Source: an optimization exercise on an open RTL-to-GDS flow (aim: small area, a short achievable clock period and few clock cycles). Production flows keep margins and buffers that such runs may drop.
The RTL was checked by simulation tests, not by an equivalence proof against the original design.
Some runs may be left out. An edit can pass the tests and still lose a function that they never use.

==> run_1/registers.png <==
Other sequential cells in the stronger grey, the rest of the logic in the fainter grey.
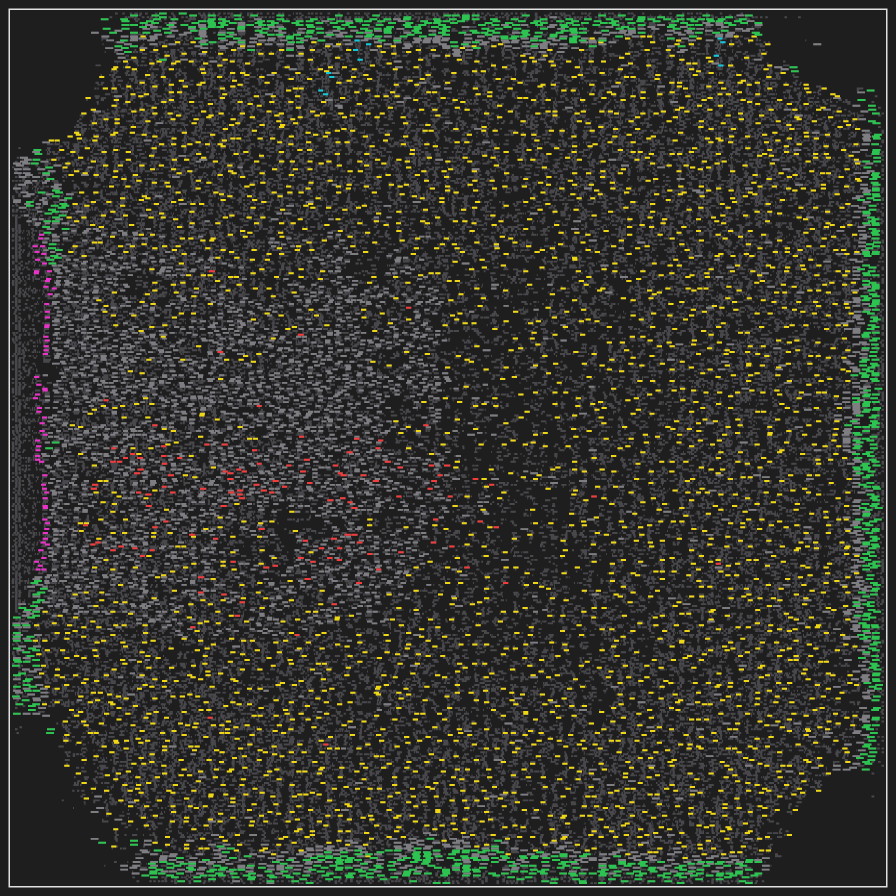
==> run_1/port_nets.png <==
Bar = 200 µm.
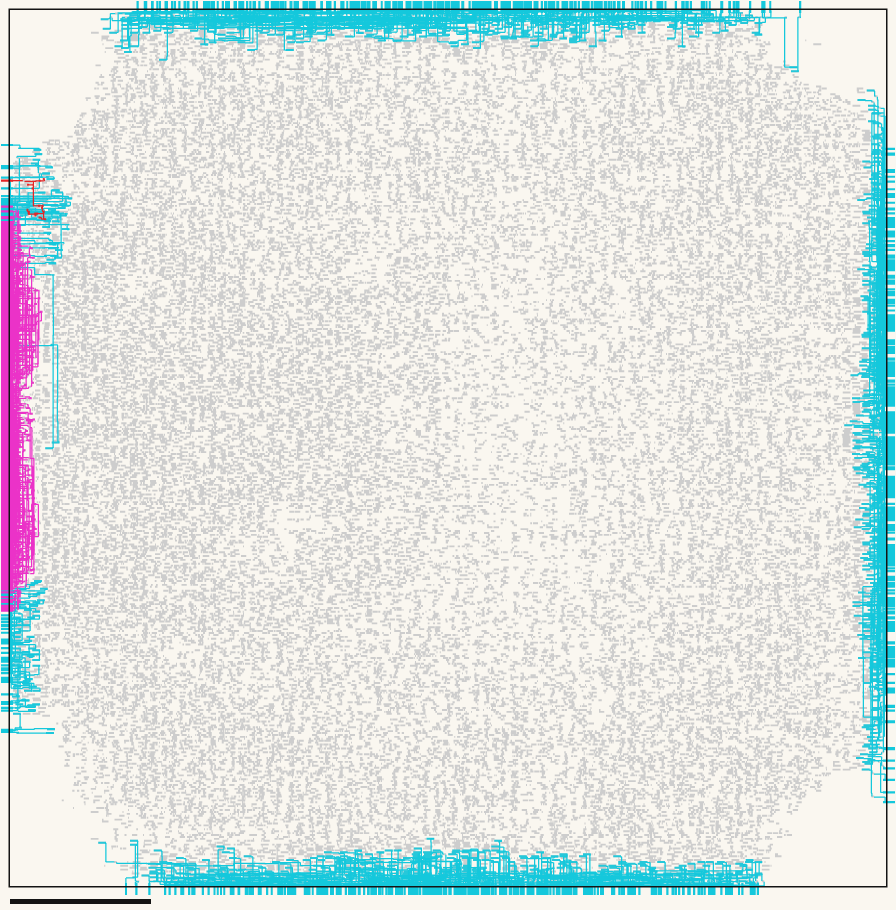
==> run_1/density.png <==
Bar = 200 µm. 31 x 31 tiles, from white (low) to dark blue (high), 0 to 100% covered.
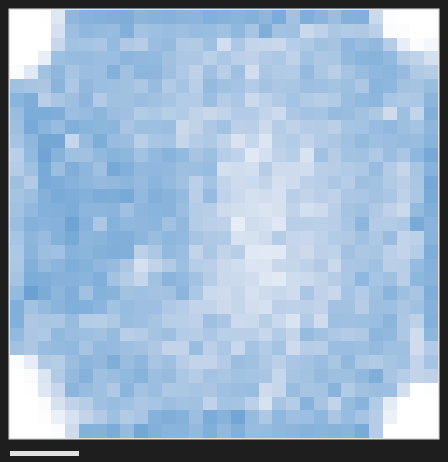
--- flow/constraint.sdc ---
create_clock -name core_clock -period 10.0 [get_ports {Clk_CI}]
set_input_delay 2.0000 -clock core_clock [delete_from_list [all_inputs] [get_ports {Clk_CI}]]
set_output_delay 2.0000 -clock core_clock [all_outputs]
set_load 0.01 [all_outputs]
--- flow/flow/grt_diodes.tcl ---
puts "Repair antennas (diodes only, 40% margin)..."
repair_antennas -diode_only -ratio_margin 40 -iterations 5
check_placement -verbose
write_guides $::env(RESULTS_DIR)/route.guide
--- flow/standard.sh ---
#!/bin/bash
# synth_recipe.tcl (not shown) runs the flow's synth.tcl, then flattens the netlist and writes it again
# the make line also repeats each setting of config.mk as NAME=value (left out here)
make -C /OpenROAD-flow-scripts/flow DESIGN_CONFIG=/design/flow/config.mk WORK_HOME=/design/flow/orfs CLKGATE_MAP_FILE= SYNTH_SCRIPT=/design/flow/synth_recipe.tcl "${@:-finish}"
--- flow/design.v ---
module spatial_encoder_ping_pong
(
	input Clk_CI, Reset_RI,
	input ValidIn_SI, ReadyIn_SI,
	output ReadyOut_SO, ValidOut_SO,
	input [2-1:0] ModeIn_SI,
	input [5-1:0] LabelIn_DI,
	input [6*64-1:0] ChannelsIn_DI,
	output [2-1:0] ModeOut_SO,
	output [5-1:0] LabelOut_DO,
	output [0:1000-1] HypervectorOut_DO
);
localparam LAST = 9;
reg [3:0] DigitA_SP, DigitB_SP, DigitC_SP;
reg ValidB_SP, ValidC_SP;
reg [1:0] InFlight_SP;   
reg Tail_SP, Head_SP;     
wire FirstA_S = (DigitA_SP == 0);
reg LastA_SP;           
wire LastA_S = LastA_SP;
wire [2:0] Used_S = InFlight_SP + Tail_SP + Head_SP;
wire Start_S = ValidIn_SI & FirstA_S & (Used_S < 3'd2);
wire StepA_S = Start_S | ~FirstA_S;
assign ReadyOut_SO = LastA_S;
wire KeepA_S = StepA_S & ~LastA_S & ~Reset_RI;
wire KeepB_S = ValidB_SP & (DigitB_SP != LAST) & ~Reset_RI;
wire Finish_S = ValidC_SP & (DigitC_SP == LAST);
wire Continue_S = ValidC_SP & (DigitC_SP != LAST);
wire Pop_S = Head_SP & ReadyIn_SI;
wire Move_S = Tail_SP & (~Head_SP | Pop_S);
assign ValidOut_SO = Head_SP;
always @(posedge Clk_CI) begin
	if (Reset_RI) begin
		DigitA_SP <= 0;
		LastA_SP <= 1'b0;
		DigitB_SP <= 0;
		DigitC_SP <= 0;
		ValidB_SP <= 1'b0;
		ValidC_SP <= 1'b0;
		InFlight_SP <= 2'd0;
		Tail_SP <= 1'b0;
		Head_SP <= 1'b0;
	end else begin
		DigitA_SP <= (StepA_S & ~LastA_S) ? DigitA_SP + 1 : 0;
		LastA_SP <= StepA_S & ~LastA_S & (DigitA_SP == LAST - 1);
		ValidB_SP <= StepA_S;
		DigitB_SP <= DigitA_SP;
		ValidC_SP <= ValidB_SP;
		DigitC_SP <= DigitB_SP;
		InFlight_SP <= InFlight_SP + Start_S - Finish_S;
		Tail_SP <= Finish_S | (Tail_SP & ~Move_S);
		Head_SP <= Move_S | (Head_SP & ~Pop_S);
	end
end
reg [2-1:0] ModeIn_DP, ModeTail_DP, ModeHead_DP;
reg [5-1:0] LabelIn_DP, LabelTail_DP, LabelHead_DP;
always @(posedge Clk_CI) begin
	if (LastA_S) begin
		ModeIn_DP <= ModeIn_SI;
		LabelIn_DP <= LabelIn_DI;
	end
	if (Finish_S) begin
		ModeTail_DP <= ModeIn_DP;
		LabelTail_DP <= LabelIn_DP;
	end
	if (Move_S) begin
		ModeHead_DP <= ModeTail_DP;
		LabelHead_DP <= LabelTail_DP;
	end
end
assign ModeOut_SO = ModeHead_DP;
assign LabelOut_DO = LabelHead_DP;
genvar i, j, q;
wire [32*2*1-1:0] PairDig_DN;
wire [32*2-1:0] PairCarry_DN;
reg [32*2*1-1:0] PairDig_DP;
reg [32*2-1:0] PairCarry_DP;
generate
	for (j = 0; j < 32; j = j + 1) begin : g_pair
		wire [9:0] fa = {(j % 4 == 0) ? 4'b1000 : 4'b0000, ChannelsIn_DI[12*j +: 6]};
		wire [9:0] fb = {4'b0000, ChannelsIn_DI[12*j+6 +: 6]};
		wire [0:0] a = fa[1*DigitA_SP +: 1];
		wire [0:0] b = fb[1*DigitA_SP +: 1];
		wire ca, cs;
		digit_adder u_add (.A_DI(a), .B_DI(b), .C_DI(PairCarry_DP[2*j]), .S_DO(PairDig_DN[1*(2*j) +: 1]), .C_DO(ca));
		digit_adder u_sub (.A_DI(a), .B_DI(~b), .C_DI(PairCarry_DP[2*j+1]), .S_DO(PairDig_DN[1*(2*j+1) +: 1]), .C_DO(cs));
		assign PairCarry_DN[2*j] = ca & KeepA_S;
		assign PairCarry_DN[2*j+1] = cs | ~KeepA_S;
	end
endgenerate
always @(posedge Clk_CI) begin
	PairDig_DP <= PairDig_DN;
	PairCarry_DP <= PairCarry_DN;
end
wire [16*8*1-1:0] QuadDig_D;
wire [16*8-1:0] QuadCarry_DN;
reg [16*8-1:0] QuadCarry_DP;
generate
	for (j = 0; j < 16; j = j + 1) begin : g_quad
		for (q = 0; q < 8; q = q + 1) begin : g_cls
			wire [0:0] x = PairDig_DP[1*(2*(2*j) + (q%2)) +: 1];
			wire [0:0] y = PairDig_DP[1*(2*(2*j+1) + (((q/2)%2)^(q/4))) +: 1];
			if ((q/2)%2) begin : g_sub
				wire c;
				digit_adder u_add (.A_DI(x), .B_DI(~y), .C_DI(QuadCarry_DP[8*j+q]), .S_DO(QuadDig_D[1*(8*j+q) +: 1]), .C_DO(c));
				assign QuadCarry_DN[8*j+q] = c | ~KeepB_S;
			end else begin : g_add
				wire c;
				digit_adder u_add (.A_DI(x), .B_DI(y), .C_DI(QuadCarry_DP[8*j+q]), .S_DO(QuadDig_D[1*(8*j+q) +: 1]), .C_DO(c));
				assign QuadCarry_DN[8*j+q] = c & KeepB_S;
			end
		end
	end
endgenerate
always @(posedge Clk_CI)
	QuadCarry_DP <= QuadCarry_DN;
wire [128*1-1:0] Block0_DN;
wire [127:0] Block0Carry_DN;
reg [127:0] Block0Carry_DP;
reg [128*1-1:0] Block0_DP;
generate
	for (q = 0; q < 128; q = q + 1) begin : g_block0
		wire [0:0] x = QuadDig_D[1*(8*0 + (q%8)) +: 1];
		wire [0:0] y = QuadDig_D[1*(8*1 + ((q/16)^(7*((q/8)%2)))) +: 1];
		wire [0:0] s;
		if ((q/8)%2) begin : g_sub
			wire c;
			digit_adder u_add (.A_DI(x), .B_DI(~y), .C_DI(Block0Carry_DP[q]), .S_DO(s), .C_DO(c));
			assign Block0Carry_DN[q] = c | ~KeepB_S;
		end else begin : g_add
			wire c;
			digit_adder u_add (.A_DI(x), .B_DI(y), .C_DI(Block0Carry_DP[q]), .S_DO(s), .C_DO(c));
			assign Block0Carry_DN[q] = c & KeepB_S;
		end
		assign Block0_DN[1*q +: 1] = s;
	end
endgenerate
always @(posedge Clk_CI) begin
	Block0Carry_DP <= Block0Carry_DN;
	Block0_DP <= Block0_DN;
end
wire [128*1-1:0] Block1_DN;
wire [127:0] Block1Carry_DN;
reg [127:0] Block1Carry_DP;
reg [128*1-1:0] Block1_DP;
generate
	for (q = 0; q < 128; q = q + 1) begin : g_block1
		wire [0:0] x = QuadDig_D[1*(8*2 + (q%8)) +: 1];
		wire [0:0] y = QuadDig_D[1*(8*3 + ((q/16)^(7*((q/8)%2)))) +: 1];
		wire [0:0] s;
		if ((q/8)%2) begin : g_sub
			wire c;
			digit_adder u_add (.A_DI(x), .B_DI(~y), .C_DI(Block1Carry_DP[q]), .S_DO(s), .C_DO(c));
			assign Block1Carry_DN[q] = c | ~KeepB_S;
		end else begin : g_add
			wire c;
			digit_adder u_add (.A_DI(x), .B_DI(y), .C_DI(Block1Carry_DP[q]), .S_DO(s), .C_DO(c));
			assign Block1Carry_DN[q] = c & KeepB_S;
		end
		assign Block1_DN[1*q +: 1] = s;
	end
endgenerate
always @(posedge Clk_CI) begin
	Block1Carry_DP <= Block1Carry_DN;
	Block1_DP <= Block1_DN;
end
wire [128*1-1:0] Block2_DN;
wire [127:0] Block2Carry_DN;
reg [127:0] Block2Carry_DP;
reg [128*1-1:0] Block2_DP;
generate
	for (q = 0; q < 128; q = q + 1) begin : g_block2
		wire [0:0] x = QuadDig_D[1*(8*4 + (q%8)) +: 1];
		wire [0:0] y = QuadDig_D[1*(8*5 + ((q/16)^(7*((q/8)%2)))) +: 1];
		wire [0:0] s;
		if ((q/8)%2) begin : g_sub
			wire c;
			digit_adder u_add (.A_DI(x), .B_DI(~y), .C_DI(Block2Carry_DP[q]), .S_DO(s), .C_DO(c));
			assign Block2Carry_DN[q] = c | ~KeepB_S;
		end else begin : g_add
			wire c;
			digit_adder u_add (.A_DI(x), .B_DI(y), .C_DI(Block2Carry_DP[q]), .S_DO(s), .C_DO(c));
			assign Block2Carry_DN[q] = c & KeepB_S;
		end
		assign Block2_DN[1*q +: 1] = s;
	end
endgenerate
always @(posedge Clk_CI) begin
	Block2Carry_DP <= Block2Carry_DN;
	Block2_DP <= Block2_DN;
end
wire [128*1-1:0] Block3_DN;
wire [127:0] Block3Carry_DN;
reg [127:0] Block3Carry_DP;
reg [128*1-1:0] Block3_DP;
generate
	for (q = 0; q < 128; q = q + 1) begin : g_block3
		wire [0:0] x = QuadDig_D[1*(8*6 + (q%8)) +: 1];
		wire [0:0] y = QuadDig_D[1*(8*7 + ((q/16)^(7*((q/8)%2)))) +: 1];
		wire [0:0] s;
		if ((q/8)%2) begin : g_sub
			wire c;
			digit_adder u_add (.A_DI(x), .B_DI(~y), .C_DI(Block3Carry_DP[q]), .S_DO(s), .C_DO(c));
			assign Block3Carry_DN[q] = c | ~KeepB_S;
		end else begin : g_add
			wire c;
			digit_adder u_add (.A_DI(x), .B_DI(y), .C_DI(Block3Carry_DP[q]), .S_DO(s), .C_DO(c));
			assign Block3Carry_DN[q] = c & KeepB_S;
		end
		assign Block3_DN[1*q +: 1] = s;
	end
endgenerate
always @(posedge Clk_CI) begin
	Block3Carry_DP <= Block3Carry_DN;
	Block3_DP <= Block3_DN;
end
wire [128*1-1:0] Block4_DN;
wire [127:0] Block4Carry_DN;
reg [127:0] Block4Carry_DP;
reg [128*1-1:0] Block4_DP;
generate
	for (q = 0; q < 128; q = q + 1) begin : g_block4
		wire [0:0] x = QuadDig_D[1*(8*8 + (q%8)) +: 1];
		wire [0:0] y = QuadDig_D[1*(8*9 + ((q/16)^(7*((q/8)%2)))) +: 1];
		wire [0:0] s;
		if ((q/8)%2) begin : g_sub
			wire c;
			digit_adder u_add (.A_DI(x), .B_DI(~y), .C_DI(Block4Carry_DP[q]), .S_DO(s), .C_DO(c));
			assign Block4Carry_DN[q] = c | ~KeepB_S;
		end else begin : g_add
			wire c;
			digit_adder u_add (.A_DI(x), .B_DI(y), .C_DI(Block4Carry_DP[q]), .S_DO(s), .C_DO(c));
			assign Block4Carry_DN[q] = c & KeepB_S;
		end
		assign Block4_DN[1*q +: 1] = s;
	end
endgenerate
always @(posedge Clk_CI) begin
	Block4Carry_DP <= Block4Carry_DN;
	Block4_DP <= Block4_DN;
end
wire [128*1-1:0] Block5_DN;
wire [127:0] Block5Carry_DN;
reg [127:0] Block5Carry_DP;
reg [128*1-1:0] Block5_DP;
generate
	for (q = 0; q < 128; q = q + 1) begin : g_block5
		wire [0:0] x = QuadDig_D[1*(8*10 + (q%8)) +: 1];
		wire [0:0] y = QuadDig_D[1*(8*11 + ((q/16)^(7*((q/8)%2)))) +: 1];
		wire [0:0] s;
		if ((q/8)%2) begin : g_sub
			wire c;
			digit_adder u_add (.A_DI(x), .B_DI(~y), .C_DI(Block5Carry_DP[q]), .S_DO(s), .C_DO(c));
			assign Block5Carry_DN[q] = c | ~KeepB_S;
		end else begin : g_add
			wire c;
			digit_adder u_add (.A_DI(x), .B_DI(y), .C_DI(Block5Carry_DP[q]), .S_DO(s), .C_DO(c));
			assign Block5Carry_DN[q] = c & KeepB_S;
		end
		assign Block5_DN[1*q +: 1] = s;
	end
endgenerate
always @(posedge Clk_CI) begin
	Block5Carry_DP <= Block5Carry_DN;
	Block5_DP <= Block5_DN;
end
wire [128*1-1:0] Block6_DN;
wire [127:0] Block6Carry_DN;
reg [127:0] Block6Carry_DP;
reg [128*1-1:0] Block6_DP;
generate
	for (q = 0; q < 128; q = q + 1) begin : g_block6
		wire [0:0] x = QuadDig_D[1*(8*12 + (q%8)) +: 1];
		wire [0:0] y = QuadDig_D[1*(8*13 + ((q/16)^(7*((q/8)%2)))) +: 1];
		wire [0:0] s;
		if ((q/8)%2) begin : g_sub
			wire c;
			digit_adder u_add (.A_DI(x), .B_DI(~y), .C_DI(Block6Carry_DP[q]), .S_DO(s), .C_DO(c));
			assign Block6Carry_DN[q] = c | ~KeepB_S;
		end else begin : g_add
			wire c;
			digit_adder u_add (.A_DI(x), .B_DI(y), .C_DI(Block6Carry_DP[q]), .S_DO(s), .C_DO(c));
			assign Block6Carry_DN[q] = c & KeepB_S;
		end
		assign Block6_DN[1*q +: 1] = s;
	end
endgenerate
always @(posedge Clk_CI) begin
	Block6Carry_DP <= Block6Carry_DN;
	Block6_DP <= Block6_DN;
end
wire [128*1-1:0] Block7_DN;
wire [127:0] Block7Carry_DN;
reg [127:0] Block7Carry_DP;
reg [128*1-1:0] Block7_DP;
generate
	for (q = 0; q < 128; q = q + 1) begin : g_block7
		wire [0:0] x = QuadDig_D[1*(8*14 + (q%8)) +: 1];
		wire [0:0] y = QuadDig_D[1*(8*15 + ((q/16)^(7*((q/8)%2)))) +: 1];
		wire [0:0] s;
		if ((q/8)%2) begin : g_sub
			wire c;
			digit_adder u_add (.A_DI(x), .B_DI(~y), .C_DI(Block7Carry_DP[q]), .S_DO(s), .C_DO(c));
			assign Block7Carry_DN[q] = c | ~KeepB_S;
		end else begin : g_add
			wire c;
			digit_adder u_add (.A_DI(x), .B_DI(y), .C_DI(Block7Carry_DP[q]), .S_DO(s), .C_DO(c));
			assign Block7Carry_DN[q] = c & KeepB_S;
		end
		assign Block7_DN[1*q +: 1] = s;
	end
endgenerate
always @(posedge Clk_CI) begin
	Block7Carry_DP <= Block7Carry_DN;
	Block7_DP <= Block7_DN;
end
localparam [64*1000-1:0] SELECT = 64000'hc3448adbebfff2f9df044d9be1c329c393065ba9ae9d79dfe5458da237f0fad3ccdabd312c683f852237ec2529a420bc9d2c5a98c6566f5aac69895465cba7895ae6bae24f93ecfa89751513f7b51235ba075f16b4f4a52f55cb8f1c6e0ec8973fd2f850a7f764e49f2b3434adb5fa76f07ad26e8cd027fb68062b094a38748ba47d3a94a1dc4db156fe265ece6ae4a6cb7d6daf67e152339303a689048ecd62f5c151f22547d402949f317988542e235ef1d6414c3dc7cdaf966de6a69cdd95891b1b55310e94f0b2368d7761975e285964bdf3bea5efc47144acc601e8e966be467a610154a2f31125b949fe8271d7198aa2f2010305c7aa4f310b417e88db3718650a9e404c912c53b80e511ea6a6698d444959517113e6b5da948a88415235e0371e070cee7a67506c8f74865907bb8849b90d413583fa0cf6aac45998be07c64d3d62ca441d44212b63b567fa53252985b1b00447c988c2b9f7282564934c63e2f5c4c855b7e64e51b0666ce0b751087568f3b650d3314ab0a49709c885966f5816e70d6cfc0de78cab8bb4b67a2b8c02c3f92a09f9c542cd9dcac14d82d9edd4f06d9ed44192e46e280b4f3a1d5956e7c49548d9ac518b8d66e12bd2368eb3fcf38ec139d349e532d7079f61d75dac95c734b1f6c78c72f09b6db62d9b46f568f1f46b7bb1ab80e4962a1ebdb6c300361b8170a52b9dc0db76be06883eb0609b045f35446048f0a93470d2aa4ed468e26e472b3f093ee45109ab3a60b49f76359482664f6ef1fb905e030db7a7d6cb08ef7e9694ed3b91d4a900591eec66b67ec23e558f1a4c4bff616188b9a9486e810db04ceaca6858bed448e65d2d1c525f7ad451332b327370b97e3199c567b547a2ff96bb99bba1eb71c10dfbf2bacee205de2bb929672753c82f859a795424762c78b915fa1d354cd643a23f7fecd05839e5719f4056683025a905b01f83a460d08ac848efbf1600380d6cd4e8a3eb60dc7bb67e5ccda3102afd49ff8ed8cd38c1852d810524d864def8c4be378a240e2f3c621f934f8a6938deb550b6584fe4232df03749335876953b48d36ddd73bba19d94d6e4ddfdabeef51e7932cccdc117d0cf45dd6a94de5c3899e0dcf14e6f31dcba107296f7589a2a05a8b51bf5134781477ce036f0ed44bedbbe502408a5255fca1dc864f488c8702f136c560e046c0728e9b65df78ab68b3be3098ef50f09f299ef0d05b0384d7bf3abb4376863944297c12a93a4b55a1aa7dec1f616f1e957ab6f9e69ebb6eacb89184f5de32b5dd2f23348aced3e732b399d6b36a860b93a21bde1d37c0eab66d6bccf97fe69830d3d2299a73de4bdd6238dbaeb6376e07991b405e9f1bb5005a71e07e2d7ebc880adeffb5185e12c00cca9ba75b8ae96806ac227b05c371900f1613418ce6c7580960d2dec6509b8401bd4d412079654e0763a7ae59b5dc25004d9b9a8ea1363c874d2e2343fe94e6c0e3911d220e308b67921156b6fef0a49fcd6e01aa7eb4f6d7a7d5076aca1d7a4b943884572cec412e2e14caab56766ed51efe67fe004b3e435e911005025b756d0e2513f88c897cb2851c69f4c6ce3d3847565f0e6b68d9506f04f281109f8e4c378f784114d74369ffcb446a694b2dbb33a2ee3751a1b9bf59987af078952a9f4f2fd8bcbba32a24e29c4f192152b71d73926c60b1fd145859ad3632aefc7e8b80f870a3ee89d1c1c28bf6e211cf4aeae3ba719d0ee6e3535998b8c3855e76f6fb3f9429c7f8df7b7b7caad4affbcd4f4d76dc4f180127e0ec30b66f600e5bff7ddd5f30bc0e8e1b59081d74e2054eed018fe8728d0821738cc7fbb3a38035cdc2200e167dc7e712a9d7faef32a00bac1acff77d6817e579e1ac04c39fe017c4fe92019257fc04148ea90eed04020e26b1d1811781fd053e1138c19bcaf38368fa942aa5ac89c6cb9c3ed77c96c0a08aadfe44c9af691687d9356594529e61c43a5cb8e473d7332a1acd301dbdc42278f3295318a6e12dbb9d5a4d64fe75bcaea90166d188dc92f1d18eb5b53bcdb68138ce3ed8d529b1be942adadf5c5a9c9e3ed88c4c0d8e29bafe40c26606c11fbcb56c6d3b0a61599d1cb21870811a0aa96d369fff451701d1b95e2c74ec6b85376a433dbd76514c9445666d1c50fa293148b448698d773f71eb304430c84069751a5061a964634a3c88c451659e32cad2c02da1555af6a88968d77a2888b1b4c19f40c330cf1c9a6757e396686869b31f8bfde444103fb2174e16944597a999eb2ae1d668a46aa111b37cc15471d5d39526c268254ae73da7249db433d75f92f0bb6cb1e9c4f8b78816d91104ee7b303bf1bb616b7ace5c5a1cd4b5d9532ec99ce9d2e8ea0d512f227fc38451090a56964626217a858c81955ad4be37cec64caa0a4f1aefe52fa273036f7353dc56764989bf52f2398145544fbb0d7d14c3da0ba9928c487f6dc7027eac466fd096ef8747d66b3844da7740d43b3f706d4adf284a1b7b7c37acc3b02cfd7d39ff96a628599c3c5f3c2f14ab8fa9d9cd561d60f5c25f00a840d3bf78e37689146d426f40593a4e6e33a6c0e37b61673ef9958f7d349eb02ebf210f5962de332e12910f019c4ed6bee7918083522a8f117fa14f4d8d57cd75c7f560e6480fec531407df7aa403dd8da5fbef51fe0232c67cf5db0105091c6549833685788a7611d44d9a4834ced49acbadb16fee6acf276278beb7d113a4bf374b1a30311996a870da6cdc1e6b25ebfc473d89f550911a7620224f13749a88bf572ca96d3927cf9d00b2f1b961bbe8a78c1287659325d0dfcdf7b445522337b7a91f954882399bdb9a6c33e4c8dbbe5e2139f21a6b5fbe81112b39071e0f954551ab5180150fac2801794cc8e88452300ab5e62090c672e8082efbd7d86ab384003e9fcfc41a262a07ee2023e19730b700011bddfaa0691b87e159c913734a71401e052e62c2cade28010e573696a8c5300a8a802a65b4a36807c343255a9a16c40fe922b778bce08a07d0b91b3f3272870036aa7e6c5643cb8815ead11dc152254ff118c512ac02f8281e84ac6c1208743fe5ce1659e90bc1e7fceae0f4f181a10406537d7488ca9165f476cc46b42ca5d8fbb4926e1ad6dceb8daf6d3cfc40b6514370d879926d547a22c0bbffa93c1fb7369f5a765e79efa06a6f1cb178f0f473455b6d983bf28642c776b9afeef7b552ab35e557de7f9a03ba6105f03ebc3309971168fc1e99fd8b3011db89fa2f364f7ceee54f131d5eab76955c2d625c43fd30d7f633b98266085d4bf4e2654934fbc7ae0082ca2a7f75af9500a7873eff4c982c80f4046af4eda012cb7585487d7253dd694347cbbc577dc391e2642a198f32e658f655f8e0cc687b0b9aa8f47d621fd08ea1ff814396984f45d10741d25a2464e3357b2ecd053e39799c35b567836afe5fb9e3283bc6c8bc8db4d22bf1a08b164890b23a3e968a6fab2f5cd8daa1c732719f195f83d32423451b6f0342327522d8e6b2892d1db7bd4491ec44b878af93a1d70260abd0fc399ac06d34ea438dff23635c7297663d329d392dfc4bbb5c579d70b9766ebf19cfac72aa3f3a1f60a3f9b3eadd7ce4bd120b1218887272ec66fb6904cfb647823e76b18e68115422a8c1ecc51fec05b3e423062317f60c921ad26bd9640b09b908465fc0d1f48fb1806ea022baf9499cc837fbdc5881eea62ff009c990ccf7dfd833f52f2c6d9039cfd9fa569619ac152c0f0c81949559fe5202824cab25fb1e890c4da272bcfb654186637647a982bc28cb36c5546443e6302f709a05dba204e8db79670ce676e48b4d35df86514596a5ec55374077dac5f8fdc89b29bbc72efb96af31bea1ef5a8eae187127fef803c1dcebf5240e900de1327e73b5fe2c02da924abd98f11607b83758993f855b0bdbff0f2e734c048e5e33879cf9260d4a8ed9c01df0bf07e34a80a86df2a68ff927cd1458f7ea4810bfec65fb70156fe2a7d638fa3c08b7f7e434af8cd60f30041a14e34d8f0853fa08f29d22428fc9f70f9c42b8ac47af0f88a663a4f66f968340df32658b382e4d27b972d73b701366bfda786bd973ddb5a85eb01ede39cdb16b8e979a4cd0e89155ca2fa7698d7b2a28e717ffb448519330505408bfab8116677881fb1071cae44b34cafa644ae7904a6e688332575054671110c22884f8065411186224ce740eaaee64173a6ace07f395519b5713210006577eaa10195e87fb0b357ceceb05cff48e63c676908ce80d45121444db465003e319245b46e0780df961bd86ae79b40910d7274e18deae0a62b42b28efc3f101385535b073260e852b9c57274d54f1c3aa299024dd0f7ee6771b233a438f455f3450995729c0e3f96e849b1fd4ab79f591c92b6ccf195f015ee1b2b6af6e028e815327eb10b30841c5f2240b64ed846ae8f235e6b2824e375f8cd715e7acaaf0f74d5f850472fcbc7b2d03436a328919c1b38926d8e7bb60a129c4bf645f94bd1120a0a6917832ec65b914e5da3bf3823c9a629ac8ee3622a9b13c47605ed0b3ebb5226f377e8d121b97ad387f31c87909a07c7ffc6aebd1815c3dfc76135e4cc7fde979b096f5662ff6de3f1d2b78bbd801b8dd67bf4f3fc008db87b024ec502c0fd14067a97dcbd20cce27c47a56adc906a5300a3a8e17218b1767c8e34cef58cf60c4245d227c0024b385f572b6420cd6e208f833a55d0d41828b8fe66a0386e323c543d0d709ca76322822396b84aedbd2f43915914f1acbd875ea715a2b63adcfc30ade8732bd9723a268c5c067ed2f5d9254ace74403980928aa1650c5e2140190fce077a71d6e0717867db43b83d10fe4344cae55463e871e5452fe9c2b15c09a9d828ea23f78e828a347b1d6eb545030d92b9135890577e7b4be3a95258c340bd4aafc333acde1ea52e8bdfd5722d118839b19391f57be8449ca6e5e6c0fd1cea4a33cc336085ae5ff1622262b0f83530b602dd42487c2f676b23cc0394bed7bb5ecd2afd5e5d84fa10d591fdef33460716d0e6bce999a3041d383322a2fbcf45eedc228d719bdbd8156a62b405a999345fa1535ec8a2ea928faee58f2c313d0bf837e9f99625236a742ceaca1998d15eb2291d6d355487115b86134bd8a2bde87245a9b52473e45c025f83d18a0656ce738fbfc60f348b65f5b8e363382cb3078114ed0a236aa5dbbee2e82ed51b8c8a1f535c79c1c9420f10768ebcdedbed78174c451a6fdbe403e35857a958c956c5ee30838a1392cbd95520be0ded09d3923f205d3be529d519df3073dde8c2c431d068b9d55423669e380cab80c22eb3419c6a83002378b7014a1bbdc02e4297feb189a060785ba341d6fb30f042c9ad217bcbd8681bdbc8ce46d164e4a9db2c691cd6ea76cbc9964d503b3ffb939219f47426208bf509354a0e2c2fb1d429d8917938c7a67e8224e6fc20dc33ff038a733a682a22817e4f02d95cc122be005872d212de735f3e734b39172ff57021bda121e3388107d0adcf96ee63becb38c4d91d55f55f92dc669a337f91304b2af35599bfa6274ac1971fbbe0139b6edee7efbb1012aa196fcba8d9a81a5fcc58d93cca3c57702213dade2dde8b47dded356d6b2df2ebcce56f5ba53b7be26ae8f7ada99d4213f114d4cdcaf51a1696a23ed42dd0171c5b339f2e6b38ab105626b187a5dc82547424b6fde96a033e4c346bc4eae17e615a2e5e265dce00b0732950d373273e48fdc476c7f92421948d660ddfcb75d05ef4f386d793f038ef7e970183f5389ca9ffa739bdd49c4ac2c1eb9aa07e0af1619ea90f30ff91b60d4fc2289881e62bd448617b44fe333e3a2b0db9ba7f6220d98194a32700422ed2ff5acf347f433939c1e99b6dbf9ddc21deaaf9f4a0ed6a962f7dda2a30c4e15d784335819826ce1343a12fbe049327e9a5cf975fdaa764e3c9d9e43037ef15efdada36272cafc0eb65759bdb298760a1174fbb8a86bbf08ec3e7b90f05e128079eecda387fae84744d123563bf77060d4ba52fb5a00c838495c897b13039bf02e164e4d6d8dea3c58efa763b6469cd980767fb26aa5d980c34548b6c5fec44d62d5db1187056fa39948ca630478347655a063360abbf24b0a9cb624082e33548cad3024043ed90946d9523605ee8081e0be48d50701cd48f9536f51846ee3ef9e19b801455159f8acefb0056821fb10d6799c07d43afb63b44aa60fe5e882b9d455df07d304c3eb5d833680366a620b03499a48145716e6892fb16fffa4159a44b9beb8107eeac560ae9a3fe445932cb4e82cd3f257595932941d86088b8b0f5c41d240f4c1408d466acca97a6a2b43ef3766fe431332e9f97f34876216687b1e7c70bbbde44bdf6cb9ff1ab7104a40b99b7b7c10946764ebaf3d5dec265bb6845b5c06f63eaab1a679460184e7fc137ab5ef07348409e9ba2af68fd6a5f4ffa33c9e48d1f8f486726d236f4cfb82b5424699b7e9814c15d3459bbff44e2dfcc2eaab9c1fa1391266937da9e0756a69ba46c750f447c53eb16494f6865407281ebf6a75ba85c4abea30dcce95c325f5fcd4b62ebce678f7098d5bde325fbb80744c1fcad679a14cbba9e02c8eb57e2d2274fbd6cc21c136b34489cf62311165a2d2b52296eea1c56d481a53d581f50753abfc89c521074b2d9e1240e33174e5b92ee9a9795e35972591717e5f1aecc42515c7c88d63522138e3141447b2fdda549daa2aa46d7ccc91d27333f1cc46adaec7466605026f125564d444f74d3967783a444b74ec71bf3bf72269419df3686e3bd755eecd76441edecf2af12830459e85a3bc9a5bd268a1c892292c8e07547aeba6a492410f25475151f49dae87b3d4f1f8f92375c029ca7efb81b6c8e7a4ecca81432494507b7623ce222b6578395fdde13636dc3bee0dc6d56ad5b9e1d30725b7ca5ed4d13d8b5ed4088ed0be924e0ad1c44a4f5e38a508412aa76b1af0fc846577ffb96cb386ca383408b1bd163b6cffe1fb136d6f549db3defa6643bd12d9963e8330426c6c4eaf11c22662c23623dd7ae2255382ab523c53573a2203eb0d1d82fb573682168c76c97a1065cd0a4dde6a4ce34523816943116276c77dcab5e61ab244ab32ac3efbe83754ba6819de901fdf09171fef0a2018038e7017f2871be409c8dce40c44561e04afc691f26e85150f1720dafd35ce688b6f5948887ce550c2bc01a0cff6537867e20c9868747934100d0da01fbfbb6197e38653981fa09ea41dc57dabe070d17e02ae32f1f44f41c5081ae7850250a5188be350377c8f18a4c1f2f85b32cb60fe650d7b9e6d66b385137c4e211391e2371932611512570d5b6b6931586d046c11d09e7a0453815de134d8f301f9ca22fa994bfd8af4a3378831aef64c8f16643bfc9a7ea6cf604a5a39acb3ff60b2489cd05d960694e36bad827da0f5d682d55648b35d7ac1ad67faab26fc4367739ff5f1bf726d3fb258030529493d7ca904027725ee7872f18e0db4baf8ffb288c508ae189ffc17b42c84feff2cf9eb9ad6c18e939970fe3c4f653e261b328ef2629cd11f6b57bab933d95556dd4f9c1e79cb0c05b7ec39ecf0e0820edbfdf0f9fd7b4d0ade19328bf852e78c4eee57bbff8c7bc6657ccb99f3c9d1af37c22e3ef9eb4e99701ddefc70d0eaae7c2cceb9b2bb77dcb636aa1f1859503d90eb18ed6f9e0c1da28b6477bc2309f757a6b14462198b10f475e1d5c2d44f6c7a350ac70c4ba4b9cce36760422272e4a252db376d57478b127d6a70dc00d42968b398fc620c45b5bf265bf619022c9567bf0af0958959b34426887d2aca0fb2c5aa4fb7b3210d96a7756810295a8ca1bbb8bfe3ab03c6dc9aaf33f6748de4bdb3fc520b3942df5db20dc6fb61e7bb1896f2ae769cfbd96f2e7c18c1dd9e51b39cc9e02ccdae83621220fcd26755464d6dd68d49b4f82443d8c1b2eebe74306234ac9c781ec1e45d1a1db9dfe52109ac7ce9bb43fc516579d27e94e60985d5cb46482974f4cce714e1541e5f7b665fa97805d88f4290777e500cc044e3d9b4c88c066ca97dcaa194460fb6fe56e1feeaab09b0888e750113f08e92b44cd371960b482c1aadcd3ea4f6e01df3f629657f7a77d9120ad593cb4edfce66fa415616eec3e73e776e8b2a71a9f028cfb1c0beda9b13242cbae4aaccaf62badd1352e7a2d0bd184962f79b92b0ec7061b97bca285089dc376a41a31f94af49f0456e965822f2ef3348beaf841c787956eb35d241ddcfde409a533caac2ac436d48cd92f3681669b3e029b6893beb3bb9f8dab1bb71ff7f9f1f4e1c9b710b7fad63eee9bd357d3457b9f17fbc5c3c52746b15c999cdedccb5cb631aa0a6d2a92306bda5dd15b814b245e2733c6edfe0a2650349923ed7f0e35762dbb6ae40009d24dd4bb1e163ff42be63ad931ebdf0e7a51998a98e390b74671b20d04ad18d51db6493b9a88cc80ee5d29dd570c6200553382d51c86bd807f9943801141bc00ffbb1e40aa5922c080fb10a07fca8d2000f956700067b49080fa3db87f441e180045de54ff45af8c80672dc280d8890200eb3b630034f2cd80829d4e80d279940003f508406b414ec07e900aa05ae6b72000584f701615d5907eac97b8551780180172e414c2a340cc80b576e263cee02200e0fb130e25109d8050cb566867e8ac00c8d13c5aeb1c1ac06c962057c2aea920f65b6c8b2335ca9069165ab26e6f6d181d54535b18b74b8c8c7c8d7272b4f5420602b502036ef1ed8b7fa033cda7f6e4f3ff709595ed4b56c5c0f8b1f0ec2e8bdc6034f6285a38b36af0d24bc48922a5e1686b2e66fa6b8ccee45a78b375e14267361642b70f8fed44db555b97c7b9e405dbc289a39cea56f8c923fbad0a1dcb04926e8b88d11393ba4918b14c86a9b5270972a6a643c3f434b24373311a9f0e6d6bed426156b3b7b45aa512be75b5d50a16881b41f294c0f15544a9617b1e60b6c2aa8bee428fb06b233ff3791ab9081e2e60854557aaf470384fbca08b7d4e0622b75a30f20397752b94c9d87bc1a5f2c15eda6402dfe83b9fef25ea7ad11462b1e9777f07c6a24ab6a2f3408323330f6b31c65fbe6a66b75e6521cf5d1e449410b829983371445e16448204d9b866af1d9a43dadb141589ae571e778be282b2351c504cb15303192f517659a6367e51d78a4d8e732c408ec40fe64102285e49663851117238715db32371e64b24b88cb795b615e12e5406d7e11d17af79828b83ce13e389fc43f3fd67a9aef23a1e85c0048375399950bc6025bf0f21b2365af0c8a3c7d6492d89686ccddc7d29d6bae4b6982a03823915360904c18143655fdb4d9adeff1eb08fdbd4576fc11048f8893a1c58de569474f29951532f3d5ef279f2ca8d389eaf7b01692ff5634dc902865928c0f54b923a45ea3b60d1d549675f5799f0c6c109b38f7cb368639ef2b6f801b7e44a4f4b2934c297760e486a7dd223e3fb496b5ebc2b6e8d8bd4a1515e7a58b8b13eefc88f465254a69fa92cf91d738273f1c2968aeeb543429621190d55e11e125b6d757b7fae101b56a4b8bdbf7756a9745214e5e00c7dcb0c8da2a81039be933ab43334a8de5db5635e26927c6933b4f58f244bfe5d996ed1f9744a7decbbe7c6ca0e6e4356fbcd636d3959a183b9dc0a4bdcac8fffda222eb52a32f9c335cd399181958a9d6f949ca6fef00df0f70e0a133f283b68d497915220c4dda43ee5e63a2f2695169fc83327c7d3a0ebb12462d3dc8710a3f6da42c66affe88d0b370321e1875cf84e6cbd298efbce7428499d8247c125f27ab6ac0314de677b076d1a3e5d2feb42831ba9208c38821abecd8a6e466343175ddd0d19abb55eeb739c3b8c83f130e2f9129d42fdf62613cb85b5ed804b6516d3f8f0e4002eaa1cd53c0856c0785f50c49ef48b20027074264d4ef3907b474ed30b978518f9ab59c7f5a5fccc83c2ccdff1e83a62ff232297f61499bd836edda30ba2b2fcfd18cced0e730902c0322ae8084649fd2063d11c4a5492fc90bdc6ae2f7c5b4218fd6335c742529d8cbc0a6fdc1f72ac02222eb72aef4b5acd8d39b481e8e189d4f49c6efe5ceffa6e3e0ae77fcee935e7df918d4065a26f8d91e6fc1f4771f7bce63332afbb4594123362d5c8dae85ee52242d02c371cefe8624338d62ceea954139ddc396915c2c285ad6a25a61f6123f9e4e19055af4d2e8216ce583788f43841ab27ac934c0a625d836432f6e6f14b8cbd15d56911b6f146e0c0901d116bf7eb506058cce65ef5e3c8b0ac265510f0ad2c08329b775608c896b495abf37df46c192ef0e1c6fe0ef6758768ee613db769f8bde4170923951d74e4765c92d1a0ccb256fb715b8710661bcbcbfa52bde8bb5293913732a45cfb32b5b66c6b76ceb92bb44b09b1bb65da916e2e96b7eb0775e7e7385dd5e1db4f8dcd225380ae8ae7bc9c2b8940370fec1202c1b3e06c7812e59d9fe7100943e5e8ecb1efa896a5e8543ab6af3c1dc954c2d92bc7de739ac263923e9b6df945230e5960b11b8b072e68514eb6cdb3fb385a8e096b9de5ba625749f45ebcec270b8b5d0e1042523491b2ccb7569d852da71b26953dacf894ad12dba0de5a3c1acc52cb506dc9de896a3bd1c85b9a6dfaf199d62ced451b75d6f37bd6ad078d4f3bd70639c4fbbde726c73c6566baecec6cdb60f0b3671a5218d10c68f714e98570c62ae4b73deaf800237b76d39c1d3c302ab9bb850e53de283ea3ebfcd7892d6c218fe13a85f37b5ad0bbae99b8c7fd5338e937f21c9fc5cddca22c69eeb798d56a31295915f30c90e165c6aa1fb5d658cef82537af9479ec27242f6c881e055264ca87494ccf8085552ffcf6a6d900f8e0283a0d319ac07c107b990b615560fee8b9b2b5be5fb07d5ce309d101cf48038eaf49860198d48145cb9243be443eff17915b1a61fadf81e3b61256514791feae0b5275a664a63f350e3bb2751553606f08d95b0780724fb70a93328b400ab7b44fa722b2e07f942ed7ef635b10ff5ec784efed72e880efdd06a7c5021c00e994c38b9833ee80e21e9fb90c95150051cfb3ead6b15f8075d9f55d79f6cf40f0daf433454bd8e078754e99a06e2410fc4f97bb3018cae87ae7a5bbd8722f5cf9ace8996403288e823214eaea8d3b4501d5e27d3ff599577dd053032080f3c3bc3836812f40d7de1e9c6cff87a0c76def4a08c1fc309b1be9f168de3ad8b1cde2f61c6f9924f69d514b3218b28a4bfc356e2773490f2e62d058dbbd697878ad2812caade24342a484532f8433e55b7606c5280666a9c9bb83997b;
wire [0:1000-1] Hv_DN;
reg [0:1000-1] HvTail_DP, HvHead_DP;
always @(posedge Clk_CI) begin
	if (Finish_S)
		HvTail_DP <= Hv_DN;
	if (Move_S)
		HvHead_DP <= HvTail_DP;
end
assign HypervectorOut_DO = HvHead_DP;
generate
	for (i = 0; i < 1000; i = i + 1) begin : g_out
		localparam [63:0] E = SELECT[64*i +: 64];
		localparam integer K = E[7] + E[15] + E[23] + E[31] + E[39] + E[47] + E[55] + E[63];
		wire [7:0] ops;
		localparam [7:0] S0 = E[7:0];
		localparam integer N0 = 0;
		localparam integer P0 = S0[7] ? N0 : K + 0 - N0;
		assign ops[1*P0 +: 1] = Block0_DP[1*S0[6:0] +: 1];
		localparam [7:0] S1 = E[15:8];
		localparam integer N1 = 0 + E[7];
		localparam integer P1 = S1[7] ? N1 : K + 1 - N1;
		assign ops[1*P1 +: 1] = Block1_DP[1*S1[6:0] +: 1];
		localparam [7:0] S2 = E[23:16];
		localparam integer N2 = 0 + E[7] + E[15];
		localparam integer P2 = S2[7] ? N2 : K + 2 - N2;
		assign ops[1*P2 +: 1] = Block2_DP[1*S2[6:0] +: 1];
		localparam [7:0] S3 = E[31:24];
		localparam integer N3 = 0 + E[7] + E[15] + E[23];
		localparam integer P3 = S3[7] ? N3 : K + 3 - N3;
		assign ops[1*P3 +: 1] = Block3_DP[1*S3[6:0] +: 1];
		localparam [7:0] S4 = E[39:32];
		localparam integer N4 = 0 + E[7] + E[15] + E[23] + E[31];
		localparam integer P4 = S4[7] ? N4 : K + 4 - N4;
		assign ops[1*P4 +: 1] = Block4_DP[1*S4[6:0] +: 1];
		localparam [7:0] S5 = E[47:40];
		localparam integer N5 = 0 + E[7] + E[15] + E[23] + E[31] + E[39];
		localparam integer P5 = S5[7] ? N5 : K + 5 - N5;
		assign ops[1*P5 +: 1] = Block5_DP[1*S5[6:0] +: 1];
		localparam [7:0] S6 = E[55:48];
		localparam integer N6 = 0 + E[7] + E[15] + E[23] + E[31] + E[39] + E[47];
		localparam integer P6 = S6[7] ? N6 : K + 6 - N6;
		assign ops[1*P6 +: 1] = Block6_DP[1*S6[6:0] +: 1];
		localparam [7:0] S7 = E[63:56];
		localparam integer N7 = 0 + E[7] + E[15] + E[23] + E[31] + E[39] + E[47] + E[55];
		localparam integer P7 = S7[7] ? N7 : K + 7 - N7;
		assign ops[1*P7 +: 1] = Block7_DP[1*S7[6:0] +: 1];
		if (K > 7) begin : g_wide
			reg [3:0] Carry_DP;
			wire [3:0] carry;
			csa_digit_8 u_sum (.Ops_DI(ops), .Carry_DI(Carry_DP), .Carry_DO(carry));
			always @(posedge Clk_CI)
				Carry_DP <= Continue_S ? carry : 4'd8;
			assign Hv_DN[i] = ~(carry[3] | carry[2]);
		end else begin : g_narrow
			reg [2:0] Carry_DP;
			wire [2:0] carry;
			if (K == 0) begin : g_k0
				csa_digit_0 u_sum (.Ops_DI(ops), .Carry_DI(Carry_DP), .Carry_DO(carry));
			end
			else if (K == 1) begin : g_k1
				csa_digit_1 u_sum (.Ops_DI(ops), .Carry_DI(Carry_DP), .Carry_DO(carry));
			end
			else if (K == 2) begin : g_k2
				csa_digit_2 u_sum (.Ops_DI(ops), .Carry_DI(Carry_DP), .Carry_DO(carry));
			end
			else if (K == 3) begin : g_k3
				csa_digit_3 u_sum (.Ops_DI(ops), .Carry_DI(Carry_DP), .Carry_DO(carry));
			end
			else if (K == 4) begin : g_k4
				csa_digit_4 u_sum (.Ops_DI(ops), .Carry_DI(Carry_DP), .Carry_DO(carry));
			end
			else if (K == 5) begin : g_k5
				csa_digit_5 u_sum (.Ops_DI(ops), .Carry_DI(Carry_DP), .Carry_DO(carry));
			end
			else if (K == 6) begin : g_k6
				csa_digit_6 u_sum (.Ops_DI(ops), .Carry_DI(Carry_DP), .Carry_DO(carry));
			end
			else if (K == 7) begin : g_k7
				csa_digit_7 u_sum (.Ops_DI(ops), .Carry_DI(Carry_DP), .Carry_DO(carry));
			end
			always @(posedge Clk_CI)
				Carry_DP <= Continue_S ? carry : K;
			assign Hv_DN[i] = ~carry[2];
		end
	end
endgenerate
endmodule
module csa_fa_row #(parameter W = 1) (
	input [W-1:0] A_DI, B_DI, C_DI,
	output [W-1:0] S_DO, C_DO
);
assign S_DO = A_DI ^ B_DI ^ C_DI;
assign C_DO = (A_DI & B_DI) | (A_DI & C_DI) | (B_DI & C_DI);
endmodule
module csa_ha_row #(parameter W = 1) (
	input [W-1:0] A_DI, B_DI,
	output [W-1:0] S_DO, C_DO
);
assign S_DO = A_DI ^ B_DI;
assign C_DO = A_DI & B_DI;
endmodule
module digit_adder (
	input [0:0] A_DI, B_DI,
	input C_DI,
	output [0:0] S_DO,
	output C_DO
);
wire [1:0] c;
assign c[0] = C_DI;
genvar k;
generate
	for (k = 0; k < 1; k = k + 1) begin : g_bit
		csa_fa_row #(.W(1)) u_fa (.A_DI(A_DI[k]), .B_DI(B_DI[k]), .C_DI(c[k]), .S_DO(S_DO[k]), .C_DO(c[k+1]));
	end
endgenerate
assign C_DO = c[1];
endmodule
module csa_digit_0 (
	input [7:0] Ops_DI,
	input [2:0] Carry_DI,
	output [2:0] Carry_DO
);
wire [2:0] Ext_D = Carry_DI;
wire [1:0] S1, C1;
wire [0:0] S2, C2;
wire [0:0] S3, C3;
wire [0:0] HS1, HC1;
wire [1:0] HS2, HC2;
wire [0:0] HS3, HC3;
csa_ha_row #(.W(1)) u_hrow1 (.A_DI({Ops_DI[3]}), .B_DI({Ops_DI[4]}), .S_DO(HS1), .C_DO(HC1));
csa_ha_row #(.W(2)) u_hrow2 (.A_DI({HS1[0], Ext_D[0]}), .B_DI({S1[1], S1[0]}), .S_DO(HS2), .C_DO(HC2));
csa_ha_row #(.W(1)) u_hrow3 (.A_DI({Ext_D[2]}), .B_DI({C2[0]}), .S_DO(HS3), .C_DO(HC3));
csa_fa_row #(.W(2)) u_row1 (.A_DI({Ops_DI[5], Ops_DI[0]}), .B_DI({Ops_DI[6], Ops_DI[1]}), .C_DI({Ops_DI[7], Ops_DI[2]}), .S_DO(S1), .C_DO(C1));
csa_fa_row #(.W(1)) u_row2 (.A_DI({Ext_D[1]}), .B_DI({C1[0]}), .C_DI({HC1[0]}), .S_DO(S2), .C_DO(C2));
csa_fa_row #(.W(1)) u_row3 (.A_DI({C1[1]}), .B_DI({HC2[0]}), .C_DI({S2[0]}), .S_DO(S3), .C_DO(C3));
wire [3:0] Sum_D = {HC3[0], C3[0], HC2[1], HS2[0]} + {1'b0, HS3[0], S3[0], HS2[1]};
assign Carry_DO = Sum_D[3:1];
endmodule
module csa_digit_1 (
	input [7:0] Ops_DI,
	input [2:0] Carry_DI,
	output [2:0] Carry_DO
);
wire [2:0] Ext_D = Carry_DI;
wire [1:0] S1, C1;
wire [0:0] S2, C2;
wire [0:0] S3, C3;
wire [0:0] HS1, HC1;
wire [1:0] HS2, HC2;
wire [0:0] HS3, HC3;
csa_ha_row #(.W(1)) u_hrow1 (.A_DI({Ops_DI[3]}), .B_DI({Ops_DI[4]}), .S_DO(HS1), .C_DO(HC1));
csa_ha_row #(.W(2)) u_hrow2 (.A_DI({HS1[0], Ext_D[0]}), .B_DI({S1[1], S1[0]}), .S_DO(HS2), .C_DO(HC2));
csa_ha_row #(.W(1)) u_hrow3 (.A_DI({Ext_D[2]}), .B_DI({C2[0]}), .S_DO(HS3), .C_DO(HC3));
csa_fa_row #(.W(2)) u_row1 (.A_DI({Ops_DI[5], ~Ops_DI[0]}), .B_DI({Ops_DI[6], Ops_DI[1]}), .C_DI({Ops_DI[7], Ops_DI[2]}), .S_DO(S1), .C_DO(C1));
csa_fa_row #(.W(1)) u_row2 (.A_DI({Ext_D[1]}), .B_DI({C1[0]}), .C_DI({HC1[0]}), .S_DO(S2), .C_DO(C2));
csa_fa_row #(.W(1)) u_row3 (.A_DI({C1[1]}), .B_DI({HC2[0]}), .C_DI({S2[0]}), .S_DO(S3), .C_DO(C3));
wire [3:0] Sum_D = {HC3[0], C3[0], HC2[1], HS2[0]} + {1'b0, HS3[0], S3[0], HS2[1]};
assign Carry_DO = Sum_D[3:1];
endmodule
module csa_digit_2 (
	input [7:0] Ops_DI,
	input [2:0] Carry_DI,
	output [2:0] Carry_DO
);
wire [2:0] Ext_D = Carry_DI;
wire [0:0] S1, C1;
wire [1:0] S2, C2;
wire [0:0] S3, C3;
wire [1:0] HS1, HC1;
wire [1:0] HS3, HC3;
csa_ha_row #(.W(2)) u_hrow1 (.A_DI({Ops_DI[7], Ops_DI[3]}), .B_DI({Ext_D[0], Ops_DI[4]}), .S_DO(HS1), .C_DO(HC1));
csa_ha_row #(.W(2)) u_hrow3 (.A_DI({Ext_D[2], HS1[0]}), .B_DI({C2[1], S2[0]}), .S_DO(HS3), .C_DO(HC3));
csa_fa_row #(.W(1)) u_row1 (.A_DI({Ops_DI[0]}), .B_DI({Ops_DI[1]}), .C_DI({~Ops_DI[2]}), .S_DO(S1), .C_DO(C1));
csa_fa_row #(.W(2)) u_row2 (.A_DI({~C1[0], ~S1[0]}), .B_DI({Ext_D[1], Ops_DI[5]}), .C_DI({HC1[0], Ops_DI[6]}), .S_DO(S2), .C_DO(C2));
csa_fa_row #(.W(1)) u_row3 (.A_DI({C2[0]}), .B_DI({HC1[1]}), .C_DI({S2[1]}), .S_DO(S3), .C_DO(C3));
wire [3:0] Sum_D = {HC3[1], C3[0], HC3[0], HS1[1]} + {1'b0, HS3[1], S3[0], HS3[0]};
assign Carry_DO = Sum_D[3:1];
endmodule
module csa_digit_3 (
	input [7:0] Ops_DI,
	input [2:0] Carry_DI,
	output [2:0] Carry_DO
);
wire [2:0] Ext_D = Carry_DI;
wire [0:0] S1, C1;
wire [1:0] S2, C2;
wire [0:0] S3, C3;
wire [1:0] HS1, HC1;
wire [1:0] HS3, HC3;
csa_ha_row #(.W(2)) u_hrow1 (.A_DI({Ops_DI[7], Ops_DI[3]}), .B_DI({Ext_D[0], Ops_DI[4]}), .S_DO(HS1), .C_DO(HC1));
csa_ha_row #(.W(2)) u_hrow3 (.A_DI({Ext_D[2], HS1[0]}), .B_DI({C2[1], S2[0]}), .S_DO(HS3), .C_DO(HC3));
csa_fa_row #(.W(1)) u_row1 (.A_DI({Ops_DI[0]}), .B_DI({Ops_DI[1]}), .C_DI({Ops_DI[2]}), .S_DO(S1), .C_DO(C1));
csa_fa_row #(.W(2)) u_row2 (.A_DI({~C1[0], ~S1[0]}), .B_DI({Ext_D[1], Ops_DI[5]}), .C_DI({HC1[0], Ops_DI[6]}), .S_DO(S2), .C_DO(C2));
csa_fa_row #(.W(1)) u_row3 (.A_DI({C2[0]}), .B_DI({HC1[1]}), .C_DI({S2[1]}), .S_DO(S3), .C_DO(C3));
wire [3:0] Sum_D = {HC3[1], C3[0], HC3[0], HS1[1]} + {1'b0, HS3[1], S3[0], HS3[0]};
assign Carry_DO = Sum_D[3:1];
endmodule
module csa_digit_4 (
	input [7:0] Ops_DI,
	input [2:0] Carry_DI,
	output [2:0] Carry_DO
);
wire [2:0] Ext_D = Carry_DI;
wire [0:0] S1, C1;
wire [1:0] S2, C2;
wire [0:0] S3, C3;
wire [1:0] HS1, HC1;
wire [1:0] HS3, HC3;
csa_ha_row #(.W(2)) u_hrow1 (.A_DI({Ops_DI[7], ~Ops_DI[3]}), .B_DI({Ext_D[0], Ops_DI[4]}), .S_DO(HS1), .C_DO(HC1));
csa_ha_row #(.W(2)) u_hrow3 (.A_DI({Ext_D[2], HS1[0]}), .B_DI({C2[1], S2[0]}), .S_DO(HS3), .C_DO(HC3));
csa_fa_row #(.W(1)) u_row1 (.A_DI({Ops_DI[0]}), .B_DI({Ops_DI[1]}), .C_DI({Ops_DI[2]}), .S_DO(S1), .C_DO(C1));
csa_fa_row #(.W(2)) u_row2 (.A_DI({~C1[0], ~S1[0]}), .B_DI({Ext_D[1], Ops_DI[5]}), .C_DI({HC1[0], Ops_DI[6]}), .S_DO(S2), .C_DO(C2));
csa_fa_row #(.W(1)) u_row3 (.A_DI({C2[0]}), .B_DI({HC1[1]}), .C_DI({S2[1]}), .S_DO(S3), .C_DO(C3));
wire [3:0] Sum_D = {HC3[1], C3[0], HC3[0], HS1[1]} + {1'b0, HS3[1], S3[0], HS3[0]};
assign Carry_DO = Sum_D[3:1];
endmodule
module csa_digit_5 (
	input [7:0] Ops_DI,
	input [2:0] Carry_DI,
	output [2:0] Carry_DO
);
wire [2:0] Ext_D = Carry_DI;
wire [0:0] S1, C1;
wire [1:0] S2, C2;
wire [0:0] S3, C3;
wire [1:0] HS1, HC1;
wire [1:0] HS3, HC3;
csa_ha_row #(.W(2)) u_hrow1 (.A_DI({Ops_DI[7], ~Ops_DI[3]}), .B_DI({Ext_D[0], ~Ops_DI[4]}), .S_DO(HS1), .C_DO(HC1));
csa_ha_row #(.W(2)) u_hrow3 (.A_DI({Ext_D[2], HS1[0]}), .B_DI({C2[1], S2[0]}), .S_DO(HS3), .C_DO(HC3));
csa_fa_row #(.W(1)) u_row1 (.A_DI({Ops_DI[0]}), .B_DI({Ops_DI[1]}), .C_DI({Ops_DI[2]}), .S_DO(S1), .C_DO(C1));
csa_fa_row #(.W(2)) u_row2 (.A_DI({~C1[0], ~S1[0]}), .B_DI({Ext_D[1], Ops_DI[5]}), .C_DI({HC1[0], Ops_DI[6]}), .S_DO(S2), .C_DO(C2));
csa_fa_row #(.W(1)) u_row3 (.A_DI({C2[0]}), .B_DI({HC1[1]}), .C_DI({S2[1]}), .S_DO(S3), .C_DO(C3));
wire [3:0] Sum_D = {HC3[1], C3[0], HC3[0], HS1[1]} + {1'b0, HS3[1], S3[0], HS3[0]};
assign Carry_DO = Sum_D[3:1];
endmodule
module csa_digit_6 (
	input [7:0] Ops_DI,
	input [2:0] Carry_DI,
	output [2:0] Carry_DO
);
wire [2:0] Ext_D = Carry_DI;
wire [0:0] S1, C1;
wire [0:0] S2, C2;
wire [0:0] S3, C3;
wire [0:0] S4, C4;
wire [0:0] HS1, HC1;
wire [0:0] HS2, HC2;
wire [0:0] HS3, HC3;
wire [0:0] HS4, HC4;
csa_ha_row #(.W(1)) u_hrow1 (.A_DI({~Ops_DI[3]}), .B_DI({~Ops_DI[4]}), .S_DO(HS1), .C_DO(HC1));
csa_ha_row #(.W(1)) u_hrow2 (.A_DI({Ext_D[0]}), .B_DI({HS1[0]}), .S_DO(HS2), .C_DO(HC2));
csa_ha_row #(.W(1)) u_hrow3 (.A_DI({~S2[0]}), .B_DI({Ops_DI[7]}), .S_DO(HS3), .C_DO(HC3));
csa_ha_row #(.W(1)) u_hrow4 (.A_DI({~C3[0]}), .B_DI({Ext_D[2]}), .S_DO(HS4), .C_DO(HC4));
csa_fa_row #(.W(1)) u_row1 (.A_DI({Ops_DI[0]}), .B_DI({Ops_DI[1]}), .C_DI({Ops_DI[2]}), .S_DO(S1), .C_DO(C1));
csa_fa_row #(.W(1)) u_row2 (.A_DI({Ops_DI[5]}), .B_DI({S1[0]}), .C_DI({~Ops_DI[6]}), .S_DO(S2), .C_DO(C2));
csa_fa_row #(.W(1)) u_row3 (.A_DI({C1[0]}), .B_DI({C2[0]}), .C_DI({~Ext_D[1]}), .S_DO(S3), .C_DO(C3));
csa_fa_row #(.W(1)) u_row4 (.A_DI({~S3[0]}), .B_DI({HC1[0]}), .C_DI({HC3[0]}), .S_DO(S4), .C_DO(C4));
wire [3:0] Sum_D = {HC4[0], C4[0], HC2[0], HS3[0]} + {1'b0, HS4[0], S4[0], HS2[0]};
assign Carry_DO = Sum_D[3:1];
endmodule
module csa_digit_7 (
	input [7:0] Ops_DI,
	input [2:0] Carry_DI,
	output [2:0] Carry_DO
);
wire [2:0] Ext_D = Carry_DI;
wire [0:0] S1, C1;
wire [0:0] S2, C2;
wire [0:0] S3, C3;
wire [0:0] S4, C4;
wire [0:0] HS1, HC1;
wire [0:0] HS2, HC2;
wire [0:0] HS3, HC3;
wire [0:0] HS4, HC4;
csa_ha_row #(.W(1)) u_hrow1 (.A_DI({~Ops_DI[3]}), .B_DI({~Ops_DI[4]}), .S_DO(HS1), .C_DO(HC1));
csa_ha_row #(.W(1)) u_hrow2 (.A_DI({Ext_D[0]}), .B_DI({HS1[0]}), .S_DO(HS2), .C_DO(HC2));
csa_ha_row #(.W(1)) u_hrow3 (.A_DI({~S2[0]}), .B_DI({Ops_DI[7]}), .S_DO(HS3), .C_DO(HC3));
csa_ha_row #(.W(1)) u_hrow4 (.A_DI({~C3[0]}), .B_DI({Ext_D[2]}), .S_DO(HS4), .C_DO(HC4));
csa_fa_row #(.W(1)) u_row1 (.A_DI({Ops_DI[0]}), .B_DI({Ops_DI[1]}), .C_DI({Ops_DI[2]}), .S_DO(S1), .C_DO(C1));
csa_fa_row #(.W(1)) u_row2 (.A_DI({Ops_DI[5]}), .B_DI({Ops_DI[6]}), .C_DI({S1[0]}), .S_DO(S2), .C_DO(C2));
csa_fa_row #(.W(1)) u_row3 (.A_DI({C1[0]}), .B_DI({C2[0]}), .C_DI({~Ext_D[1]}), .S_DO(S3), .C_DO(C3));
csa_fa_row #(.W(1)) u_row4 (.A_DI({~S3[0]}), .B_DI({HC1[0]}), .C_DI({HC3[0]}), .S_DO(S4), .C_DO(C4));
wire [3:0] Sum_D = {HC4[0], C4[0], HC2[0], HS3[0]} + {1'b0, HS4[0], S4[0], HS2[0]};
assign Carry_DO = Sum_D[3:1];
endmodule
module csa_digit_8 (
	input [7:0] Ops_DI,
	input [3:0] Carry_DI,
	output [3:0] Carry_DO
);
wire [3:0] Ext_D = Carry_DI;
wire [1:0] S1, C1;
wire [0:0] S2, C2;
wire [0:0] S3, C3;
wire [0:0] HS1, HC1;
wire [1:0] HS2, HC2;
wire [0:0] HS3, HC3;
csa_ha_row #(.W(1)) u_hrow1 (.A_DI({~Ops_DI[3]}), .B_DI({~Ops_DI[4]}), .S_DO(HS1), .C_DO(HC1));
csa_ha_row #(.W(2)) u_hrow2 (.A_DI({Ext_D[0], ~S1[0]}), .B_DI({HS1[0], ~S1[1]}), .S_DO(HS2), .C_DO(HC2));
csa_ha_row #(.W(1)) u_hrow3 (.A_DI({~C2[0]}), .B_DI({Ext_D[2]}), .S_DO(HS3), .C_DO(HC3));
csa_fa_row #(.W(2)) u_row1 (.A_DI({Ops_DI[5], Ops_DI[0]}), .B_DI({Ops_DI[6], Ops_DI[1]}), .C_DI({Ops_DI[7], Ops_DI[2]}), .S_DO(S1), .C_DO(C1));
csa_fa_row #(.W(1)) u_row2 (.A_DI({C1[0]}), .B_DI({C1[1]}), .C_DI({~Ext_D[1]}), .S_DO(S2), .C_DO(C2));
csa_fa_row #(.W(1)) u_row3 (.A_DI({~S2[0]}), .B_DI({HC1[0]}), .C_DI({HC2[0]}), .S_DO(S3), .C_DO(C3));
wire [4:0] Sum_D = {1'b0, Ext_D[3], C3[0], HC2[1], HS2[0]} + {1'b0, HC3[0], HS3[0], S3[0], HS2[1]};
assign Carry_DO = Sum_D[4:1];
endmodule
--- flow/config.mk ---
export PLATFORM = sky130hd
export DESIGN_NAME = spatial_encoder_ping_pong
export DESIGN_NICKNAME = spatial_encoder_ping_pong
export VERILOG_FILES = /design/flow/design.v
export SDC_FILE = /design/flow/constraint.sdc
export NUM_CORES = 8
export LEC_CHECK = 0
export CAP_MARGIN = 20
export CELL_PAD_IN_SITES_DETAIL_PLACEMENT = 1
export CORE_MARGIN = 2
export CORE_UTILIZATION = 30
export PLACE_DENSITY = 0.45
export SETUP_SLACK_MARGIN = 4.5
export SLEW_MARGIN = 20
export SYNTH_HIERARCHICAL = 1
--- flow/flow/run.sh ---
#!/bin/bash
# Own flow: the standard layout (standard.sh) with one change in the global
# routing step: ORFS's antenna repair there (jumpers, then diodes) is replaced
# by a diode-only repair with a 40% ratio margin (flow/grt_diodes.tcl, run as
# the step's POST_GLOBAL_ROUTE_TCL hook, which also rewrites the route guides).
# The post-route antenna repair is unchanged.
# make's and the tools' full output goes to standard.log; ORFS also keeps each
# step's log under orfs/logs/.
set -euo pipefail
export POST_GLOBAL_ROUTE_TCL="$PWD/flow/grt_diodes.tcl"
bash standard.sh SKIP_ANTENNA_REPAIR=1 POST_GLOBAL_ROUTE_TCL="$PWD/flow/grt_diodes.tcl" finish > standard.log 2>&1
==> results.toml, run 1 <==
[logic_synthesis]
synth_edf_count = 2021
ys_top_cells_by_area = "fa_1 (27%), dfxtp_1 (23%), ha_1 (16%), edfxtp_1 (13%), inv_1 (3.8%)"
synthAdderAreaFrac = 0.437
syn-instance-count = 34400
yosys.area.top_type_share = 0.272
seq_area_frac_synth = 0.366
yosys.area_share.simple = 0.0730
yosysMostFrequentCell = "fa_1"
synth_top_family_by_area = "adder cells"

[status]
check.faults = "capacitance limit, slew limit"
status = "failed layout checks"

[layout]
num_antenna_cells = 6896
top_regs = "g_out.g_narrow.Carry_DP x2991, HvHead_DP x1000, HvTail_DP x1000"
inverters_excl_clock = 4615
seqCellArea_um2 = 169000
final_net_count = 50500
largest_reg_flops = 2991
top_register = "g_out.g_narrow.Carry_DP"
final_cell_mix = "fa_1 (6138), ha_1 (6009), dfxtp_1 (4705)"
multi_input_cells = 21900
post-route-util = 0.368
buf_share = 0.0491
synthToLayoutAreaGrowth_pct = 22.4
drive_above_1_share = 0.152

[worst_setup_path]
cp_slowest_cell = "dfxtp_2"
cpPeakStageDelay_ps = 1070
crit_chain = "buf_4, fa_2, inv_1, fa_1, fa_1, ha_1, a31o_1, a21oi_2, xnor2_1, inv_1"
crit_path_start = "Block0_DP[76]$_DFF_P_"

[global_routing]
track_usage = 0.459
grt_max_degree = 170
use_met1 = 0.540

[clocking]
clk_path_buf_depth = 5
clockRootBuffer = "clkbuf_16"

[flow_run]
drv_cap = 2

[detailed_routing]
routedLengthMet1_um = 1330000
routed_wl_um = 3600000

[timing]
post-route-period-util = 0.575
clock_skew_ps = 187
hold_viol_final = 0
maxSlewViolCount = 44

[floorplanning]
start_util = 0.301
die_w_um = 1240

[placement]
port_buffers = 1403
Testbench counts for the RTL of run 1, summed over its fixed seeds: cycles 2,912.
Notes on registers.png above:
| netlist name | colour | sequential cells |
|---|---|---|
| g_out.g_wide.Carry_DP | cyan | 12 |
| g_out.g_narrow.Carry_DP | yellow | 2991 |
| HvHead_DP | green | 1000 |
| Block0_DP | red | 128 |
| PairCarry_DP | magenta | 64 |
not coloured: 3152

Notes on port_nets.png above:
| port | colour | direction | end cells | buffers | wire |
|---|---|---|---|---|---|
| HypervectorOut_DO | cyan | output | 1000 | 1000 | 71.9 mm |
| Reset_RI | red | input | 16 | 1 | 169 µm |
| ChannelsIn_DI | magenta | input | 192 | 384 | 16600 µm |

Notes on density.png above:
mean over tiles: 34%
fullest tile: 54%
nearly empty tiles: 4.5%
densest ninth of the die: middle left

-- run 1: through the flow --
| step | TNS (ps) | hold slack (ps) | cell area [µm²] | worst slack (ps) | std cells |
|---|---|---|---|---|---|
| 2_1_floorplan | -7361870 | 400 | 457000 | -7310 | 34400 |
| 3_3_place_gp | 0 | 401 | 509000 | 4340 | 57100 |
| 3_5_place_dp | 0 | 405 | 510000 | 4440 | 57100 |
| 4_1_cts | 0 | 378 | 542000 | 4740 | 58900 |
| 6_report | 0 | 380 | 559000 | 4250 | 65800 |
-- run 1: final timing paths --
kind | to | slack (ps) | cells past startpoint
worst max-delay path | HvTail_DP[325]$_DFFE_PP_ | 4250 | 10
worst min-delay path | Block5_DP[114]$_DFF_P_ | 380 | 1
worst max register to register | HvTail_DP[325]$_DFFE_PP_ | 4250 | 10
worst min register to register | Block5_DP[114]$_DFF_P_ | 380 | 1
==> run 1 -> run 2 <==
==> flow/flow/run.sh (replaced) <==
#!/bin/bash
# Own flow: the standard layout (standard.sh) with two changes:
#  - in the global routing step, ORFS's antenna repair (jumpers, then diodes)
#    is replaced by a diode-only repair with a 25% ratio margin, followed by a
#    slew/capacitance repair (flow/grt_diodes.tcl, the step's
#    POST_GLOBAL_ROUTE_TCL hook, which also rewrites the route guides);
#  - after ORFS's post-route antenna repair, up to three more repair rounds run
#    if violations remain (flow/drt_antennas.tcl, POST_DETAIL_ROUTE_TCL).
# make's and the tools' full output goes to standard.log; ORFS also keeps each
# step's log under orfs/logs/.
set -euo pipefail
export POST_GLOBAL_ROUTE_TCL="$PWD/flow/grt_diodes.tcl"
export POST_DETAIL_ROUTE_TCL="$PWD/flow/drt_antennas.tcl"
bash standard.sh SKIP_ANTENNA_REPAIR=1 POST_GLOBAL_ROUTE_TCL="$PWD/flow/grt_diodes.tcl" POST_DETAIL_ROUTE_TCL="$PWD/flow/drt_antennas.tcl" finish > standard.log 2>&1
==> flow/flow/drt_antennas.tcl (new file) <==
# Sourced by ORFS's detail_route.tcl as POST_DETAIL_ROUTE_TCL (run.sh sets it),
# after ORFS's own post-route antenna repair. If antenna violations remain,
# up to three more rounds of diode repair (20% ratio margin) and detailed
# routing, with the step's own detailed_route arguments.
set hdc_rounds 0
while { [check_antennas] && $hdc_rounds < 3 } {
  puts "Extra antenna repair round [expr {$hdc_rounds + 1}]..."
  repair_antennas -ratio_margin 20
  detailed_route {*}$::all_args
  incr hdc_rounds
}
==> flow/flow/grt_diodes.tcl (replaced) <==
puts "Repair antennas (diodes only, 25% margin)..."
repair_antennas -diode_only -ratio_margin 25 -iterations 5
estimate_parasitics -global_routing
repair_design_helper
global_route -start_incremental
detailed_placement
global_route -end_incremental
check_placement -verbose
estimate_parasitics -global_routing
report_check_types -max_slew -max_capacitance -violators
write_guides $::env(RESULTS_DIR)/route.guide
--- a/flow/config.mk
+++ b/flow/config.mk
@@ -7,3 +7,3 @@
 export LEC_CHECK = 0
-export CAP_MARGIN = 20
+export CAP_MARGIN = 30
 export CELL_PAD_IN_SITES_DETAIL_PLACEMENT = 1
@@ -13,3 +13,3 @@
 export SETUP_SLACK_MARGIN = 4.5
-export SLEW_MARGIN = 20
+export SLEW_MARGIN = 30
 export SYNTH_HIERARCHICAL = 1
==> run 2 against run 1 <==
  * The flow now stops in global routing (5_1_grt)
  * Synthesized cell count unchanged
  * Synthesized area unchanged
==> results.toml, run 2 <==
[status]
status = "stopped before the end"
stop_stage = "global routing (5_1_grt)"
tool.error = "[ERROR EST-0104] inconsistent parasitics state"

[placement]
port_buffers = 1403
gp_congestion = 1.09
dpl.cell_count = 57200
place_area_um2 = 511000
hpwl_um = 2880000
dp_slack_ps = 4430

[clocking]
htreeDepth = 6
clk_path_buf_depth = 5
cts_resized = 0
cts_sinks = 7347
clockRootBuffer = "clkbuf_16"
numCtsBuffers = 939
post_cts_buffers = 0
hold_buffers = 0

[logic_synthesis]
ys_top_cells_by_area = "fa_1 (27%), dfxtp_1 (23%), ha_1 (16%), edfxtp_1 (13%), inv_1 (3.8%)"
yosys.area.top_type_share = 0.272
yosys.area.top_type = "fa_1"
yosysMostFrequentCell = "fa_1"
synth_mux_area_frac = 0.00420
syn-instance-count = 34400
ys_types = 37
synth_common_cells = "fa_1 (6216), ha_1 (6009), dfxtp_1 (5326), inv_1 (4615), edfxtp_1 (2021)"
synth-compound-area-share = 0.0392
ys_async_sr_fraction = 0
synth_xor_area_frac = 0.0384
syn_area_per_cell_um2 = 13.3
syn_area_um2 = 457000
seq_area_frac_synth = 0.366
syn_nets = 47000
synthAdderAreaFrac = 0.437
synth_top_family_by_area = "adder cells"
ys.flop_type = "dfxtp_1"
yosysWarnings = 7
yosys.area_share.simple = 0.0730
synth_edf_count = 2021
ys_ff_latch = 7347

[floorplanning]
rows = 453
dieHeight_um = 1240
die_w_um = 1240
start_util = 0.301
io_pins = 1404

[global_routing]
antenna_found_initial = 1553
grt_max_degree = 170
[run 2: worst max path at each step]
stage,endpoint,slack (ps),cells after the start
after floorplan,HvHead_DP[0]$_DFFE_PP_,-7310,2
after global placement,HvTail_DP[295]$_DFFE_PP_,4340,11
after detailed placement,Block5Carry_DP[35]$_DFF_P_,4430,6
after CTS,HvTail_DP[306]$_DFFE_PP_,4750,12
[run 2: modules after synthesis (local to each module, per instance), a selection]
| module | area (µm²) | flops+latches |
|---|---|---|
| spatial_encoder_ping_pong | 202000 | 7347 |
| csa_digit_8 | 151 | 0 |
| csa_digit_6 | 114 | 0 |
| csa_digit_7 | 110 | 0 |
| csa_digit_4 | 98.8 | 0 |
| csa_digit_3 | 95.1 | 0 |
| csa_digit_0 | 87.6 | 0 |
[run 2: cell families after synthesis]
logic type,Yosys count
fa+ha+maj,12200
flops,7347
simple gates,5443
buf+inv,5137
compound gates,2063
xor+xnor,2003
mux,192
==> run 2 -> run 3 <==
--- a/flow/flow/grt_diodes.tcl
+++ b/flow/flow/grt_diodes.tcl
@@ -2,3 +2,5 @@
 repair_antennas -diode_only -ratio_margin 25 -iterations 5
-estimate_parasitics -global_routing
+# (parasitics from placement here: the global-route estimate is not usable
+# right after the antenna repair)
+estimate_parasitics -placement
 repair_design_helper
==> run 3 against run 2 <==
  * The run fails in detailed routing (5_2_route)
  * Synthesized cell count did not move
  * Synthesized area did not move
==> results.toml, run 3 <==
[logic_synthesis]
yosys.area.top_type_share = 0.272
ys_ff_latch = 7347
seq_area_frac_synth = 0.366
ys.flop_type = "dfxtp_1"
syn-instance-count = 34400
yosys.area_share.simple = 0.0730
ys_top_cells_by_area = "fa_1 (27%), dfxtp_1 (23%), ha_1 (16%), edfxtp_1 (13%), inv_1 (3.8%)"
yosysWarnings = 7
synth_edf_count = 2021
synth_mux_area_frac = 0.00420
synth_common_cells = "fa_1 (6216), ha_1 (6009), dfxtp_1 (5326), inv_1 (4615), edfxtp_1 (2021)"
synth_xor_area_frac = 0.0384
synthAdderAreaFrac = 0.437
ys_async_sr_fraction = 0
syn_area_um2 = 457000
synth_top_family_by_area = "adder cells"
syn_area_per_cell_um2 = 13.3
synth-compound-area-share = 0.0392
yosys.area.top_type = "fa_1"
syn_nets = 47000
ys_types = 37
yosysMostFrequentCell = "fa_1"

[floorplanning]
dieHeight_um = 1240
rows = 453
start_util = 0.301
io_pins = 1404
die_w_um = 1240

[clocking]
hold_buffers = 0
post_cts_buffers = 0
htreeDepth = 6
clk_path_buf_depth = 5
clockRootBuffer = "clkbuf_16"
numCtsBuffers = 939
cts_resized = 0
cts_sinks = 7347

[global_routing]
grt_pass1_vias = 319000
overflow = 0
grt_pass1_wl_um = 4280000
track_usage = 0.459
grt_max_degree = 170
antenna_found_initial = 1553

[placement]
port_buffers = 1403
dp_slack_ps = 4430
gp_congestion = 1.09
place_area_um2 = 511000
hpwl_um = 2880000
dpl.cell_count = 57200

[status]
stop_stage = "detailed routing (5_2_route)"
status = "stopped before the end"
tool.error = "Error: detail_route.tcl, 8 Global routing failed, run `make gui_grt` and load /design/flow/orfs/reports/sky130hd/spatial_encoder_ping_pong/base/congestion.rpt  in DRC ..."
==> run 3: modules after synthesis (local to each module, per instance), a selection <==
module,times used,flops+latches,cells
csa_digit_4,279,0,11
spatial_encoder_ping_pong,1,7347,13700
csa_digit_2,104,0,11
csa_digit_7,32,0,14
csa_digit_5,219,0,12
csa_digit_0,4,0,8
csa_digit_3,216,0,10
csa_digit_1,27,0,9
csa_digit_8,3,0,22
csa_digit_6,116,0,15
==> run 3: worst max path at each step <==
stage,to,slack (ps),cells after the start
after global placement,HvTail_DP[295]$_DFFE_PP_,4340,11
after CTS,HvTail_DP[306]$_DFFE_PP_,4750,12
after floorplan,HvHead_DP[0]$_DFFE_PP_,-7310,2
after detailed placement,Block5Carry_DP[35]$_DFF_P_,4430,6
==> run 3: cell families after synthesis <==
family	after synthesis
AND/OR/NAND/NOR	5443
XOR/XNOR	2003
flip-flops	7347
adder cells (fa/ha/maj)	12200
AO/OA/AOI/OAI	2063
buffers and inverters	5137
multiplexers	192
==> run 3: layer usage <==
layer,track usage
met1,0.542
met2,0.605
met3,0.226
met4,0.417
met5,0.0107
==> run 3 -> run 4 <==
--- a/flow/flow/run.sh
+++ b/flow/flow/run.sh
@@ -3,4 +3,4 @@
 #  - in the global routing step, ORFS's antenna repair (jumpers, then diodes)
-#    is replaced by a diode-only repair with a 25% ratio margin, followed by a
-#    slew/capacitance repair (flow/grt_diodes.tcl, the step's
+#    is replaced by a diode-only repair with a 25% ratio margin, followed by
+#    slew/capacitance repair and a new global route (flow/grt_diodes.tcl, the step's
 #    POST_GLOBAL_ROUTE_TCL hook, which also rewrites the route guides);
==> flow/flow/grt_diodes.tcl (replaced) <==
puts "Repair antennas (diodes only, 25% margin)..."
repair_antennas -diode_only -ratio_margin 25 -iterations 5
estimate_parasitics -placement
repair_design_helper
detailed_placement
global_route
estimate_parasitics -global_routing
repair_design_helper
detailed_placement
global_route
estimate_parasitics -global_routing
check_placement -verbose
report_check_types -max_slew -max_capacitance -violators
write_guides $::env(RESULTS_DIR)/route.guide
==> run_4/port_nets.png <==
Bar = 200 µm.
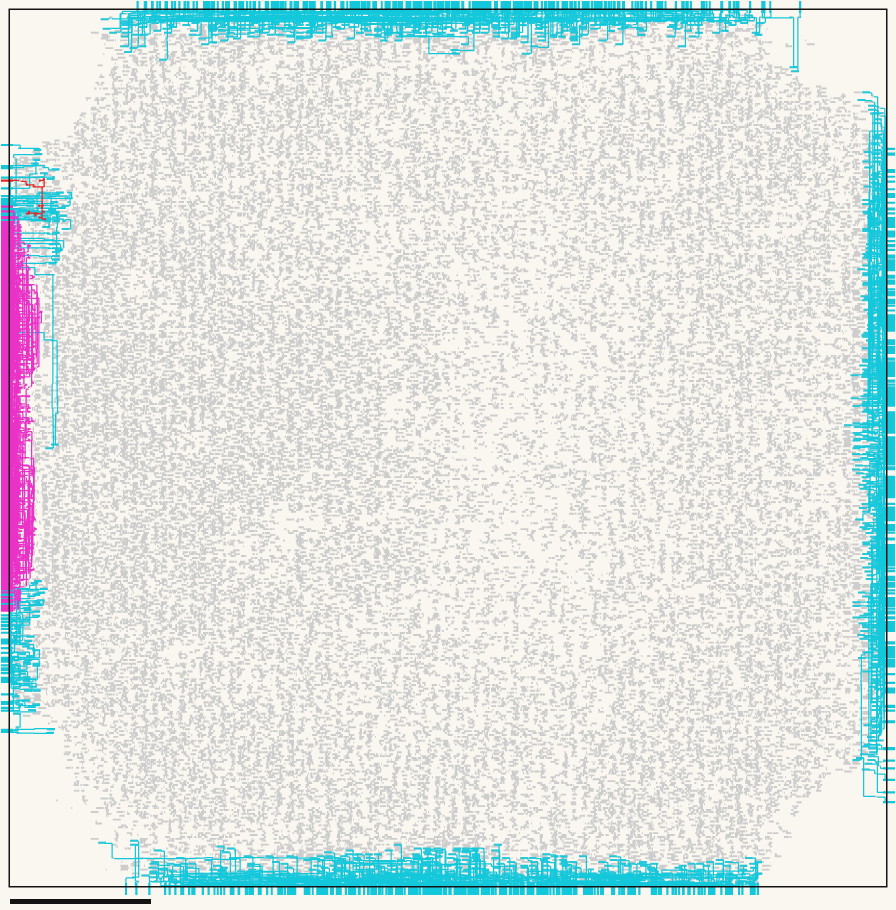
| port | colour | direction | end cells | buffers | wire |
|---|---|---|---|---|---|
| Reset_RI | red | input | 16 | 1 | 163 µm |
| HypervectorOut_DO | cyan | output | 1000 | 1000 | 71.5 mm |
| ChannelsIn_DI | magenta | input | 192 | 384 | 16400 µm |

==> run_4/final_placement.png <==
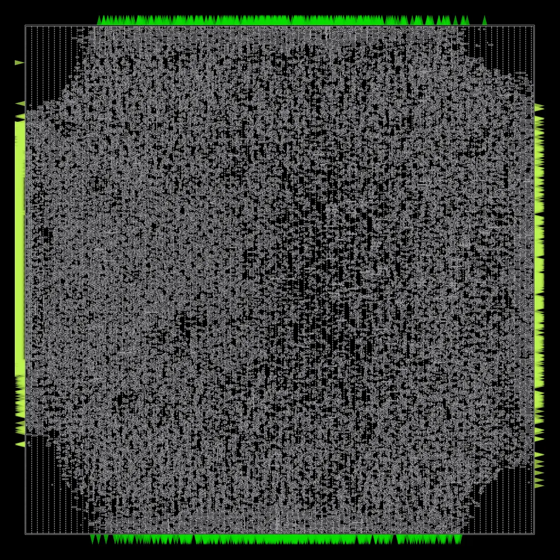
Layout Utilization: 0.367
fraction of area in registers: 0.303
# fillers: 161000

==> run_4/registers.png <==
Other sequential cells in the stronger grey, the rest of the logic in the fainter grey.
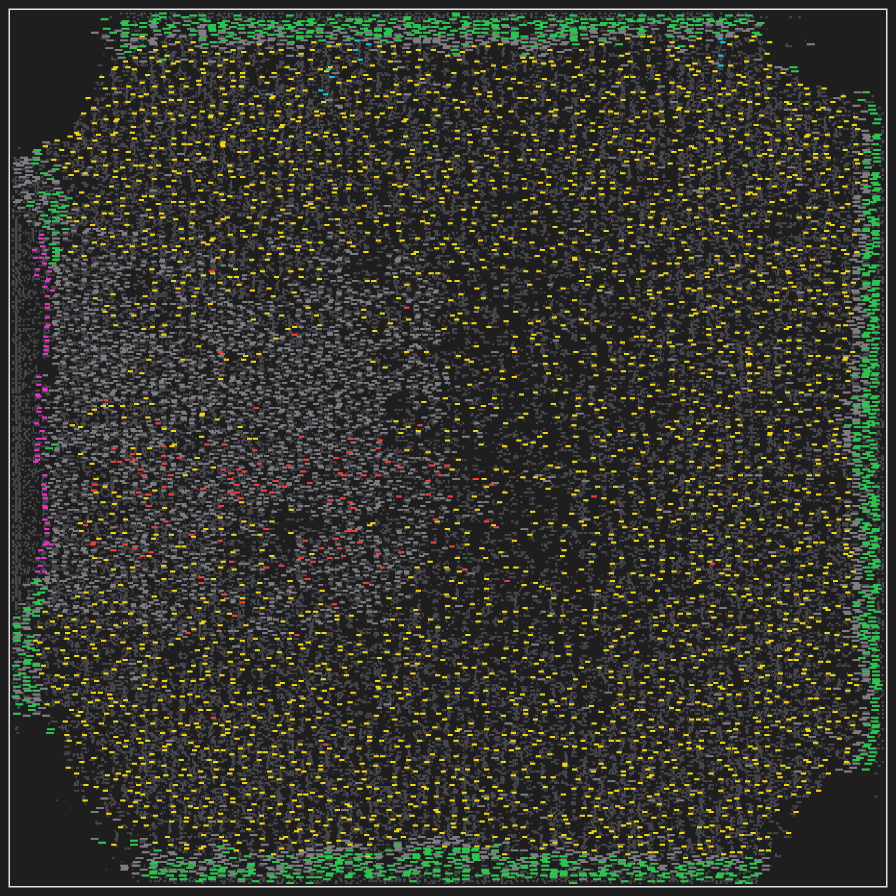
FF+latch area: 169000 µm²

==> run 4 against run 3 <==
  * The run now finishes clean
  * Synthesized area is the same
  * Global-route usage stayed put
  * Synthesized cell count did not move
==> results.toml, run 4 <==
[clocking]
numCtsBuffers = 939
clockRootBuffer = "clkbuf_16"
cts_sinks = 7347
hold_buffers = 0
htreeDepth = 6
clock_latency_ps = 1420
clk_pin_slew_ps = 70
clk_path_buf_depth = 5
cts_resized = 0
post_cts_buffers = 0
cts_tree = "built"

[detailed_routing]
wl_per_cell_um = 56.4
drc = 0
drt_pass1_iterations = 6
routed_wl_um = 3610000
drtIter0Drc = 44600
final_antenna_net_count = 0
vias = 341000

[logic_synthesis]
yosysWarnings = 7
synth_common_cells = "fa_1 (6216), ha_1 (6009), dfxtp_1 (5326), inv_1 (4615), edfxtp_1 (2021)"
yosys.area.top_type = "fa_1"
syn-instance-count = 34400
ys_types = 37
ys_async_sr_fraction = 0
syn_nets = 47000
ys_ff_latch = 7347
synth_edf_count = 2021
synth-compound-area-share = 0.0392
ys.flop_type = "dfxtp_1"
yosysMostFrequentCell = "fa_1"
yosys.area.top_type_share = 0.272
ys_top_cells_by_area = "fa_1 (27%), dfxtp_1 (23%), ha_1 (16%), edfxtp_1 (13%), inv_1 (3.8%)"
synth_mux_area_frac = 0.00420
syn_area_per_cell_um2 = 13.3
seq_area_frac_synth = 0.366
yosys.area_share.simple = 0.0730
synthAdderAreaFrac = 0.437
synth_xor_area_frac = 0.0384
synth_top_family_by_area = "adder cells"
syn_area_um2 = 457000

[layout]
synthToLayoutAreaGrowth_pct = 22.0
top_regs = "g_out.g_narrow.Carry_DP x2991, HvHead_DP x1000, HvTail_DP x1000"
top_register = "g_out.g_narrow.Carry_DP"
final_cell_mix = "fa_1 (6130), ha_1 (6007), dfxtp_1 (4686)"
instances_no_fill = 64100
layout_commonest_cell = "fa_1"
drive_above_1_share = 0.155
largest_reg_flops = 2991
final_net_count = 50600
finalInstanceArea_um2 = 558000

[worst_setup_path]
critPathKind = "flip-flop to flip-flop"
crit_arrival_ps = 6420
crit_path_end = "HvTail_DP[306]$_DFFE_PP_"
worstReg2RegEnd = "HvTail_DP[306]$_DFFE_PP_"
crit_path_start = "Block1_DP[59]$_DFF_P_"
r2r_cells = 12
rr_startpoint = "Block1_DP[59]$_DFF_P_"
end_kind = "flip-flop"
rrSetupSlack_ps = 4550
crit_required_ps = 10970
crit_fanout = 3

[timing]
fin_ws_ps = 4550
maxSlewViolCount = 0
finalSetupTns_ps = 0
hold_ws_ps = 343
slew_headroom = 0.0596
hold_viol_final = 0
worstMarginPinSlew_ps = 1410
setup_viol_count_final = 0
clock_skew_ps = 227
post-route-period-util = 0.545

[floorplanning]
rows = 453
die_w_um = 1240
dieHeight_um = 1240
start_util = 0.301
io_pins = 1404

[global_routing]
antenna_found_initial = 1553
overflow = 0
grt_max_degree = 170
grt_pass1_wl_um = 4280000
track_usage = 0.459
grt_pass1_vias = 319000

[placement]
gp_congestion = 1.09
dpl.cell_count = 57200
dp_slack_ps = 4430
port_buffers = 1403
place_area_um2 = 511000
hpwl_um = 2880000

[hold_path]
worstHoldPathCells = 0
whs_endpoint = "HvHead_DP[816]$_DFFE_PP_"
min-delay-start = "HvTail_DP[816]$_DFFE_PP_"
min_path_type = "flip-flop to flip-flop"

[flow_run]
drv_cap = 0

[status]
status = "no timing/DRC/antenna violations"
[run 4: cell counts after synthesis]
Identical to the previous run, type by type.
[run 4: layout make-up]
class	instances	area [µm²]	area share
tap	20200	25300	0.0454
clock buffer	1351	27100	0.0485
multi-input combinational	21900	271000	0.486
sequential	7347	169000	0.303
inverter	4615	17300	0.0310
clock inverter	423	5250	0.00941
antenna	5037	12600	0.0226
timing repair buffer	3120	30000	0.0538
[run 4: critical path: stages, from the launching register on]
cell     delay, ps
dfxtp_1       1050
buf_4          530
buf_4          380
fa_1           560
fa_1           460
fa_1           520
inv_1           60
fa_1           530
ha_1           320
a31o_1         190
a21oi_2        140
xnor2_1        130
inv_1           80
[run 4: per-layer routing]
metal,GRT usage,wire (µm),vias up
met5,0.0107,3550,-
met1,0.542,1390000,186000
li1,-,-,125000
met3,0.226,431000,6844
met2,0.605,1400000,23400
met4,0.417,387000,20
[run 4: cells by family after synthesis]
kind of cell,count (synthesis)
XOR/XNOR,2003
AO/OA/AOI/OAI,2063
flip-flops,7347
adder cells (fa/ha/maj),12200
multiplexers,192
AND/OR/NAND/NOR,5443
buffers and inverters,5137
==> run 4 -> run 5 <==
--- a/flow/config.mk
+++ b/flow/config.mk
@@ -10,5 +10,5 @@
 export CORE_MARGIN = 2
-export CORE_UTILIZATION = 30
-export PLACE_DENSITY = 0.45
-export SETUP_SLACK_MARGIN = 4.5
+export CORE_UTILIZATION = 36
+export PLACE_DENSITY = 0.55
+export SETUP_SLACK_MARGIN = 5
 export SLEW_MARGIN = 30
==> run_5/registers.png <==
Other sequential cells in the stronger grey, the rest of the logic in the fainter grey.
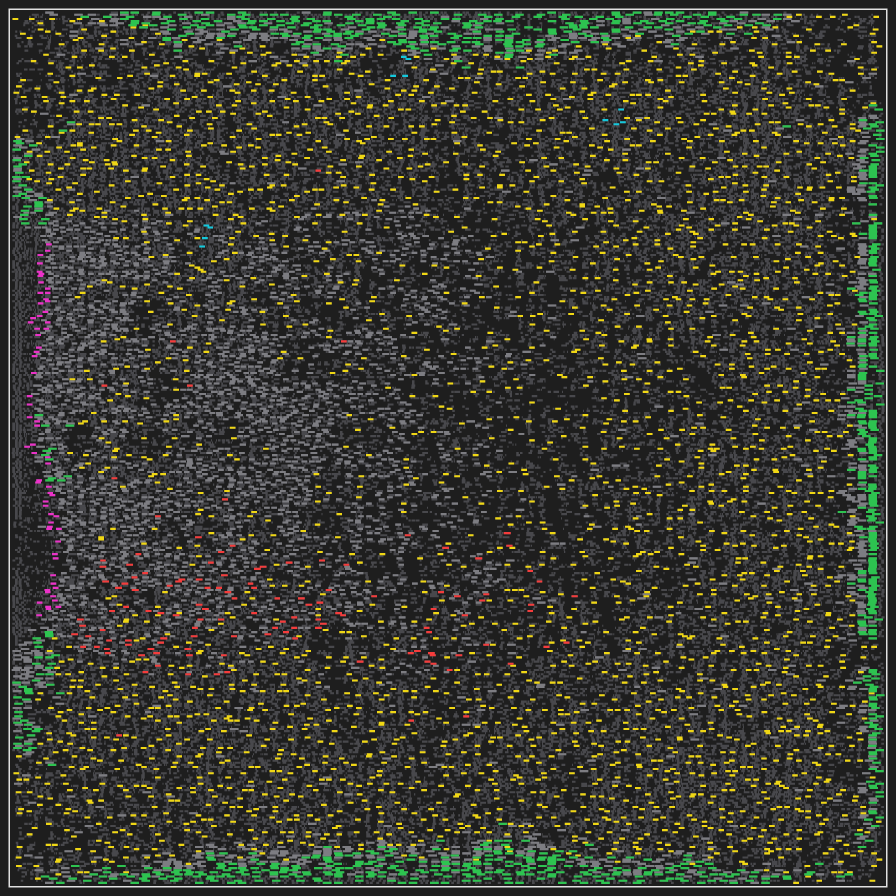
| netlist name | colour | sequential cells |
|---|---|---|
| g_out.g_wide.Carry_DP | cyan | 12 |
| g_out.g_narrow.Carry_DP | yellow | 2991 |
| Block0_DP | red | 128 |
| HvHead_DP | green | 1000 |
| PairCarry_DP | magenta | 64 |
not coloured: 3152

==> run_5/port_nets.png <==
Bar = 200 µm.
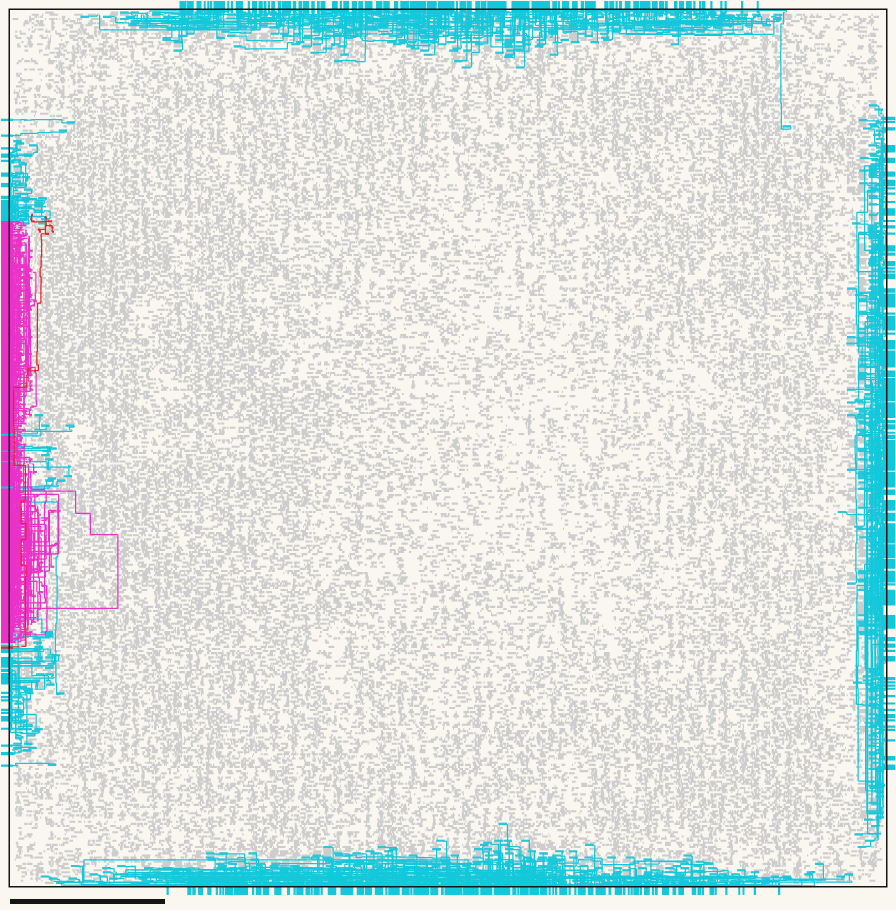
| port | colour | direction | end cells | buffers | wire |
|---|---|---|---|---|---|
| Reset_RI | red | input | 16 | 2 | 740 µm |
| HypervectorOut_DO | cyan | output | 1000 | 1000 | 77.4 mm |
| ChannelsIn_DI | magenta | input | 192 | 384 | 19600 µm |

==> run_5/final_placement.png <==
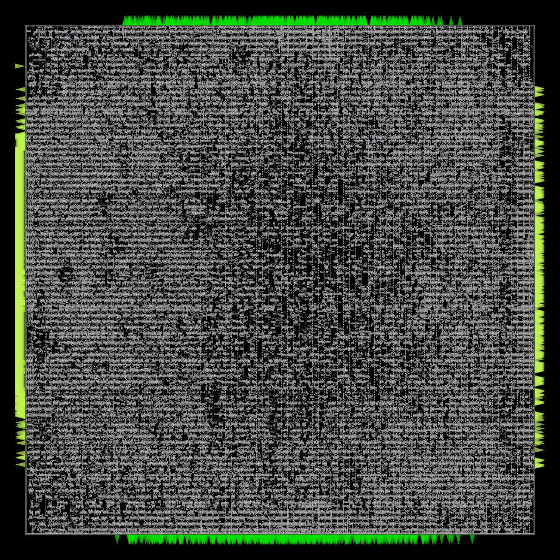
Layout Utilization: 0.436
Tapcells: 16800

==> run 5 against run 4 <==
  * Now fails the layout checks on capacitance limit, slew limit
  * Via count up 1.9%
  * Sequential share of layout area up 0.25 points
  * Sequential cell count unchanged
  * Critical path depth down 2
  * Non-clock buffer count down 54
  * Wire length down 2.9%
  * Hold slack better by 22 ps
  * Utilization up 6.9 points
  * Clock skew down 32 ps
  * Clock-buffer cell count down 93
  * Largest cell class unchanged
==> results.toml, run 5 <==
[status]
status = "failed layout checks"
check.faults = "capacitance limit, slew limit"

[timing]
worstMarginPinSlew_ps = 1650
maxSlewViolCount = 3

[placement]
hpwl_um = 2800000
gp_congestion = 1.12
dpl.cell_count = 53700

[clocking]
post_cts_buffers = 2
clk_pin_slew_ps = 60
cts_resized = 11

[logic_synthesis]
syn_area_per_cell_um2 = 13.3
ys.flop_type = "dfxtp_1"
ys_top_cells_by_area = "fa_1 (27%), dfxtp_1 (23%), ha_1 (16%), edfxtp_1 (13%), inv_1 (3.8%)"

[floorplanning]
start_util = 0.360
die_w_um = 1130
rows = 414
dieHeight_um = 1130

[worst_setup_path]
path_delay_family = "adder cells"
r2r_cells = 10
worstReg2RegEnd = "HvTail_DP[631]$_DFFE_PP_"
crit_top_cell = "fa_1"
end_kind = "flip-flop"
cpPeakStageDelay_ps = 1020
crit_path_end = "HvTail_DP[631]$_DFFE_PP_"

[layout]
final_cell_mix = "fa_1 (6128), ha_1 (6006), dfxtp_1 (4683)"
final_net_count = 50500
nFillCells = 132000
synthToLayoutAreaGrowth_pct = 21.1

[hold_path]
min_path_type = "flip-flop to flip-flop"

[detailed_routing]
final_antenna_net_count = 0
dr_wl_met2_um = 1330000
wl_met3_um = 486000

[global_routing]
antenna_found_initial = 1582
grt_util_met2 = 0.681
overflow = 0
grt_max_degree = 180
met3_usage = 0.307

[flow_run]
drv_cap = 1
==> run 5: cell count changes in the layout (fill, tap and decap cells not counted), moves of 18 or more <==
cell	change
buf_4	-40
diode_2	+491
xnor2_1	+18
clkbuf_16	-48
dfxtp_2	-19
clkbuf_1	-51
buf_12	-23
dfxtp_4	+22
xnor2_2	-20
clkinvlp_4	+18
==> run 5: logic make-up (layout without fill, tap and decap cells) <==
family / count (synthesis) / count (layout) / synth area share
other cells: 0 / 5528 / 0
compound gates: 2063 / 2063 / 0.0392
fa+ha+maj: 12200 / 12200 / 0.437
buf+inv: 5137 / 9399 / 0.0425
flops: 7347 / 7347 / 0.366
simple gates: 5443 / 5443 / 0.0730
mux: 192 / 192 / 0.00420
xor+xnor: 2003 / 2003 / 0.0384
==> run 5: area by class of cell <==
type | count | area, µm² | area share
Multi-Input combinational cell | 21900 | 271000 | 0.490
Sequential cell | 7347 | 169000 | 0.305
Timing Repair Buffer | 3066 | 29400 | 0.0531
Clock buffer | 1258 | 25800 | 0.0466
Tap cell | 16800 | 21100 | 0.0381
Inverter | 4615 | 17300 | 0.0313
Antenna cell | 5528 | 13800 | 0.0250
Clock inverter | 460 | 5820 | 0.0105

==> notes/layouts.md <==
Pictures saved along the way, in no particular order.

Clock distribution.
Bar = 200 µm.
(a)
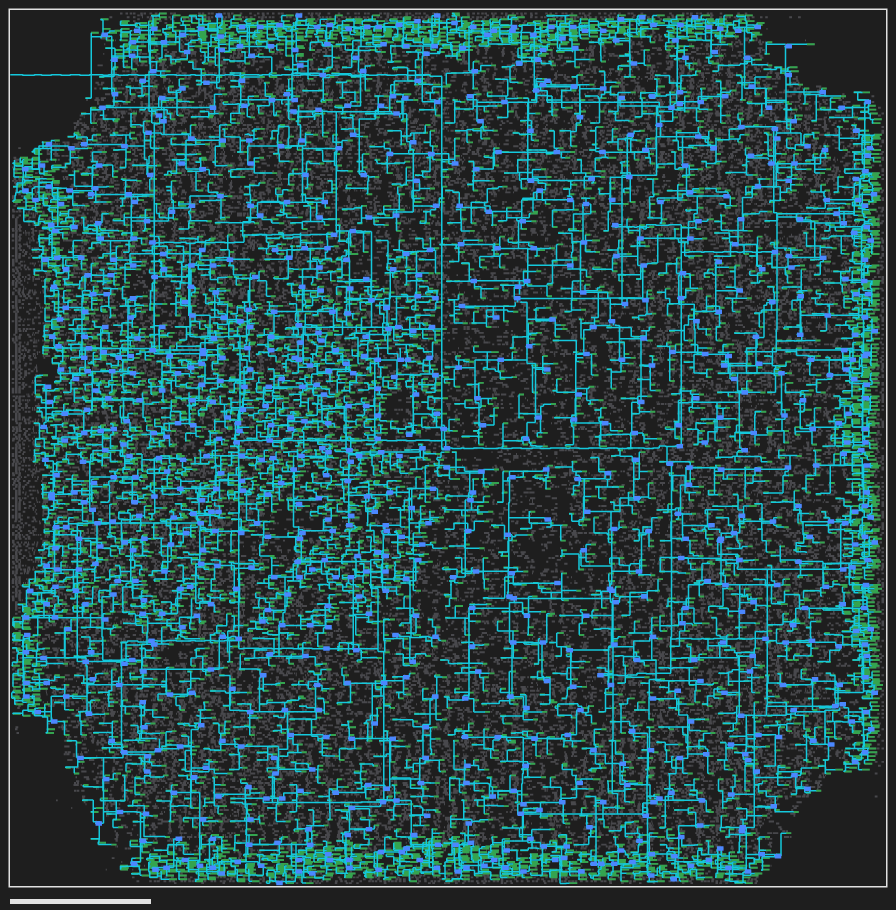
(b)
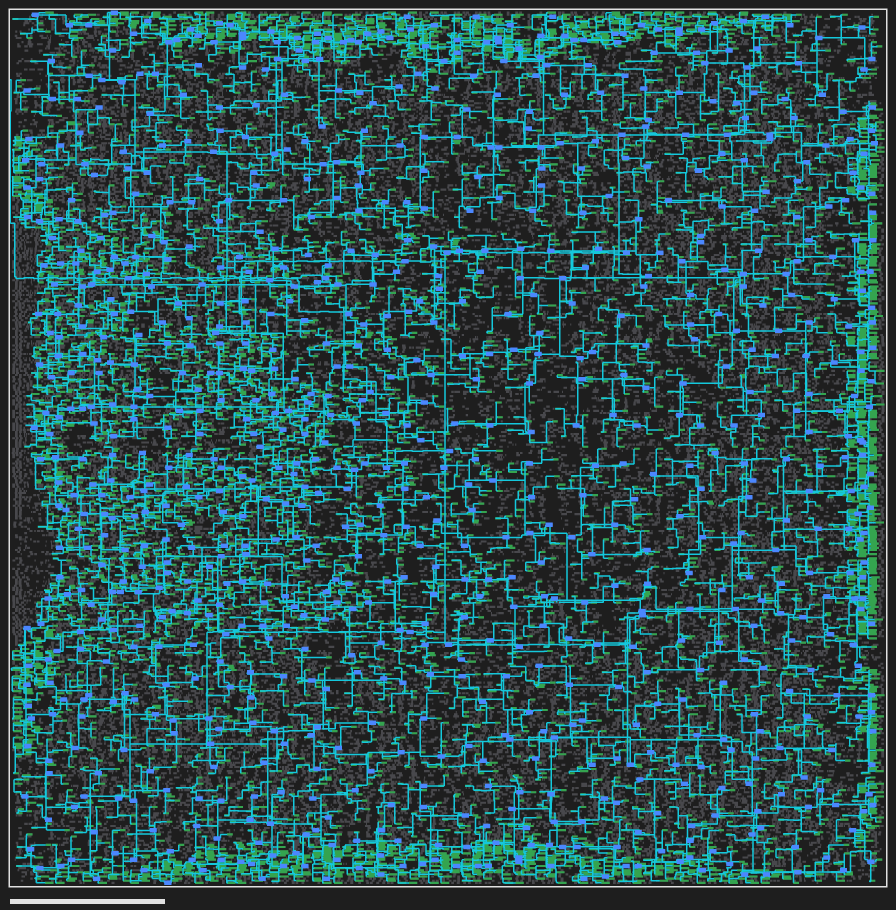
| picture | from |
|---|---|
| (a) | run 4 |
| (b) | run 5 |
Of these, largest die: (a)

Key to (a):
[flip-flops] green | count: 7347
[clock wires] cyan | length: 134 mm
[cells driving clock nets] blue | count: 939
routed clock nets: 940
flops lie: spread over the die

==> what the ideal ports hide <==
No port has a modelled driver above. Below, the same layouts with a new extraction and two added sets of constraints. Step 1, drivers: a clkbuf_16 drives Clk_CI and a buf_2 each remaining input, both assumed. Step 2, shift: input delay + t, output delay - t, t = (earliest + latest rising clock arrival at the registers) / 2. This alone moves slack from input paths to output paths. Three values: ideal ports, drivers, drivers and shift; two values: the first two.
run | t, ns | setup slack, ns | hold slack, ns | worst setup path at the end | clock arrival spread, ns
run 1 | 1.530 | 4.246 / 4.246 / 4.246 | 0.380 / 0.380 / 0.380 | register to register | 0.187 / 0.187
run 4 | 1.511 | 4.553 / 4.553 / 4.410 | 0.343 / 0.343 / 0.343 | input to register | 0.233 / 0.233
run 5 | 1.518 | 4.763 / 4.763 / 3.910 | 0.365 / 0.365 / 0.365 | input to register | 0.201 / 0.201
The setup slack of run 5, which loses most, moves by 0.000 ns with the drivers and by -0.853 ns with both steps.
